This design comes from an exercise in tuning for small area on the open sky130 flow, not from production work.
Only simulation tests tie the RTL to the original design; equivalence was not proved.
Not every run is shown, and edits may drop behaviour that the tests do not exercise.

## flow/design.v in outline (module list and top-level ports)
// module fir_coe: 45 lines
// module fir_cal: 5622 lines
// module fir_fa: 4 lines
// module fir_top: 32 lines
module fir_top (
input                clk,
input                rst_n,
input                coe_sel_vld_i,
input       [1:0]    coe_sel_index_i,
input                coe_reload_vld_i,
input       [15:0]   coe_reload_data_i,
input                data_vld_i,
input       [15:0]   data_i,
output               data_vld_o,
output      [36:0]   data_o
);
  // ...
==> flow/flow/run.sh <==
#!/bin/bash
# Layout flow: the standard flow, except that synthesis maps the logic
# with an area-oriented ABC script (flow/area.abc) instead of ORFS's ABC
# script. Everything else (the synthesis passes, flattening, renaming,
# floorplan, power grid, placement, CTS, routing) is the standard flow.
set -euo pipefail
W=$PWD
# ORFS synthesis with only the ABC call changed
sed 's#^\(\s*\)log_cmd abc {\*}\$abc_args$#\1log_cmd abc {*}$lib_args {*}$lib_dont_use_args -script '"$W"'/flow/area.abc#' \
    "$FLOW_HOME/scripts/synth.tcl" > "$W/flow_synth_core.tcl"
grep -q "flow/area.abc" "$W/flow_synth_core.tcl"
# The standard flow's synthesis script, sourcing the copy above
sed 's#^source \$::env(SCRIPTS_DIR)/synth.tcl$#source '"$W"'/flow_synth_core.tcl#' synth_recipe.tcl > "$W/flow_synth.tcl"
grep -q "flow_synth_core.tcl" "$W/flow_synth.tcl"
# standard.sh with that synthesis script
sed 's#SYNTH_SCRIPT=[^ ]*#SYNTH_SCRIPT='"$W"'/flow_synth.tcl#' standard.sh > "$W/flow_standard.sh"
grep -q "SYNTH_SCRIPT=$W/flow_synth.tcl" "$W/flow_standard.sh"
bash "$W/flow_standard.sh" synth > "$W/flow_synth.log" 2>&1
# the rest of the standard flow
bash standard.sh > "$W/flow_layout.log" 2>&1
test -f out/final.def
==> flow/flow/area.abc <==
strash; dch; map -a; topo
==> flow/standard.sh <==
#!/bin/bash
# synth_recipe.tcl (not shown) runs the flow's synth.tcl, then flattens the netlist and writes it again
# the make line also repeats each setting of config.mk as NAME=value (left out here)
make -C /OpenROAD-flow-scripts/flow DESIGN_CONFIG=/design/flow/config.mk WORK_HOME=/design/flow/orfs CLKGATE_MAP_FILE= SYNTH_SCRIPT=/design/flow/synth_recipe.tcl "${@:-finish}"
==> flow/config.mk <==
export PLATFORM = sky130hd
export DESIGN_NAME = fir_top
export DESIGN_NICKNAME = fir_top
export VERILOG_FILES = /design/flow/design.v
export SDC_FILE = /design/flow/constraint.sdc
export NUM_CORES = 4
export LEC_CHECK = 0
export CAP_MARGIN = 20
export CORE_MARGIN = 2
export CORE_UTILIZATION = 40
export SETUP_SLACK_MARGIN = 0.2
export SLEW_MARGIN = 20
export SYNTH_HIERARCHICAL = 1
==> flow/constraint.sdc <==
create_clock -name core_clock -period 8.0 [get_ports {clk}]
set_input_delay 1.6000 -clock core_clock [delete_from_list [all_inputs] [get_ports {clk}]]
set_output_delay 1.6000 -clock core_clock [all_outputs]
set_load 0.01 [all_outputs]
Run 1, cell outlines without signal wires:
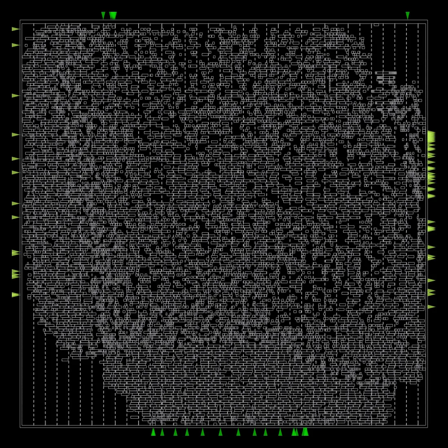
Seq area share: 21.7%
Cell Count, Final, Fillers Out: 11.9k
final core occ: 46.4%
row cnt: 175

Run 1, wiring by layer:
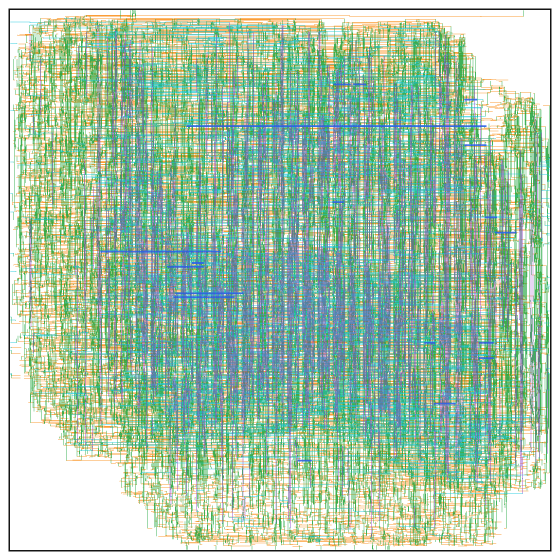
Key: met3 = cyan [wire length 78.4 mm]; met1 = orange [wire length 189 mm]; met2 = green [wire length 207 mm]; met4 = purple [wire length 52.1 mm]; met5 = blue [wire length 676 µm]

Run 1, power grid:
Pins as bars on the die edge. Tap cells in gray.
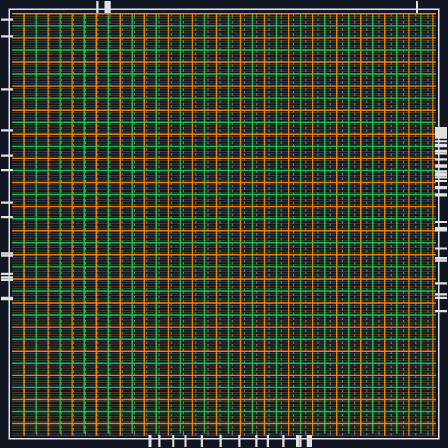
Key: VDD = green; VSS = orange
The core has 175 rows. 35 straps on met5. 35 straps on met4. 77 signal pins sit on the boundary.

==> qor.yml, run 1 <==
cts:
  cts_hold_buf: 0
  cts_buffers: 98
  cts_resized: 0
  cts_tree: "yes"
  h-tree-depth: 3
  cts-root-buf: "clkbuf_16"
  clkTransAtPathRegs_ns: 0.06
  cts_setup_buffers: 0
  clkLatencyLatePin_ns: 0.84
  clock_path_buffers: 3
cells_and_area:
  design_area_um2: 106000
  layout.nets: 10600
  syn_to_final_growth_pct: 15.0
  drive_gt1_share_pct: 12.7
  fillerInstances: 21200
hold_path:
  hp-class: "reg2reg"
  hold_path_depth: 0
global_route:
  grt_first_pass_wirelength_um: 709000
  grt_pass1_vias: 80600
  track_usage_pct: 44.8
  grt_max_degree: 185
  antenna_found_initial: 45
  gr-total-overflow: 0
synth:
  synth.distinct_cells: 36
  synth_edf_count: 0
  synth_area_um2: 91800
  syn_inst: 7885
  yosysWarnings: 8
  synth_ff_type: "dfrtp_1"
  synth-async-reset-ratio_pct: 73.2
  syn_avg_cell_area_um2: 11.6
  synth-seq-cells: 958
timing:
  finalWorstSetupSlack_ns: 0.441
  post-route-period-util_pct: 94.5
  setup_violations: 0
  max-slew-margin-rel_pct: 6.88
  rsz0062_at_grt: "false"
  fin_skew_ns: 0.110
  worst_slew_pin_slew_ns: 1.40
  max_freq_ghz: 0.132
  min_period_ns: 7.56
  finalHoldViolations: 0
  tns_ns: 0
place:
  routabilityCongestion: 1.11
  dpl_worst_slack_ns: 0.648
  dp_hpwl_um: 417000
  port_buffers: 76
worst_setup_path:
  cp-start-kind: "register"
  arrival_ns: 8.17
  rrSetupSlack_ns: 0.44
  worstSetupEndpointType: "register"
  slowest_delay_ns: 0.91
  cpMostUsedCell: "fa_1"
  crit_type: "reg2reg"
  crit_chain: "nor2_1 > clkinv_1 > nand2_1 > o22ai_1 > xor2_1 > fa_1 > fa_1 > fa_1 > fa_1 > fa_1 > fa_1 > fa_1 > fa_1 > fa_1 > fa_1"
  worstPathRequired_ns: 8.61
  critPathMaxFanout: 9
  r2r_cells: 15
detailed_routing:
  totalWireLength_um: 527000
  vias_per_cell: 6.75
  drc: 0
  routedWlPerCell_um: 44.3
  drt_iter0_markers: 12600
  detail-route-antenna-nets: 0
  num_vias: 80300
floorplanning:
  io_pins: 77
  die_area_um2: 233000
  start_util_pct: 40.3
  core_um2: 228000
  die_y_um: 483
  fp.dieW_um: 483
status:
  outcome: "complete, no violations"
flow_run:
  cap_violations: 0
[run 1: stage by stage]
| step | std cells | hold WS (ns) | util [%] |
|---|---|---|---|
| finish | 11900 | 0.316 | 46.4 |
| global placement | 11600 | 0.334 | 44.7 |
| global route | 11800 | 0.331 | 46.3 |
| detailed placement | 11600 | 0.344 | 44.7 |
| CTS | 11800 | 0.365 | 46.2 |
| floorplan | 7892 | 0.331 | - |
[run 1: cells by family after synthesis]
family,count (synthesis),share of synthesized area (%)
flops,958,24.9
buf+inv,474,1.94
compound gates,2098,14.1
fa+ha+maj,1858,39.7
simple gates,908,3.79
mux,111,1.36
other cells,1,0.00409
xor+xnor,1477,14.1
[run 1: critical path: cells and delay by family, from the launching register on]
kind,cells,cell delay (ns)
XOR/XNOR,1,0.13
adder cells (fa/ha/maj),10,5.56
flip-flops,1,0.62
AO/OA/AOI/OAI,1,0.41
AND/OR/NAND/NOR,2,0.59
buffers and inverters,1,0.06
[run 1: cells in the mapped netlist (2+ instances only)]
cell type	number	area share, %
nor2_1	466	1.9
ha_1	96	1.3
nor3_1	22	0.12
a2111oi_0	2	0.019
nand4_1	4	0.027
o21ai_0	225	1.2
dfstp_2	160	4.6
xnor2_1	37	0.35
a21boi_0	11	0.090
o31ai_1	4	0.033
nand3b_1	2	0.016
fa_1	1762	38
o211ai_1	3	0.025
clkinv_1	473	1.9
a211oi_1	67	0.55
a31oi_1	69	0.47
nor4_1	3	0.020
o21a_1	2	0.016
nand2_1	397	1.6
dfrtp_1	541	15
dfxtp_1	257	5.6
a21oi_1	290	1.6
nand3_1	13	0.071
o311ai_0	2	0.019
xor2_1	1440	14
mux2_2	111	1.4
a32o_1	94	1.0
o22ai_1	1324	9.0
[run 1: final cells by class]
| class | count | area, µm² | share of cell area, % |
|---|---|---|---|
| clock buffers | 138 | 2860 | 2.71 |
| well taps | 3009 | 3760 | 3.57 |
| multi-input cells | 6460 | 67200 | 63.7 |
| diodes | 87 | 218 | 0.206 |
| repair buffers | 730 | 6180 | 5.85 |
| flip-flops and latches | 958 | 22900 | 21.7 |
| clock inverters | 47 | 659 | 0.625 |
| inverters | 473 | 1780 | 1.68 |
[run 1: metal layers]
metal  track usage (%)  routed length, µm  vias up
met1              55.0             189000    41300
met2              60.9             207000     7368
li1                  -                  -    29400
met4              33.6              52100       36
met3              21.0              78400     2316
met5             0.959                676        -
[run 1: layout by cell type (no fill, tap or decap), drive strengths merged, types with 3 or more instances in the layout]
master and instances:
nand2 397, nor4 3, fa 1762, buf 656, conb 8, bufinv 11, o211ai 3, clkinv 493
dfrtp 541, mux2 111, dfstp 160, a31oi 69, a211oi 67, nand3 13, o21ai 225, a21oi 290
dfxtp 257, clkdlybuf4s50 73, nor3 22, inv 13, nand4 4, clkinvlp 3, xnor2 37, o22ai 1324
clkbuf 139, o31ai 4, a32o 94, ha 96, nor2 466, xor2 1440, a21boi 11, diode 87
==> run 2, diff against run 1 <==
--- a/flow/design.v
+++ b/flow/design.v
@@ -5372,286 +5372,418 @@
 wire fs3153, fc3154;
 fir_fa ufs3153 (.a(fs3023), .b(fc3018), .ci(fc3020), .s(fs3153), .co(fc3154));
-wire hs3155 = fs2581 ^ fs2583;
-wire hc3156 = fs2581 & fs2583;
-wire fs3157, fc3158;
-fir_fa ufs3157 (.a(fc3026), .b(fs3027), .ci(fs2837), .s(fs3157), .co(fc3158));
-wire fs3159, fc3160;
-fir_fa ufs3159 (.a(fc3028), .b(hc3030), .ci(fs3031), .s(fs3159), .co(fc3160));
-wire fs3161, fc3162;
-fir_fa ufs3161 (.a(fc3032), .b(fs3035), .ci(fc3034), .s(fs3161), .co(fc3162));
-wire fs3163, fc3164;
-fir_fa ufs3163 (.a(fc3036), .b(fs3039), .ci(fc3038), .s(fs3163), .co(fc3164));
-wire fs3165, fc3166;
-fir_fa ufs3165 (.a(fc3040), .b(fs3043), .ci(fc3042), .s(fs3165), .co(fc3166));
-wire fs3167, fc3168;
-fir_fa ufs3167 (.a(fc3044), .b(fs3047), .ci(fc3046), .s(fs3167), .co(fc3168));
-wire fs3169, fc3170;
-fir_fa ufs3169 (.a(fc3048), .b(fs3051), .ci(fc3050), .s(fs3169), .co(fc3170));
-wire fs3171, fc3172;
-fir_fa ufs3171 (.a(fc3052), .b(fs3055), .ci(fc3054), .s(fs3171), .co(fc3172));
-wire fs3173, fc3174;
-fir_fa ufs3173 (.a(fc3056), .b(fs3059), .ci(fc3058), .s(fs3173), .co(fc3174));
-wire fs3175, fc3176;
-fir_fa ufs3175 (.a(fc3060), .b(fs3063), .ci(fc3062), .s(fs3175), .co(fc3176));
-wire fs3177, fc3178;
-fir_fa ufs3177 (.a(fc3064), .b(fs3067), .ci(fc3066), .s(fs3177), .co(fc3178));
-wire fs3179, fc3180;
-fir_fa ufs3179 (.a(fc3068), .b(fs3071), .ci(fc3070), .s(fs3179), .co(fc3180));
-wire fs3181, fc3182;
-fir_fa ufs3181 (.a(fc3072), .b(fs3075), .ci(fc3074), .s(fs3181), .co(fc3182));
-wire fs3183, fc3184;
-fir_fa ufs3183 (.a(fc3076), .b(fs3079), .ci(fc3078), .s(fs3183), .co(fc3184));
-wire fs3185, fc3186;
-fir_fa ufs3185 (.a(fc3080), .b(fs3083), .ci(fc3082), .s(fs3185), .co(fc3186));
-wire fs3187, fc3188;
-fir_fa ufs3187 (.a(fc3084), .b(fs3087), .ci(fc3086), .s(fs3187), .co(fc3188));
-wire fs3189, fc3190;
-fir_fa ufs3189 (.a(fc3088), .b(fs3091), .ci(fc3090), .s(fs3189), .co(fc3190));
-wire fs3191, fc3192;
-fir_fa ufs3191 (.a(fc3092), .b(fs3095), .ci(fc3094), .s(fs3191), .co(fc3192));
-wire fs3193, fc3194;
-fir_fa ufs3193 (.a(fc3096), .b(fs3099), .ci(fc3098), .s(fs3193), .co(fc3194));
-wire fs3195, fc3196;
-fir_fa ufs3195 (.a(fc3100), .b(fs3103), .ci(fc3102), .s(fs3195), .co(fc3196));
-wire fs3197, fc3198;
-fir_fa ufs3197 (.a(fc3104), .b(fs3107), .ci(fc3106), .s(fs3197), .co(fc3198));
-wire fs3199, fc3200;
-fir_fa ufs3199 (.a(fc3108), .b(fs3111), .ci(fc3110), .s(fs3199), .co(fc3200));
-wire fs3201, fc3202;
-fir_fa ufs3201 (.a(fc3112), .b(fs3115), .ci(fs3117), .s(fs3201), .co(fc3202));
-wire fs3203, fc3204;
-fir_fa ufs3203 (.a(fc3116), .b(fs3119), .ci(fs3121), .s(fs3203), .co(fc3204));
-wire fs3205, fc3206;
-fir_fa ufs3205 (.a(fs3123), .b(fc3120), .ci(fc3122), .s(fs3205), .co(fc3206));
-wire fs3207, fc3208;
-fir_fa ufs3207 (.a(fs3127), .b(fc3124), .ci(fs3129), .s(fs3207), .co(fc3208));
-wire fs3209, fc3210;
-fir_fa ufs3209 (.a(fc3128), .b(fs3131), .ci(fs3133), .s(fs3209), .co(fc3210));
-wire fs3211, fc3212;
-fir_fa ufs3211 (.a(fs3135), .b(fc3132), .ci(fs3137), .s(fs3211), .co(fc3212));
-wire fs3213, fc3214;
-fir_fa ufs3213 (.a(fs3139), .b(fc3136), .ci(fs3141), .s(fs3213), .co(fc3214));
-wire fs3215, fc3216;
-fir_fa ufs3215 (.a(fs3143), .b(fc3140), .ci(fs3145), .s(fs3215), .co(fc3216));
-wire fs3217, fc3218;
-fir_fa ufs3217 (.a(fs3147), .b(fc3144), .ci(fs3149), .s(fs3217), .co(fc3218));
-wire fs3219, fc3220;
-fir_fa ufs3219 (.a(fs3151), .b(fc3148), .ci(fs3153), .s(fs3219), .co(fc3220));
-wire fs3221, fc3222;
-fir_fa ufs3221 (.a(fc3022), .b(fc3024), .ci(fc3152), .s(fs3221), .co(fc3222));
-wire hs3223 = fs2227 ^ hs3155;
-wire hc3224 = fs2227 & hs3155;
-wire fs3225, fc3226;
-fir_fa ufs3225 (.a(hc3156), .b(hs3029), .ci(fs3157), .s(fs3225), .co(fc3226));
-wire fs3227, fc3228;
-fir_fa ufs3227 (.a(fc3158), .b(fs3033), .ci(fs3159), .s(fs3227), .co(fc3228));
-wire fs3229, fc3230;
-fir_fa ufs3229 (.a(fc3160), .b(fs3037), .ci(fs3161), .s(fs3229), .co(fc3230));
-wire fs3231, fc3232;
-fir_fa ufs3231 (.a(fc3162), .b(fs3041), .ci(fs3163), .s(fs3231), .co(fc3232));
-wire fs3233, fc3234;
-fir_fa ufs3233 (.a(fc3164), .b(fs3045), .ci(fs3165), .s(fs3233), .co(fc3234));
-wire fs3235, fc3236;
-fir_fa ufs3235 (.a(fs3049), .b(fc3166), .ci(fs3167), .s(fs3235), .co(fc3236));
-wire fs3237, fc3238;
-fir_fa ufs3237 (.a(fs3053), .b(fc3168), .ci(fs3169), .s(fs3237), .co(fc3238));
-wire fs3239, fc3240;
-fir_fa ufs3239 (.a(fc3170), .b(fs3057), .ci(fs3171), .s(fs3239), .co(fc3240));
-wire fs3241, fc3242;
-fir_fa ufs3241 (.a(fs3061), .b(fc3172), .ci(fs3173), .s(fs3241), .co(fc3242));
-wire fs3243, fc3244;
-fir_fa ufs3243 (.a(fs3065), .b(fc3174), .ci(fs3175), .s(fs3243), .co(fc3244));
-wire fs3245, fc3246;
-fir_fa ufs3245 (.a(fs3069), .b(fc3176), .ci(fs3177), .s(fs3245), .co(fc3246));
-wire fs3247, fc3248;
-fir_fa ufs3247 (.a(fs3073), .b(fc3178), .ci(fs3179), .s(fs3247), .co(fc3248));
-wire fs3249, fc3250;
-fir_fa ufs3249 (.a(fs3077), .b(fc3180), .ci(fs3181), .s(fs3249), .co(fc3250));
-wire fs3251, fc3252;
-fir_fa ufs3251 (.a(fs3081), .b(fc3182), .ci(fs3183), .s(fs3251), .co(fc3252));
-wire fs3253, fc3254;
-fir_fa ufs3253 (.a(fs3085), .b(fc3184), .ci(fs3185), .s(fs3253), .co(fc3254));
-wire fs3255, fc3256;
-fir_fa ufs3255 (.a(fs3089), .b(fc3186), .ci(fs3187), .s(fs3255), .co(fc3256));
-wire fs3257, fc3258;
-fir_fa ufs3257 (.a(fs3093), .b(fc3188), .ci(fs3189), .s(fs3257), .co(fc3258));
-wire fs3259, fc3260;
-fir_fa ufs3259 (.a(fs3097), .b(fc3190), .ci(fs3191), .s(fs3259), .co(fc3260));
-wire fs3261, fc3262;
-fir_fa ufs3261 (.a(fs3101), .b(fc3192), .ci(fs3193), .s(fs3261), .co(fc3262));
-wire fs3263, fc3264;
-fir_fa ufs3263 (.a(fs3105), .b(fc3194), .ci(fs3195), .s(fs3263), .co(fc3264));
-wire fs3265, fc3266;
-fir_fa ufs3265 (.a(fs3109), .b(fc3196), .ci(fs3197), .s(fs3265), .co(fc3266));
-wire fs3267, fc3268;
-fir_fa ufs3267 (.a(fs3113), .b(fc3198), .ci(fs3199), .s(fs3267), .co(fc3268));
-wire fs3269, fc3270;
-fir_fa ufs3269 (.a(fc3114), .b(fs3201), .ci(fc3200), .s(fs3269), .co(fc3270));
-wire fs3271, fc3272;
-fir_fa ufs3271 (.a(fc3118), .b(fs3203), .ci(fc3202), .s(fs3271), .co(fc3272));
-wire fs3273, fc3274;
-fir_fa ufs3273 (.a(fs3125), .b(fc3204), .ci(fs3205), .s(fs3273), .co(fc3274));
-wire fs3275, fc3276;
-fir_fa ufs3275 (.a(fc3126), .b(fs3207), .ci(fc3206), .s(fs3275), .co(fc3276));
-wire fs3277, fc3278;
-fir_fa ufs3277 (.a(fc3130), .b(fs3209), .ci(fc3208), .s(fs3277), .co(fc3278));
-wire fs3279, fc3280;
-fir_fa ufs3279 (.a(fc3134), .b(fs3211), .ci(fc3210), .s(fs3279), .co(fc3280));
-wire fs3281, fc3282;
-fir_fa ufs3281 (.a(fc3138), .b(fs3213), .ci(fc3212), .s(fs3281), .co(fc3282));
-wire fs3283, fc3284;
-fir_fa ufs3283 (.a(fc3142), .b(fs3215), .ci(fc3214), .s(fs3283), .co(fc3284));
-wire fs3285, fc3286;
-fir_fa ufs3285 (.a(fc3146), .b(fs3217), .ci(fc3216), .s(fs3285), .co(fc3286));
-wire fs3287, fc3288;
-fir_fa ufs3287 (.a(fc3150), .b(fs3219), .ci(fc3218), .s(fs3287), .co(fc3288));
-wire fs3289, fc3290;
-fir_fa ufs3289 (.a(fc3154), .b(fs3221), .ci(fc3220), .s(fs3289), .co(fc3290));
 reg r0_0;
 reg r0_1;
+reg r0_2;
+reg r0_3;
 reg r1_0;
 reg r1_1;
+reg r1_2;
+reg r1_3;
 reg r2_0;
 reg r2_1;
+reg r2_2;
+reg r2_3;
 reg r3_0;
 reg r3_1;
+reg r3_2;
+reg r3_3;
 reg r4_0;
 reg r4_1;
+reg r4_2;
+reg r4_3;
 reg r5_0;
 reg r5_1;
+reg r5_2;
+reg r5_3;
 reg r6_0;
 reg r6_1;
+reg r6_2;
+reg r6_3;
 reg r7_0;
 reg r7_1;
+reg r7_2;
+reg r7_3;
 reg r8_0;
 reg r8_1;
+reg r8_2;
+reg r8_3;
 reg r9_0;
 reg r9_1;
+reg r9_2;
+reg r9_3;
 reg r10_0;
 reg r10_1;
+reg r10_2;
+reg r10_3;
 reg r11_0;
 reg r11_1;
+reg r11_2;
+reg r11_3;
 reg r12_0;
 reg r12_1;
+reg r12_2;
+reg r12_3;
 reg r13_0;
 reg r13_1;
+reg r13_2;
+reg r13_3;
 reg r14_0;
 reg r14_1;
+reg r14_2;
+reg r14_3;
 reg r15_0;
 reg r15_1;
+reg r15_2;
+reg r15_3;
 reg r16_0;
 reg r16_1;
+reg r16_2;
+reg r16_3;
 reg r17_0;
 reg r17_1;
+reg r17_2;
+reg r17_3;
 reg r18_0;
 reg r18_1;
+reg r18_2;
+reg r18_3;
 reg r19_0;
 reg r19_1;
+reg r19_2;
+reg r19_3;
 reg r20_0;
 reg r20_1;
+reg r20_2;
+reg r20_3;
 reg r21_0;
 reg r21_1;
+reg r21_2;
+reg r21_3;
 reg r22_0;
 reg r22_1;
+reg r22_2;
+reg r22_3;
 reg r23_0;
 reg r23_1;
+reg r23_2;
+reg r23_3;
 reg r24_0;
 reg r24_1;
+reg r24_2;
+reg r24_3;
 reg r25_0;
 reg r25_1;
+reg r25_2;
+reg r25_3;
 reg r26_0;
 reg r26_1;
+reg r26_2;
+reg r26_3;
 reg r27_0;
 reg r27_1;
+reg r27_2;
+reg r27_3;
 reg r28_0;
 reg r28_1;
+reg r28_2;
+reg r28_3;
 reg r29_0;
 reg r29_1;
+reg r29_2;
+reg r29_3;
 reg r30_0;
 reg r30_1;
+reg r30_2;
+reg r30_3;
 reg r31_0;
 reg r31_1;
+reg r31_2;
+reg r31_3;
 reg r32_0;
 reg r32_1;
+reg r32_2;
+reg r32_3;
 reg r33_0;
 reg r33_1;
-reg r34_0;
-reg r34_1;
+reg r33_2;
+reg r33_3;
 reg r35_0;
 always @(posedge clk) begin
-    r0_0 <= hs3223;
-    r0_1 <= fs3025;
-    r1_0 <= hc3224;
-    r1_1 <= fs3225;
-    r2_0 <= fc3226;
-    r2_1 <= fs3227;
-    r3_0 <= fc3228;
-    r3_1 <= fs3229;
-    r4_0 <= fc3230;
-    r4_1 <= fs3231;
-    r5_0 <= fc3232;
-    r5_1 <= fs3233;
-    r6_0 <= fc3234;
-    r6_1 <= fs3235;
-    r7_0 <= fc3236;
-    r7_1 <= fs3237;
-    r8_0 <= fc3238;
-    r8_1 <= fs3239;
-    r9_0 <= fc3240;
-    r9_1 <= fs3241;
-    r10_0 <= fc3242;
-    r10_1 <= fs3243;
-    r11_0 <= fc3244;
-    r11_1 <= fs3245;
-    r12_0 <= fc3246;
-    r12_1 <= fs3247;
-    r13_0 <= fc3248;
-    r13_1 <= fs3249;
-    r14_0 <= fc3250;
-    r14_1 <= fs3251;
-    r15_0 <= fc3252;
-    r15_1 <= fs3253;
-    r16_0 <= fc3254;
-    r16_1 <= fs3255;
-    r17_0 <= fc3256;
-    r17_1 <= fs3257;
-    r18_0 <= fc3258;
-    r18_1 <= fs3259;
-    r19_0 <= fc3260;
-    r19_1 <= fs3261;
-    r20_0 <= fc3262;
-    r20_1 <= fs3263;
-    r21_0 <= fc3264;
-    r21_1 <= fs3265;
-    r22_0 <= fc3266;
-    r22_1 <= fs3267;
-    r23_0 <= fc3268;
-    r23_1 <= fs3269;
-    r24_0 <= fc3270;
-    r24_1 <= fs3271;
-    r25_0 <= fc3272;
-    r25_1 <= fs3273;
-    r26_0 <= fc3274;
-    r26_1 <= fs3275;
-    r27_0 <= fc3276;
-    r27_1 <= fs3277;
-    r28_0 <= fc3278;
-    r28_1 <= fs3279;
-    r29_0 <= fc3280;
-    r29_1 <= fs3281;
-    r30_0 <= fc3282;
-    r30_1 <= fs3283;
-    r31_0 <= fc3284;
-    r31_1 <= fs3285;
-    r32_0 <= fc3286;
-    r32_1 <= fs3287;
-    r33_0 <= fc3288;
-    r33_1 <= fs3289;
-    r34_0 <= fc3290;
-    r34_1 <= fc3222;
+    r0_0 <= fs2581;
+    r0_1 <= fs2583;
+    r0_2 <= fs2227;
+    r0_3 <= fs3025;
+    r1_0 <= fc3026;
+    r1_1 <= fs3027;
+    r1_2 <= fs2837;
+    r1_3 <= hs3029;
+    r2_0 <= fc3028;
+    r2_1 <= hc3030;
+    r2_2 <= fs3031;
+    r2_3 <= fs3033;
+    r3_0 <= fc3032;
+    r3_1 <= fs3035;
+    r3_2 <= fc3034;
+    r3_3 <= fs3037;
+    r4_0 <= fc3036;
+    r4_1 <= fs3039;
+    r4_2 <= fc3038;
+    r4_3 <= fs3041;
+    r5_0 <= fc3040;
+    r5_1 <= fs3043;
+    r5_2 <= fc3042;
+    r5_3 <= fs3045;
+    r6_0 <= fc3044;
+    r6_1 <= fs3047;
+    r6_2 <= fc3046;
+    r6_3 <= fs3049;
+    r7_0 <= fc3048;
+    r7_1 <= fs3051;
+    r7_2 <= fc3050;
+    r7_3 <= fs3053;
+    r8_0 <= fc3052;
+    r8_1 <= fs3055;
+    r8_2 <= fc3054;
+    r8_3 <= fs3057;
+    r9_0 <= fc3056;
+    r9_1 <= fs3059;
+    r9_2 <= fc3058;
+    r9_3 <= fs3061;
+    r10_0 <= fc3060;
+    r10_1 <= fs3063;
+    r10_2 <= fc3062;
+    r10_3 <= fs3065;
+    r11_0 <= fc3064;
+    r11_1 <= fs3067;
+    r11_2 <= fc3066;
+    r11_3 <= fs3069;
+    r12_0 <= fc3068;
+    r12_1 <= fs3071;
+    r12_2 <= fc3070;
+    r12_3 <= fs3073;
+    r13_0 <= fc3072;
+    r13_1 <= fs3075;
+    r13_2 <= fc3074;
+    r13_3 <= fs3077;
+    r14_0 <= fc3076;
+    r14_1 <= fs3079;
+    r14_2 <= fc3078;
+    r14_3 <= fs3081;
+    r15_0 <= fc3080;
+    r15_1 <= fs3083;
+    r15_2 <= fc3082;
+    r15_3 <= fs3085;
+    r16_0 <= fc3084;
+    r16_1 <= fs3087;
+    r16_2 <= fc3086;
+    r16_3 <= fs3089;
+    r17_0 <= fc3088;
+    r17_1 <= fs3091;
+    r17_2 <= fc3090;
+    r17_3 <= fs3093;
+    r18_0 <= fc3092;
+    r18_1 <= fs3095;
+    r18_2 <= fc3094;
+    r18_3 <= fs3097;
+    r19_0 <= fc3096;
+    r19_1 <= fs3099;
+    r19_2 <= fc3098;
+    r19_3 <= fs3101;
+    r20_0 <= fc3100;
+    r20_1 <= fs3103;
+    r20_2 <= fc3102;
+    r20_3 <= fs3105;
+    r21_0 <= fc3104;
+    r21_1 <= fs3107;
+    r21_2 <= fc3106;
+    r21_3 <= fs3109;
+    r22_0 <= fc3108;
+    r22_1 <= fs3111;
+    r22_2 <= fc3110;
+    r22_3 <= fs3113;
+    r23_0 <= fc3112;
+    r23_1 <= fs3115;
+    r23_2 <= fs3117;
+    r23_3 <= fc3114;
+    r24_0 <= fc3116;
+    r24_1 <= fs3119;
+    r24_2 <= fs3121;
+    r24_3 <= fc3118;
+    r25_0 <= fs3123;
+    r25_1 <= fc3120;
+    r25_2 <= fc3122;
+    r25_3 <= fs3125;
+    r26_0 <= fs3127;
+    r26_1 <= fc3124;
+    r26_2 <= fs3129;
+    r26_3 <= fc3126;
+    r27_0 <= fc3128;
+    r27_1 <= fs3131;
+    r27_2 <= fs3133;
+    r27_3 <= fc3130;
+    r28_0 <= fs3135;
+    r28_1 <= fc3132;
+    r28_2 <= fs3137;
+    r28_3 <= fc3134;
+    r29_0 <= fs3139;
+    r29_1 <= fc3136;
+    r29_2 <= fs3141;
+    r29_3 <= fc3138;
+    r30_0 <= fs3143;
+    r30_1 <= fc3140;
+    r30_2 <= fs3145;
+    r30_3 <= fc3142;
+    r31_0 <= fs3147;
+    r31_1 <= fc3144;
+    r31_2 <= fs3149;
+    r31_3 <= fc3146;
+    r32_0 <= fs3151;
+    r32_1 <= fc3148;
+    r32_2 <= fs3153;
+    r32_3 <= fc3150;
+    r33_0 <= fc3022;
+    r33_1 <= fc3024;
+    r33_2 <= fc3152;
+    r33_3 <= fc3154;
     r35_0 <= 1'b1;
 end
-wire [35:0] opa = {r35_0, r34_0, r33_0, r32_0, r31_0, r30_0, r29_0, r28_0, r27_0, r26_0, r25_0, r24_0, r23_0, r22_0, r21_0, r20_0, r19_0, r18_0, r17_0, r16_0, r15_0, r14_0, r13_0, r12_0, r11_0, r10_0, r9_0, r8_0, r7_0, r6_0, r5_0, r4_0, r3_0, r2_0, r1_0, r0_0};
-wire [35:0] opb = {1'b0, r34_1, r33_1, r32_1, r31_1, r30_1, r29_1, r28_1, r27_1, r26_1, r25_1, r24_1, r23_1, r22_1, r21_1, r20_1, r19_1, r18_1, r17_1, r16_1, r15_1, r14_1, r13_1, r12_1, r11_1, r10_1, r9_1, r8_1, r7_1, r6_1, r5_1, r4_1, r3_1, r2_1, r1_1, r0_1};
+wire hs3155 = r0_0 ^ r0_1;
+wire hc3156 = r0_0 & r0_1;
+wire fs3157, fc3158;
+fir_fa ufs3157 (.a(r1_0), .b(r1_1), .ci(r1_2), .s(fs3157), .co(fc3158));
+wire fs3159, fc3160;
+fir_fa ufs3159 (.a(r2_0), .b(r2_1), .ci(r2_2), .s(fs3159), .co(fc3160));
+wire fs3161, fc3162;
+fir_fa ufs3161 (.a(r3_0), .b(r3_1), .ci(r3_2), .s(fs3161), .co(fc3162));
+wire fs3163, fc3164;
+fir_fa ufs3163 (.a(r4_0), .b(r4_1), .ci(r4_2), .s(fs3163), .co(fc3164));
+wire fs3165, fc3166;
+fir_fa ufs3165 (.a(r5_0), .b(r5_1), .ci(r5_2), .s(fs3165), .co(fc3166));
+wire fs3167, fc3168;
+fir_fa ufs3167 (.a(r6_0), .b(r6_1), .ci(r6_2), .s(fs3167), .co(fc3168));
+wire fs3169, fc3170;
+fir_fa ufs3169 (.a(r7_0), .b(r7_1), .ci(r7_2), .s(fs3169), .co(fc3170));
+wire fs3171, fc3172;
+fir_fa ufs3171 (.a(r8_0), .b(r8_1), .ci(r8_2), .s(fs3171), .co(fc3172));
+wire fs3173, fc3174;
+fir_fa ufs3173 (.a(r9_0), .b(r9_1), .ci(r9_2), .s(fs3173), .co(fc3174));
+wire fs3175, fc3176;
+fir_fa ufs3175 (.a(r10_0), .b(r10_1), .ci(r10_2), .s(fs3175), .co(fc3176));
+wire fs3177, fc3178;
+fir_fa ufs3177 (.a(r11_0), .b(r11_1), .ci(r11_2), .s(fs3177), .co(fc3178));
+wire fs3179, fc3180;
+fir_fa ufs3179 (.a(r12_0), .b(r12_1), .ci(r12_2), .s(fs3179), .co(fc3180));
+wire fs3181, fc3182;
+fir_fa ufs3181 (.a(r13_0), .b(r13_1), .ci(r13_2), .s(fs3181), .co(fc3182));
+wire fs3183, fc3184;
+fir_fa ufs3183 (.a(r14_0), .b(r14_1), .ci(r14_2), .s(fs3183), .co(fc3184));
+wire fs3185, fc3186;
+fir_fa ufs3185 (.a(r15_0), .b(r15_1), .ci(r15_2), .s(fs3185), .co(fc3186));
+wire fs3187, fc3188;
+fir_fa ufs3187 (.a(r16_0), .b(r16_1), .ci(r16_2), .s(fs3187), .co(fc3188));
+wire fs3189, fc3190;
+fir_fa ufs3189 (.a(r17_0), .b(r17_1), .ci(r17_2), .s(fs3189), .co(fc3190));
+wire fs3191, fc3192;
+fir_fa ufs3191 (.a(r18_0), .b(r18_1), .ci(r18_2), .s(fs3191), .co(fc3192));
+wire fs3193, fc3194;
+fir_fa ufs3193 (.a(r19_0), .b(r19_1), .ci(r19_2), .s(fs3193), .co(fc3194));
+wire fs3195, fc3196;
+fir_fa ufs3195 (.a(r20_0), .b(r20_1), .ci(r20_2), .s(fs3195), .co(fc3196));
+wire fs3197, fc3198;
+fir_fa ufs3197 (.a(r21_0), .b(r21_1), .ci(r21_2), .s(fs3197), .co(fc3198));
+wire fs3199, fc3200;
+fir_fa ufs3199 (.a(r22_0), .b(r22_1), .ci(r22_2), .s(fs3199), .co(fc3200));
+wire fs3201, fc3202;
+fir_fa ufs3201 (.a(r23_0), .b(r23_1), .ci(r23_2), .s(fs3201), .co(fc3202));
+wire fs3203, fc3204;
+fir_fa ufs3203 (.a(r24_0), .b(r24_1), .ci(r24_2), .s(fs3203), .co(fc3204));
+wire fs3205, fc3206;
+fir_fa ufs3205 (.a(r25_0), .b(r25_1), .ci(r25_2), .s(fs3205), .co(fc3206));
+wire fs3207, fc3208;
+fir_fa ufs3207 (.a(r26_0), .b(r26_1), .ci(r26_2), .s(fs3207), .co(fc3208));
+wire fs3209, fc3210;
+fir_fa ufs3209 (.a(r27_0), .b(r27_1), .ci(r27_2), .s(fs3209), .co(fc3210));
+wire fs3211, fc3212;
+fir_fa ufs3211 (.a(r28_0), .b(r28_1), .ci(r28_2), .s(fs3211), .co(fc3212));
+wire fs3213, fc3214;
+fir_fa ufs3213 (.a(r29_0), .b(r29_1), .ci(r29_2), .s(fs3213), .co(fc3214));
+wire fs3215, fc3216;
+fir_fa ufs3215 (.a(r30_0), .b(r30_1), .ci(r30_2), .s(fs3215), .co(fc3216));
+wire fs3217, fc3218;
+fir_fa ufs3217 (.a(r31_0), .b(r31_1), .ci(r31_2), .s(fs3217), .co(fc3218));
+wire fs3219, fc3220;
+fir_fa ufs3219 (.a(r32_0), .b(r32_1), .ci(r32_2), .s(fs3219), .co(fc3220));
+wire fs3221, fc3222;
+fir_fa ufs3221 (.a(r33_0), .b(r33_1), .ci(r33_2), .s(fs3221), .co(fc3222));
+wire hs3223 = r0_2 ^ r0_3;
+wire hc3224 = r0_2 & r0_3;
+wire fs3225, fc3226;
+fir_fa ufs3225 (.a(r1_3), .b(hc3156), .ci(fs3157), .s(fs3225), .co(fc3226));
+wire fs3227, fc3228;
+fir_fa ufs3227 (.a(r2_3), .b(fc3158), .ci(fs3159), .s(fs3227), .co(fc3228));
+wire fs3229, fc3230;
+fir_fa ufs3229 (.a(r3_3), .b(fc3160), .ci(fs3161), .s(fs3229), .co(fc3230));
+wire fs3231, fc3232;
+fir_fa ufs3231 (.a(r4_3), .b(fc3162), .ci(fs3163), .s(fs3231), .co(fc3232));
+wire fs3233, fc3234;
+fir_fa ufs3233 (.a(r5_3), .b(fc3164), .ci(fs3165), .s(fs3233), .co(fc3234));
+wire fs3235, fc3236;
+fir_fa ufs3235 (.a(r6_3), .b(fc3166), .ci(fs3167), .s(fs3235), .co(fc3236));
+wire fs3237, fc3238;
+fir_fa ufs3237 (.a(r7_3), .b(fc3168), .ci(fs3169), .s(fs3237), .co(fc3238));
+wire fs3239, fc3240;
+fir_fa ufs3239 (.a(r8_3), .b(fc3170), .ci(fs3171), .s(fs3239), .co(fc3240));
+wire fs3241, fc3242;
+fir_fa ufs3241 (.a(r9_3), .b(fc3172), .ci(fs3173), .s(fs3241), .co(fc3242));
+wire fs3243, fc3244;
+fir_fa ufs3243 (.a(r10_3), .b(fc3174), .ci(fs3175), .s(fs3243), .co(fc3244));
+wire fs3245, fc3246;
+fir_fa ufs3245 (.a(r11_3), .b(fc3176), .ci(fs3177), .s(fs3245), .co(fc3246));
+wire fs3247, fc3248;
+fir_fa ufs3247 (.a(r12_3), .b(fc3178), .ci(fs3179), .s(fs3247), .co(fc3248));
+wire fs3249, fc3250;
+fir_fa ufs3249 (.a(r13_3), .b(fc3180), .ci(fs3181), .s(fs3249), .co(fc3250));
+wire fs3251, fc3252;
+fir_fa ufs3251 (.a(r14_3), .b(fc3182), .ci(fs3183), .s(fs3251), .co(fc3252));
+wire fs3253, fc3254;
+fir_fa ufs3253 (.a(r15_3), .b(fc3184), .ci(fs3185), .s(fs3253), .co(fc3254));
+wire fs3255, fc3256;
+fir_fa ufs3255 (.a(r16_3), .b(fc3186), .ci(fs3187), .s(fs3255), .co(fc3256));
+wire fs3257, fc3258;
+fir_fa ufs3257 (.a(r17_3), .b(fc3188), .ci(fs3189), .s(fs3257), .co(fc3258));
+wire fs3259, fc3260;
+fir_fa ufs3259 (.a(r18_3), .b(fc3190), .ci(fs3191), .s(fs3259), .co(fc3260));
+wire fs3261, fc3262;
+fir_fa ufs3261 (.a(r19_3), .b(fc3192), .ci(fs3193), .s(fs3261), .co(fc3262));
+wire fs3263, fc3264;
+fir_fa ufs3263 (.a(r20_3), .b(fc3194), .ci(fs3195), .s(fs3263), .co(fc3264));
+wire fs3265, fc3266;
+fir_fa ufs3265 (.a(r21_3), .b(fc3196), .ci(fs3197), .s(fs3265), .co(fc3266));
+wire fs3267, fc3268;
+fir_fa ufs3267 (.a(r22_3), .b(fc3198), .ci(fs3199), .s(fs3267), .co(fc3268));
+wire fs3269, fc3270;
+fir_fa ufs3269 (.a(r23_3), .b(fc3200), .ci(fs3201), .s(fs3269), .co(fc3270));
+wire fs3271, fc3272;
+fir_fa ufs3271 (.a(r24_3), .b(fc3202), .ci(fs3203), .s(fs3271), .co(fc3272));
+wire fs3273, fc3274;
+fir_fa ufs3273 (.a(r25_3), .b(fc3204), .ci(fs3205), .s(fs3273), .co(fc3274));
+wire fs3275, fc3276;
+fir_fa ufs3275 (.a(r26_3), .b(fc3206), .ci(fs3207), .s(fs3275), .co(fc3276));
+wire fs3277, fc3278;
+fir_fa ufs3277 (.a(r27_3), .b(fc3208), .ci(fs3209), .s(fs3277), .co(fc3278));
+wire fs3279, fc3280;
+fir_fa ufs3279 (.a(r28_3), .b(fc3210), .ci(fs3211), .s(fs3279), .co(fc3280));
+wire fs3281, fc3282;
+fir_fa ufs3281 (.a(r29_3), .b(fc3212), .ci(fs3213), .s(fs3281), .co(fc3282));
+wire fs3283, fc3284;
+fir_fa ufs3283 (.a(r30_3), .b(fc3214), .ci(fs3215), .s(fs3283), .co(fc3284));
+wire fs3285, fc3286;
+fir_fa ufs3285 (.a(r31_3), .b(fc3216), .ci(fs3217), .s(fs3285), .co(fc3286));
+wire fs3287, fc3288;
+fir_fa ufs3287 (.a(r32_3), .b(fc3218), .ci(fs3219), .s(fs3287), .co(fc3288));
+wire fs3289, fc3290;
+fir_fa ufs3289 (.a(r33_3), .b(fc3220), .ci(fs3221), .s(fs3289), .co(fc3290));
+wire [35:0] opa = {r35_0, fc3290, fc3288, fc3286, fc3284, fc3282, fc3280, fc3278, fc3276, fc3274, fc3272, fc3270, fc3268, fc3266, fc3264, fc3262, fc3260, fc3258, fc3256, fc3254, fc3252, fc3250, fc3248, fc3246, fc3244, fc3242, fc3240, fc3238, fc3236, fc3234, fc3232, fc3230, fc3228, fc3226, hc3224, hs3223};
+wire [35:0] opb = {1'b0, fc3222, fs3289, fs3287, fs3285, fs3283, fs3281, fs3279, fs3277, fs3275, fs3273, fs3271, fs3269, fs3267, fs3265, fs3263, fs3261, fs3259, fs3257, fs3255, fs3253, fs3251, fs3249, fs3247, fs3245, fs3243, fs3241, fs3239, fs3237, fs3235, fs3233, fs3231, fs3229, fs3227, fs3225, hs3155};
 wire [35:0] sum = opa + opb;
 reg v1_r, v2_r;
==> qor.yml, run 2 <==
worst_setup_path:
  slowest_delay_ns: 1.16  # was 0.91 ns
  crit_chain: "nor2_1 > nor2_1 > nand2_1 > xor2_1 > fa_1 > fa_1 > fa_1 > fa_1 > fa_1 > fa_1 > fa_1 > fa_1"  # was nor2_1 > clkinv_1 > nand2_1 > o22ai_1 > xor2_1 > fa_1 > fa_1 > fa_1 > fa_1 > fa_1 > fa_1 > fa_1 > fa_1 > fa_1 > fa_1
  r2r_cells: 12  # was 15
  worstSetupEndpointType: "register"  # unchanged
  critPathBufInv: 0  # was 1
  crit_type: "reg2reg"  # unchanged
  cp.depth: 12  # was 15
  rrSetupSlack_ns: 0.63  # was 0.44 ns
  critPathMaxFanout: 4  # was 9
  worstPathRequired_ns: 8.62  # was 8.61 ns
  arrival_ns: 7.99  # was 8.17 ns
place:
  dp_cells: 11600  # about the same
  dp_hpwl_um: 412000  # was 417,000 µm
  port_buffers: 76  # unchanged
  routabilityCongestion: 1.14  # was 1.11
floorplanning:
  io_pins: 77  # unchanged
  core_um2: 232000  # was 228,000 µm²
  die_y_um: 486  # was 483 µm
  fp.dieW_um: 486  # was 483 µm
  start_util_pct: 40.1  # was 40.3%
  die_area_um2: 236000  # was 233,000 µm²
cells_and_area:
  layout_commonest_cell: "fa_1"  # unchanged
  drive_gt1_share_pct: 11.5  # was 12.7%
  layout.nets: 10500  # was 10.6k
  final_cell_mix: "fa_1 (1,762), xor2_1 (1,442), o22ai_1 (1,324), dfrtp_1 (541), buf_4 (516)"  # was fa_1 (1,762), xor2_1 (1,439), o22ai_1 (1,324), buf_4 (614), dfrtp_1 (541)
global_route:
  track_usage_pct: 44.8  # about the same
  antenna_found_initial: 28  # was 45
  grt_first_pass_wirelength_um: 716000  # was 709,000 µm
  grt_max_degree: 171  # was 185
  gr-total-overflow: 0  # unchanged
  grt_pass1_vias: 81800  # was 80.6k
timing:
  post-route-period-util_pct: 92.1  # was 94.5%
  max_freq_ghz: 0.136  # was 0.132 GHz
  worst_slew_pin_slew_ns: 1.38  # was 1.40 ns
  min_period_ns: 7.37  # was 7.56 ns
  tns_ns: 0  # unchanged
  finalHoldViolations: 0  # unchanged
  fin_skew_ns: 0.0762  # was 0.110 ns
  rsz0062_at_grt: "false"  # unchanged
  timing.hold.ws_ns: 0.355  # was 0.316 ns
cts:
  clkTransAtPathRegs_ns: 0.08  # was 0.06 ns
  cts_buffers: 109  # was 98
  cts_resized: 0  # unchanged
  cts_hold_buf: 0  # unchanged
  cts-root-buf: "clkbuf_16"  # unchanged
  cts_tree: "yes"  # unchanged
  cts_setup_buffers: 0  # unchanged
  clock_path_buffers: 3  # unchanged
  h-tree-depth: 3  # unchanged
  clkLatencyLatePin_ns: 0.84  # about the same
detailed_routing:
  detail-route-antenna-nets: 0  # unchanged
  totalWireLength_um: 532000  # was 527,000 µm
  vias_per_cell: 6.82  # was 6.75
  drc: 0  # unchanged
  routedWlPerCell_um: 45.1  # was 44.3 µm
  num_vias: 80400  # was 80.3k
synth:
  synth-seq-cells: 1024  # was 958
  synth_top_area_share_pct: 37.9  # was 38.4%
  synth_ff_type: "dfrtp_1"  # unchanged
  synth-async-reset-ratio_pct: 68.5  # was 73.2%
  yosysWarnings: 8  # unchanged
  synth_top_area_cell: "fa_1"  # unchanged
  syn_inst: 7926  # was 7,885
  synth_area_leaders: "fa_1 (38%), dfrtp_1 (15%), xor2_1 (14%), o22ai_1 (8.9%), dfxtp_1 (7.0%)"  # was fa_1 (38%), dfrtp_1 (15%), xor2_1 (14%), o22ai_1 (9.0%), dfxtp_1 (5.6%)
  syn_avg_cell_area_um2: 11.7  # was 11.6 µm²
  synth_edf_count: 0  # unchanged
  yosysMostFrequentCell: "fa_1"  # unchanged
hold_path:
  hp-class: "reg2reg"  # unchanged
status:
  outcome: "complete, no violations"  # unchanged
-- run 2: worst reg2reg max path, cell delays in order, from the launching register on --
cell and delay, ns:
dfstp_2 0.56, nor2_1 0.08, nor2_1 0.56, nand2_1 0.41, xor2_1 1.16, fa_1 0.65
fa_1 0.60, fa_1 0.51, fa_1 0.49, fa_1 0.59, fa_1 0.46, fa_1 0.55
fa_1 0.52
-- run 2: cells by family (layout without fill, tap and decap cells) --
| logic type | count (synthesis) | count (layout) | share of synthesized area [%] |
|---|---|---|---|
| compound gates | 2097 | 2097 | 13.9 |
| xor+xnor | 1478 | 1478 | 13.9 |
| fa+ha+maj | 1858 | 1858 | 39.2 |
| buf+inv | 455 | 1255 | 1.84 |
| flops | 1024 | 1024 | 26.0 |
| mux | 111 | 111 | 1.34 |
| other cells | 1 | 16 | 0.00403 |
| simple gates | 902 | 902 | 3.71 |
-- run 2: per-stage QoR --
| step | utilization [%] | setup slack [ns] |
|---|---|---|
| final | 45.5 | 0.629 |
| after floorplan | - | 0.589 |
| after global routing | 45.5 | 0.576 |
| after detailed placement | 43.8 | 0.867 |
| after CTS | 45.5 | 0.789 |
| after global placement | 43.8 | 0.834 |
-- run 2: routing by layer --
metal  track usage [%]  part of all wire, %  vias up
met5              2.43                 0.16        -
met2              60.0                   39     7562
met4              35.3                   11       32
met1              54.8                   35    41200
li1                  -                    -    29100
met3              21.1                   15     2483
-- run 2: layout make-up --
type / instances / area, µm²
well taps: 3043 / 3810
multi-input cells: 6454 / 67200
diodes: 8 / 20.0
flip-flops and latches: 1024 / 24200
fillers: 21600 / 126000
clock buffers: 155 / 3080
repair buffers: 595 / 4720
clock inverters: 51 / 739
inverters: 454 / 1710
Run 2, cell outlines without signal wires:
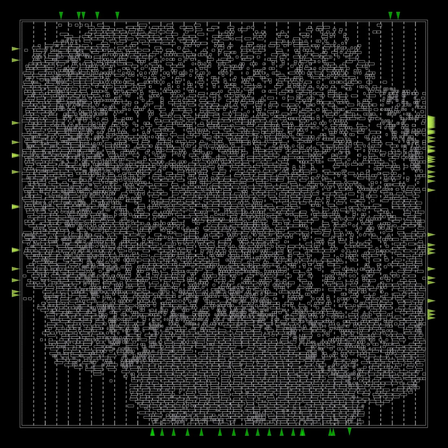
Cell Count, Final, Fillers Out: 11.8k
final core occ: 45.5%
row cnt: 177
Seq area share: 22.9%

Run 2, wiring by layer:
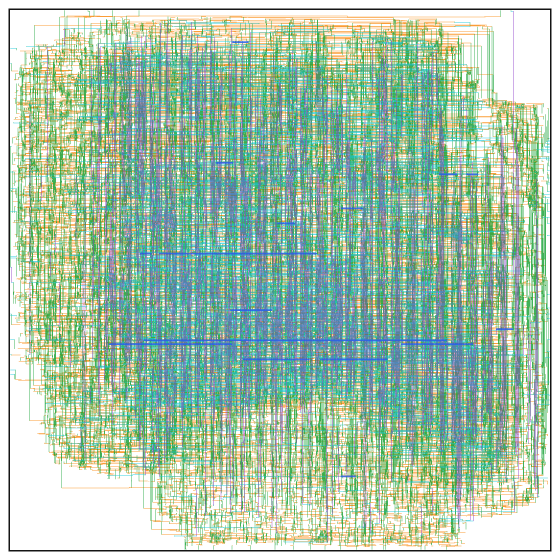
Key: met1 = orange [wire length 188 mm]; met5 = blue [wire length 857 µm]; met4 = purple [wire length 56.3 mm]; met2 = green [wire length 205 mm]; met3 = cyan [wire length 81.9 mm]

--- run 3: outline of the changes from run 2 ---
flow/design.v: 5838 -> 5841 lines; modules unchanged: 3
  fir_cal: edited, 5754 -> 5757 lines
==> flow/flow/run.sh (replaced) <==
#!/bin/bash
# Layout flow: the standard flow (standard.sh) with two changes:
#  - synthesis maps the logic with an area-oriented ABC script (flow/area.abc)
#    instead of ORFS's ABC script; the synthesis passes, flattening and
#    renaming are the standard flow's own (synth_recipe.tcl);
#  - the resizer may not use the largest buffers (buf_8/12/16, bufbuf_8/16):
#    for the fanout trees it builds, buf_6 and smaller meet the limits too.
# Floorplan, power grid, placement, CTS and routing are the standard steps.
# Each tool's output goes to its own log file in this folder.
set -euo pipefail
W=$PWD
EXTRA_DONT_USE="sky130_fd_sc_hd__buf_8 sky130_fd_sc_hd__buf_12 sky130_fd_sc_hd__buf_16 sky130_fd_sc_hd__bufbuf_8 sky130_fd_sc_hd__bufbuf_16"

# ORFS synthesis with only the ABC call changed
sed 's#^\(\s*\)log_cmd abc {\*}\$abc_args$#\1log_cmd abc {*}$lib_args {*}$lib_dont_use_args -script '"$W"'/flow/area.abc#' \
    "$FLOW_HOME/scripts/synth.tcl" > "$W/flow_synth_core.tcl"
grep -q "flow/area.abc" "$W/flow_synth_core.tcl"
# The standard flow's synthesis script, sourcing the copy above
sed 's#^source \$::env(SCRIPTS_DIR)/synth.tcl$#source '"$W"'/flow_synth_core.tcl#' synth_recipe.tcl > "$W/flow_synth.tcl"
grep -q "flow_synth_core.tcl" "$W/flow_synth.tcl"

# the platform's dont-use list plus the extra cells
DU=$(make --no-print-directory -s -C "$FLOW_HOME" DESIGN_CONFIG="$W/config.mk" WORK_HOME="$W/orfs" print-DONT_USE_CELLS 2> "$W/flow_dontuse.log" | sed -n 's/^DONT_USE_CELLS: //p')
echo "$DU" | grep -q "lpflow_bleeder_1"
echo "DONT_USE_CELLS=$DU $EXTRA_DONT_USE" >> "$W/flow_dontuse.log"

# standard.sh with that synthesis script and dont-use list
sed -e 's#SYNTH_SCRIPT=[^ ]*#SYNTH_SCRIPT='"$W"'/flow_synth.tcl#' \
    -e 's#CLKGATE_MAP_FILE= #CLKGATE_MAP_FILE= "DONT_USE_CELLS='"$DU $EXTRA_DONT_USE"'" #' \
    standard.sh > "$W/flow_standard.sh"
grep -q "SYNTH_SCRIPT=$W/flow_synth.tcl" "$W/flow_standard.sh"
grep -q "DONT_USE_CELLS=.*bufbuf_16" "$W/flow_standard.sh"

bash "$W/flow_standard.sh" synth > "$W/flow_synth.log" 2>&1
bash "$W/flow_standard.sh" ${FLOW_TARGET:-} > "$W/flow_layout.log" 2>&1
test -f out/final.def
--- a/flow/config.mk
+++ b/flow/config.mk
@@ -9,4 +9,7 @@
 export CORE_MARGIN = 2
 export CORE_UTILIZATION = 40
+export CTS_BUF_LIST = sky130_fd_sc_hd__clkbuf_16
+export CTS_CLUSTER_DIAMETER = 80
+export CTS_CLUSTER_SIZE = 25
 export SETUP_SLACK_MARGIN = 0.2
 export SLEW_MARGIN = 20
==> qor.yml, run 3 <==
synth:
  synth-async-reset-ratio_pct: 68.5  # unchanged
  syn_inst: 7636  # was 7,926
  synth_ff_type: "dfstp_2"  # was dfrtp_1
  yosysMostFrequentCell: "fa_1"  # unchanged
  synth-seq-cells: 1024  # unchanged
  synth.yosys.seq_area_share_pct: 26.6  # was 26.0%
  yosysWarnings: 8  # unchanged
  synth_area_um2: 92800  # was 93,000 µm²
  synth.distinct_cells: 38  # was 35
  synthTopCellsByCount: "fa_1 (1,762), xor2_1 (1,523), o22ai_1 (1,397)"  # was fa_1 (1,762), xor2_1 (1,442), o22ai_1 (1,324)
  synth_top_area_cell: "fa_1"  # unchanged
  syn_avg_cell_area_um2: 12.1  # was 11.7 µm²
  synth_edf_count: 0  # unchanged
  synth_top_area_share_pct: 38.0  # was 37.9%
  synth_area_leaders: "fa_1 (38%), xor2_1 (14%), dfstp_2 (14%), o22ai_1 (9.4%), dfxtp_1 (7.0%)"  # was fa_1 (38%), dfrtp_1 (15%), xor2_1 (14%), o22ai_1 (8.9%), dfxtp_1 (7.0%)
worst_setup_path:
  crit_type: "reg2out"  # was reg2reg
  slowest_delay_ns: 0.72  # was 1.16 ns
  cp-start-kind: "register"  # unchanged
  critPathBufInv: 1  # was 0
  cp.depth: 14  # was 12
  arrival_ns: 5.93  # was 7.99 ns
  critPathMaxFanout: 3  # was 4
  cpLargestDelayFamily: "simple AND/OR/NAND/NOR gates"  # was adder cells
  rrSetupSlack_ns: 0.64  # was 0.63 ns
  worstSetupEndpointType: "primary output"  # was register
  slowest_stage: "nor2_1"  # was xor2_1
  worstPathRequired_ns: 6.40  # was 8.62 ns
  crit_chain: "fa_1 > fa_1 > fa_1 > nand3_1 > nand2_1 > a21oi_1 > nor3_1 > nor2_1 > nor3_1 > nand2_1 > nor3_1 > a2111oi_0 > xor2_1 > clkdlybuf4s25_1"  # was nor2_1 > nor2_1 > nand2_1 > xor2_1 > fa_1 > fa_1 > fa_1 > fa_1 > fa_1 > fa_1 > fa_1 > fa_1
  r2r_cells: 20  # was 12
cts:
  cts_buffers: 56  # was 109
  clkTransAtPathRegs_ns: 0.10  # was 0.08 ns
  cts_hold_buf: 0  # unchanged
  clock_path_buffers: 3  # unchanged
  cts_resized: 0  # unchanged
  cts-root-buf: "clkbuf_16"  # unchanged
  cts_setup_buffers: 0  # unchanged
  cts_tree: "yes"  # unchanged
  clkLatencyLatePin_ns: 0.80  # was 0.84 ns
  h-tree-depth: 2  # was 3
  cts_sinks: 1024  # unchanged
timing:
  rsz0062_at_grt: "false"  # unchanged
  fin_skew_ns: 0.0667  # was 0.0762 ns
  tns_ns: 0  # unchanged
  finalHoldViolations: 0  # unchanged
  slew_violations: 0  # unchanged
  setup_violations: 0  # unchanged
  post-route-period-util_pct: 94.2  # was 92.1%
  max-slew-margin-rel_pct: 12.7  # was 7.39%
  worst_slew_pin_slew_ns: 1.31  # was 1.38 ns
  max_freq_ghz: 0.133  # was 0.136 GHz
  finalWorstSetupSlack_ns: 0.466  # was 0.629 ns
  min_period_ns: 7.53  # was 7.37 ns
global_route:
  grt_first_pass_wirelength_um: 755000  # was 716,000 µm
  gr-total-overflow: 0  # unchanged
  grt_pass1_vias: 80200  # was 81.8k
  grt_max_degree: 82  # was 171
  antenna_found_initial: 48  # was 28
  track_usage_pct: 48.5  # was 44.8%
floorplanning:
  die_area_um2: 236000  # about the same
  io_pins: 77  # unchanged
  die_y_um: 486  # about the same
  rows: 176  # was 177
  core_um2: 230000  # was 232,000 µm²
  start_util_pct: 40.3  # was 40.1%
  fp.dieW_um: 486  # about the same
detailed_routing:
  drt_iter0_markers: 11700  # was 13.7k
  dr.max_layer_used: "met5"  # unchanged
  num_vias: 77900  # was 80.4k
  totalWireLength_um: 573000  # was 532,000 µm
  first_pass_iters: 9  # was 13
  dr_wl_met3_um: 69800  # was 81,900 µm
  drc: 0  # unchanged
  routedWlPerCell_um: 50.2  # was 45.1 µm
  dr_wl_met2_um: 236000  # was 205,000 µm
  detail-route-antenna-nets: 0  # unchanged
  wl_met1_um: 205000  # was 188,000 µm
  vias_per_cell: 6.82  # about the same
hold_path:
  hp-class: "reg2reg"  # unchanged
  hold_path_depth: 0  # unchanged
place:
  port_buffers: 76  # unchanged
  dp_hpwl_um: 454000  # was 412,000 µm
  routabilityCongestion: 1.10  # was 1.14
  dpl_worst_slack_ns: 0.690  # was 0.867 ns
status:
  outcome: "complete, no violations"  # unchanged
flow_run:
  cap_violations: 0  # unchanged
cells_and_area:
  drive_gt1_share_pct: 17.0  # was 11.5%
  layout.nets: 10200  # was 10.5k
  syn_to_final_growth_pct: 10.8  # was 13.4%
  layout_commonest_cell: "fa_1"  # unchanged
  final_cell_mix: "fa_1 (1,762), xor2_1 (1,523), o22ai_1 (1,397), dfstp_2 (496), buf_2 (439)"  # was fa_1 (1,762), xor2_1 (1,442), o22ai_1 (1,324), dfrtp_1 (541), buf_4 (516)
## run 3: changes by cell type after synthesis, sizes merged, moves of 81 or more
cell / previous run / this run
clkinv: 454 / 312
dfrtp: 541 / 205
xor2: 1442 / 1523
nor2: 466 / 382
o21ai: 209 / 120
dfstp: 160 / 496
## run 3: metrics by stage
stage | hold slack [ns] | utilization [%] | std cells | cell area [µm²]
2_1_floorplan | 0.331 | - | 7643 | 92800
3_3_place_gp | 0.346 | 43.7 | 11300 | 101000
3_5_place_dp | 0.338 | 43.7 | 11300 | 101000
4_1_cts | 0.334 | 44.6 | 11400 | 103000
5_1_grt | 0.334 | 44.6 | 11400 | 103000
6_report | 0.326 | 44.6 | 11400 | 103000
## run 3: kinds of logic (layout without fill, tap and decap cells)
group / count (synthesis) / after routing / synth area share (%)
buf+inv: 313 / 1042 / 1.27
compound gates: 2025 / 2025 / 13.7
mux: 111 / 111 / 1.35
xor+xnor: 1552 / 1552 / 14.7
simple gates: 752 / 752 / 3.13
fa+ha+maj: 1858 / 1858 / 39.3
flops: 1024 / 1024 / 26.6
other cells: 1 / 27 / 0.00404
## run 3: worst reg2reg max path, stage by stage, from the launching register on
cell and delay, ns:
dfstp_2 0.38, clkinv_1 0.05, ha_1 0.15, clkinv_1 0.08
fa_1 0.40, fa_1 0.42, fa_1 0.41, fa_1 0.42
fa_1 0.41, fa_1 0.42, fa_1 0.42, fa_1 0.53
fa_1 0.43, fa_1 0.39, fa_1 0.40, fa_1 0.41
fa_1 0.40, fa_1 0.39, fa_1 0.39, xnor2_1 0.19
xnor2_1 0.15
## run 3: final cells by class
| cell class | count | area [µm²] | share of cell area [%] |
|---|---|---|---|
| tap | 3026 | 3790 | 3.68 |
| clock buffer | 58 | 1450 | 1.41 |
| clock inverter | 47 | 479 | 0.466 |
| timing repair buffer | 625 | 3820 | 3.72 |
| multi-input combinational | 6306 | 67200 | 65.4 |
| antenna | 19 | 47.5 | 0.0463 |
| sequential | 1024 | 24800 | 24.1 |
| inverter | 312 | 1170 | 1.14 |
## run 3: routing by layer
layer  GRT usage (%)  vias to the layer above
met3            17.3                     2239
met1            58.3                    40900
met2            69.4                     6383
met5          0.0204                        -
li1                -                    28400
met4            40.5                       26
Run 3, cell outlines without signal wires:
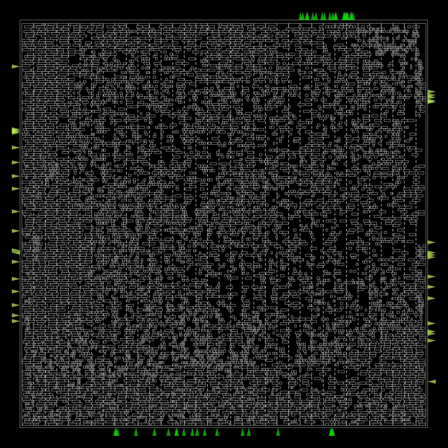
final core occ: 44.6%
fillcell total: 21.6k

Run 3, clock distribution:
Scale bar: 100 µm.
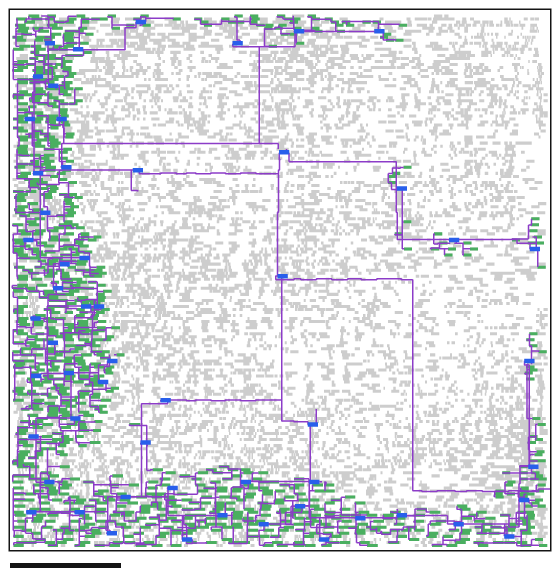
Key: flip-flops = green [count 1,024]; cells driving clock nets = blue [count 56]; clock wires = purple [length 12,000 µm]
Position of the flops: all over the die. There are 57 routed clock nets.

==> run 4, diff against run 3 <==
--- a/flow/flow/run.sh
+++ b/flow/flow/run.sh
@@ -1,13 +1,17 @@
 #!/bin/bash
-# Layout flow: the standard flow (standard.sh) with two changes:
+# Layout flow: the standard flow (standard.sh) with these changes:
 #  - synthesis maps the logic with an area-oriented ABC script (flow/area.abc)
 #    instead of ORFS's ABC script; the synthesis passes, flattening and
 #    renaming are the standard flow's own (synth_recipe.tcl);
 #  - the resizer may not use the largest buffers (buf_8/12/16, bufbuf_8/16):
-#    for the fanout trees it builds, buf_6 and smaller meet the limits too.
+#    for the fanout trees it builds, buf_6 and smaller meet the limits too;
+#  - clock tree synthesis clusters up to 25 sinks within 80 um per leaf
+#    buffer, uses clkbuf_16 only and adds no dummy loads;
+#  - the ports are buffered with buf_2 cells.
 # Floorplan, power grid, placement, CTS and routing are the standard steps.
 # Each tool's output goes to its own log file in this folder.
 set -euo pipefail
 W=$PWD
+CTS="-sink_clustering_enable -repair_clock_nets -buf_list sky130_fd_sc_hd__clkbuf_16 -sink_clustering_size 25 -sink_clustering_max_diameter 80 -dont_use_dummy_load"
 EXTRA_DONT_USE="sky130_fd_sc_hd__buf_8 sky130_fd_sc_hd__buf_12 sky130_fd_sc_hd__buf_16 sky130_fd_sc_hd__bufbuf_8 sky130_fd_sc_hd__bufbuf_16"
 
@@ -27,8 +31,10 @@
 # standard.sh with that synthesis script and dont-use list
 sed -e 's#SYNTH_SCRIPT=[^ ]*#SYNTH_SCRIPT='"$W"'/flow_synth.tcl#' \
-    -e 's#CLKGATE_MAP_FILE= #CLKGATE_MAP_FILE= "DONT_USE_CELLS='"$DU $EXTRA_DONT_USE"'" #' \
+    -e 's#CLKGATE_MAP_FILE= #CLKGATE_MAP_FILE= "DONT_USE_CELLS='"$DU $EXTRA_DONT_USE"'" "CTS_ARGS='"$CTS"'" "BUFFER_PORTS_ARGS=-buffer_cell sky130_fd_sc_hd__buf_2" #' \
     standard.sh > "$W/flow_standard.sh"
 grep -q "SYNTH_SCRIPT=$W/flow_synth.tcl" "$W/flow_standard.sh"
 grep -q "DONT_USE_CELLS=.*bufbuf_16" "$W/flow_standard.sh"
+grep -q "CTS_ARGS=.*dont_use_dummy_load" "$W/flow_standard.sh"
+grep -q "BUFFER_PORTS_ARGS=-buffer_cell" "$W/flow_standard.sh"
 
 bash "$W/flow_standard.sh" synth > "$W/flow_synth.log" 2>&1
--- a/flow/config.mk
+++ b/flow/config.mk
@@ -8,8 +8,5 @@
 export CAP_MARGIN = 20
 export CORE_MARGIN = 2
-export CORE_UTILIZATION = 40
-export CTS_BUF_LIST = sky130_fd_sc_hd__clkbuf_16
-export CTS_CLUSTER_DIAMETER = 80
-export CTS_CLUSTER_SIZE = 25
+export CORE_UTILIZATION = 50
 export SETUP_SLACK_MARGIN = 0.2
 export SLEW_MARGIN = 20
==> qor.yml, run 4 <==
status:
  outcome: "complete, no violations"  # unchanged
synth:
  synth-async-reset-ratio_pct: 68.5  # unchanged
  synthTopCellsByCount: "fa_1 (1,762), xor2_1 (1,523), o22ai_1 (1,397)"  # unchanged
  synth_ff_type: "dfstp_2"  # unchanged
  synth_top_area_cell: "fa_1"  # unchanged
  synth_edf_count: 0  # unchanged
  synth-seq-cells: 1024  # unchanged
  synth.distinct_cells: 38  # unchanged
  synth_top_area_share_pct: 38.0  # unchanged
  synth.yosys.seq_area_share_pct: 26.6  # unchanged
  syn_inst: 7636  # unchanged
  syn_avg_cell_area_um2: 12.1  # unchanged
detailed_routing:
  drt_iter0_markers: 12600  # was 11.7k
  routedWlPerCell_um: 46.3  # was 50.2 µm
  drc: 0  # unchanged
  detail-route-antenna-nets: 0  # unchanged
  totalWireLength_um: 500000  # was 573,000 µm
  first_pass_iters: 7  # was 9
place:
  dp_cells: 10700  # was 11.3k
  port_buffers: 76  # unchanged
global_route:
  track_usage_pct: 53.0  # was 48.5%
  gr-total-overflow: 0  # unchanged
  grt_max_degree: 80  # was 82
  grt_pass1_vias: 80200  # about the same
worst_setup_path:
  arrival_ns: 8.01  # was 5.93 ns
  crit_type: "reg2reg"  # was reg2out
  critPathMaxFanout: 2  # was 3
  worstSetupEndpointType: "register"  # was primary output
  cp-start-kind: "register"  # unchanged
  worstPathRequired_ns: 8.66  # was 6.40 ns
cts:
  clkLatencyLatePin_ns: 0.75  # was 0.80 ns
  clkTransAtPathRegs_ns: 0.09  # was 0.10 ns
  clock_path_buffers: 3  # unchanged
  cts_hold_buf: 0  # unchanged
  cts_sinks: 1024  # unchanged
  cts_buffers: 53  # was 56
  cts_resized: 0  # unchanged
cells_and_area:
  layout.nets: 10200  # about the same
  fillerInstances: 16000  # was 21.6k
  layout_commonest_cell: "fa_1"  # unchanged
  syn_to_final_growth_pct: 8.66  # was 10.8%
floorplanning:
  rows: 158  # was 176
  io_pins: 77  # unchanged
  start_util_pct: 50.2  # was 40.3%
  core_um2: 185000  # was 230,000 µm²
timing:
  min_period_ns: 7.35  # was 7.53 ns
  setup_violations: 0  # unchanged
  worst_slew_pin_slew_ns: 1.31  # about the same
  tns_ns: 0  # unchanged
  max_freq_ghz: 0.136  # was 0.133 GHz
  rsz0062_at_grt: "false"  # unchanged
  post-route-period-util_pct: 91.9  # was 94.2%
  slew_violations: 0  # unchanged
  max-slew-margin-rel_pct: 12.6  # was 12.7%
flow_run:
  cap_violations: 0  # unchanged
hold_path:
  hp-class: "reg2reg"  # unchanged
  hold_path_depth: 0  # unchanged
-- run 4: critical path: stages (launching register included) --
cell and delay, ns:
dfstp_2 0.39, clkinv_1 0.05, ha_1 0.16, clkinv_1 0.09, fa_1 0.38, fa_1 0.42, fa_1 0.41, fa_1 0.40
fa_1 0.43, fa_1 0.41, fa_1 0.41, fa_1 0.55, fa_1 0.45, fa_1 0.39, fa_1 0.40, fa_1 0.39
fa_1 0.39, fa_1 0.40, fa_1 0.39, xnor2_1 0.20, xnor2_1 0.17
-- run 4: kinds of logic (layout without fill, tap and decap cells) --
| family | Yosys count | after routing | share of synthesized area, % |
|---|---|---|---|
| flip-flops | 1024 | 1024 | 26.6 |
| AO/OA/AOI/OAI | 2025 | 2025 | 13.7 |
| AND/OR/NAND/NOR | 752 | 752 | 3.13 |
| adder cells (fa/ha/maj) | 1858 | 1858 | 39.3 |
| multiplexers | 111 | 111 | 1.35 |
| buffers and inverters | 313 | 975 | 1.27 |
| other | 1 | 30 | 0.00404 |
| XOR/XNOR | 1552 | 1552 | 14.7 |
-- run 4: per-stage QoR --
stage                     area [µm²]  setup slack (ns)  hold slack, ns
after detailed placement       99300             0.717           0.338
after floorplan                92800             0.589           0.331
after CTS                     101000             0.699           0.345
after global routing          101000             0.477           0.347
after global placement         99300             0.743           0.345
final                         101000             0.652           0.350
-- run 4: layer usage --
layer	global-route usage [%]	wire length, µm	up-vias
met3	22.3	71000	2813
li1	-	-	28300
met5	0.756	279	-
met2	74.5	203000	7225
met1	60.7	163000	39500
met4	50.1	63500	18
-- run 4: area by class of cell --
class | count | area, µm² | share of cell area, %
well taps | 2480 | 3100 | 3.08
repair buffers | 610 | 3300 | 3.28
multi-input cells | 6306 | 67200 | 66.6
inverters | 312 | 1170 | 1.16
clock buffers | 53 | 1330 | 1.32
diodes | 22 | 55.1 | 0.0546
flip-flops and latches | 1024 | 24700 | 24.5
Run 4, power grid:
Pins as bars on the die edge. Tap cells in gray.
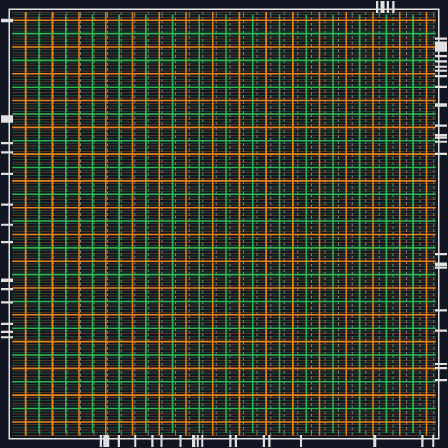
Key: VDD = green; VSS = orange
159 met1 rails follow the rows. 77 signal pins sit on the boundary. 31 straps on met4. 2,480 tap cells. The core has 158 rows.
Die X: 435 µm
height of the die: 435 µm

Run 4, cell outlines without signal wires:
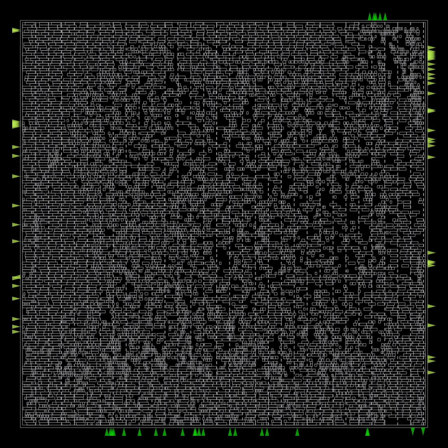
final core occ: 54.5%
Cell Count, Final, Fillers Out: 10.8k
Seq Cell Count: 1,024

==> run 5, diff against run 4 <==
--- a/flow/config.mk
+++ b/flow/config.mk
@@ -8,5 +8,6 @@
 export CAP_MARGIN = 20
 export CORE_MARGIN = 2
-export CORE_UTILIZATION = 50
+export CORE_UTILIZATION = 40
+export GPL_ROUTABILITY_DRIVEN = 0
 export SETUP_SLACK_MARGIN = 0.2
 export SLEW_MARGIN = 20
==> qor.yml, run 5 <==
timing:
  tns_ns: 0  # unchanged
  max-slew-margin-rel_pct: 5.27  # was 12.6%
  setup_violations: 0  # unchanged
  timing.hold.ws_ns: 0.325  # was 0.350 ns
  rsz0062_at_grt: "false"  # unchanged
  worst_slew_pin_slew_ns: 1.42  # was 1.31 ns
  fin_skew_ns: 0.0695  # was 0.0630 ns
  min_period_ns: 7.27  # was 7.35 ns
  finalHoldViolations: 0  # unchanged
  post-route-period-util_pct: 90.9  # was 91.9%
  max_freq_ghz: 0.138  # was 0.136 GHz
  slew_violations: 0  # unchanged
  finalWorstSetupSlack_ns: 0.728  # was 0.652 ns
place:
  placed_area_um2: 99200  # was 99,300 µm²
  dpl_worst_slack_ns: 0.805  # was 0.717 ns
  dp_hpwl_um: 345000  # was 402,000 µm
  dp_cells: 11200  # was 10.7k
  port_buffers: 76  # unchanged
synth:
  synth-async-reset-ratio_pct: 68.5  # unchanged
  synth.distinct_cells: 38  # unchanged
  synth_top_area_cell: "fa_1"  # unchanged
  syn_inst: 7636  # unchanged
  synth_edf_count: 0  # unchanged
  syn_avg_cell_area_um2: 12.1  # unchanged
  synth_top_area_share_pct: 38.0  # unchanged
  synth.yosys.seq_area_share_pct: 26.6  # unchanged
  synth_area_leaders: "fa_1 (38%), xor2_1 (14%), dfstp_2 (14%), o22ai_1 (9.4%), dfxtp_1 (7.0%)"  # unchanged
  synth-seq-cells: 1024  # unchanged
  yosysMostFrequentCell: "fa_1"  # unchanged
  synthTopCellsByCount: "fa_1 (1,762), xor2_1 (1,523), o22ai_1 (1,397)"  # unchanged
  yosysWarnings: 8  # unchanged
  synth_area_um2: 92800  # unchanged
  synth_ff_type: "dfstp_2"  # unchanged
cells_and_area:
  syn_to_final_growth_pct: 8.77  # was 8.66%
  layout_commonest_cell: "fa_1"  # unchanged
  drive_gt1_share_pct: 15.3  # was 16.4%
  final_cell_mix: "fa_1 (1,761), xor2_1 (1,523), o22ai_1 (1,397), dfstp_2 (496), buf_2 (464)"  # was fa_1 (1,761), xor2_1 (1,523), o22ai_1 (1,397), buf_2 (521), dfstp_2 (496)
  layout.nets: 10100  # was 10.2k
floorplanning:
  die_area_um2: 236000  # was 189,000 µm²
  die_y_um: 486  # was 435 µm
  fp.dieW_um: 486  # was 435 µm
  start_util_pct: 40.3  # was 50.2%
  io_pins: 77  # unchanged
global_route:
  gr-total-overflow: 0  # unchanged
  grt_pass1_vias: 80500  # was 80.2k
  track_usage_pct: 37.0  # was 53.0%
  grt_first_pass_wirelength_um: 610000  # was 679,000 µm
  antenna_found_initial: 32  # was 37
  grt_max_degree: 83  # was 80
cts:
  clock_path_buffers: 3  # unchanged
  clkLatencyLatePin_ns: 0.72  # was 0.75 ns
  cts_resized: 0  # unchanged
  cts-root-buf: "clkbuf_16"  # unchanged
  cts_hold_buf: 0  # unchanged
  clkTransAtPathRegs_ns: 0.10  # was 0.09 ns
  cts_setup_buffers: 0  # unchanged
  cts_sinks: 1024  # unchanged
  cts_tree: "yes"  # unchanged
  cts_buffers: 55  # was 53
  h-tree-depth: 2  # unchanged
worst_setup_path:
  worstPathRequired_ns: 8.57  # was 8.66 ns
  crit_chain: "nor2_1 > a21oi_1 > o22ai_1 > xor2_1 > fa_1 > fa_1 > fa_1 > fa_1 > fa_1 > fa_1 > fa_1 > fa_1"  # was clkinv_1 > ha_1 > clkinv_1 > fa_1 > fa_1 > fa_1 > fa_1 > fa_1 > fa_1 > fa_1 > fa_1 > fa_1 > fa_1 > fa_1 > fa_1 > fa_1 > fa_1 > fa_1 > xnor2_1 > xnor2_1
  cpMostUsedCell: "fa_1"  # unchanged
  cp.depth: 12  # was 20
  cpLargestDelayFamily: "adder cells"  # unchanged
  crit_type: "reg2reg"  # unchanged
  critPathMaxFanout: 15  # was 2
  rrSetupSlack_ns: 0.73  # was 0.65 ns
  critPathBufInv: 0  # was 2
  arrival_ns: 7.84  # was 8.01 ns
  worstSetupEndpointType: "register"  # unchanged
  slowest_stage: "dfstp_2"  # was fa_1
  r2r_cells: 12  # was 20
  slowest_delay_ns: 1.10  # was 0.55 ns
  cp-start-kind: "register"  # unchanged
status:
  outcome: "complete, no violations"  # unchanged
hold_path:
  hold_path_depth: 0  # unchanged
  hp-class: "reg2reg"  # unchanged
detailed_routing:
  vias_per_cell: 6.90  # was 7.20
  drt_iter0_markers: 12900  # was 12.6k
  drc: 0  # unchanged
  totalWireLength_um: 438000  # was 500,000 µm
  detail-route-antenna-nets: 0  # unchanged
  num_vias: 77700  # was 77.8k
  routedWlPerCell_um: 39.0  # was 46.3 µm
  first_pass_iters: 15  # was 7
flow_run:
  cap_violations: 0  # unchanged
run 5: cell type report:
| cell class | count | area [µm²] |
|---|---|---|
| Antenna cell | 29 | 72.6 |
| Clock buffer | 55 | 1380 |
| Sequential cell | 1024 | 24700 |
| Fill cell | 21500 | 129000 |
| Multi-Input combinational cell | 6306 | 67100 |
| Inverter | 312 | 1170 |
| Tap cell | 3026 | 3790 |
| Timing Repair Buffer | 504 | 2690 |
run 5: metal layers:
metal	part of all wire (%)	vias to the layer above	global-route usage, %
met5	0.35	-	4.82
met4	11	54	30.3
met3	17	3220	21.6
met2	39	7713	50.9
met1	32	38700	40.7
li1	-	28000	-
run 5: logic make-up after synthesis:
| kind of cell | synth area share, % |
|---|---|
| compound gates | 13.7 |
| fa+ha+maj | 39.3 |
| xor+xnor | 14.7 |
| flops | 26.6 |
| simple gates | 3.13 |
| buf+inv | 1.27 |
| mux | 1.35 |
| other cells | 0.00404 |
Run 5, cell outlines without signal wires:
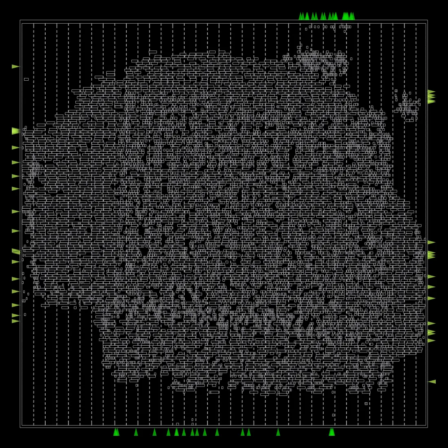
row cnt: 176
Cell Count, Final, Fillers Out: 11.3k
core area: 230,000 µm²
tap cells: 3,026

Run 5, cells colored by class:
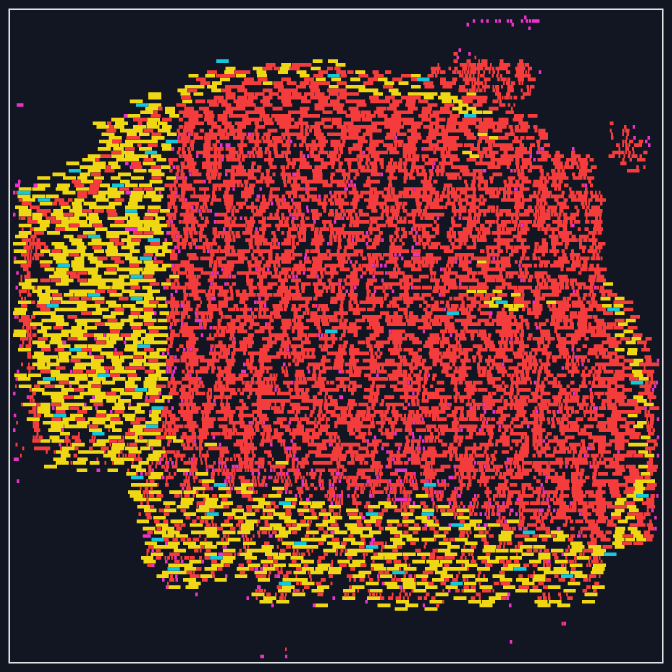
Key: cells driving clock nets = cyan [cells 55]; all other logic = red [cells 6,618]; other buffers and delay cells = magenta [cells 504]; flip-flops = yellow [cells 1,024]
final core occ: 43.8%
design area: 101,000 µm²
Seq area share: 24.5%

## port drivers added, routing unchanged
No port has a modelled driver above. Below, the same layouts with a new extraction and two added sets of constraints. Step 1 sets driving cells, clkbuf_16 on the clock port and buf_2 on the other inputs (assumed; they add their load-dependent delay and slew). Step 2 moves the port delays by t, midway between the first and last clock arrival at a register: inputs arrive t later, outputs are due t later. That takes back most of the time a late clock gives input paths. a / b / c = ideal / step 1 / step 2; a / b = the first two.
run | shift t [ns] | slack for setup (ns) | worst setup path after step 2 | cell pins on the clock port's net
run 1 | 0.898 | 0.441 / 0.441 / 0.441 | register to register | 1
run 2 | 0.916 | 0.629 / 0.629 / 0.629 | register to register | 1
run 3 | 0.871 | 0.466 / 0.361 / 0.639 | register to register | 1
run 4 | 0.811 | 0.652 / 0.652 / 0.652 | register to register | 1
run 5 | 0.803 | 0.728 / 0.728 / 0.728 | register to register | 1
After both steps every run listed still meets setup and hold.
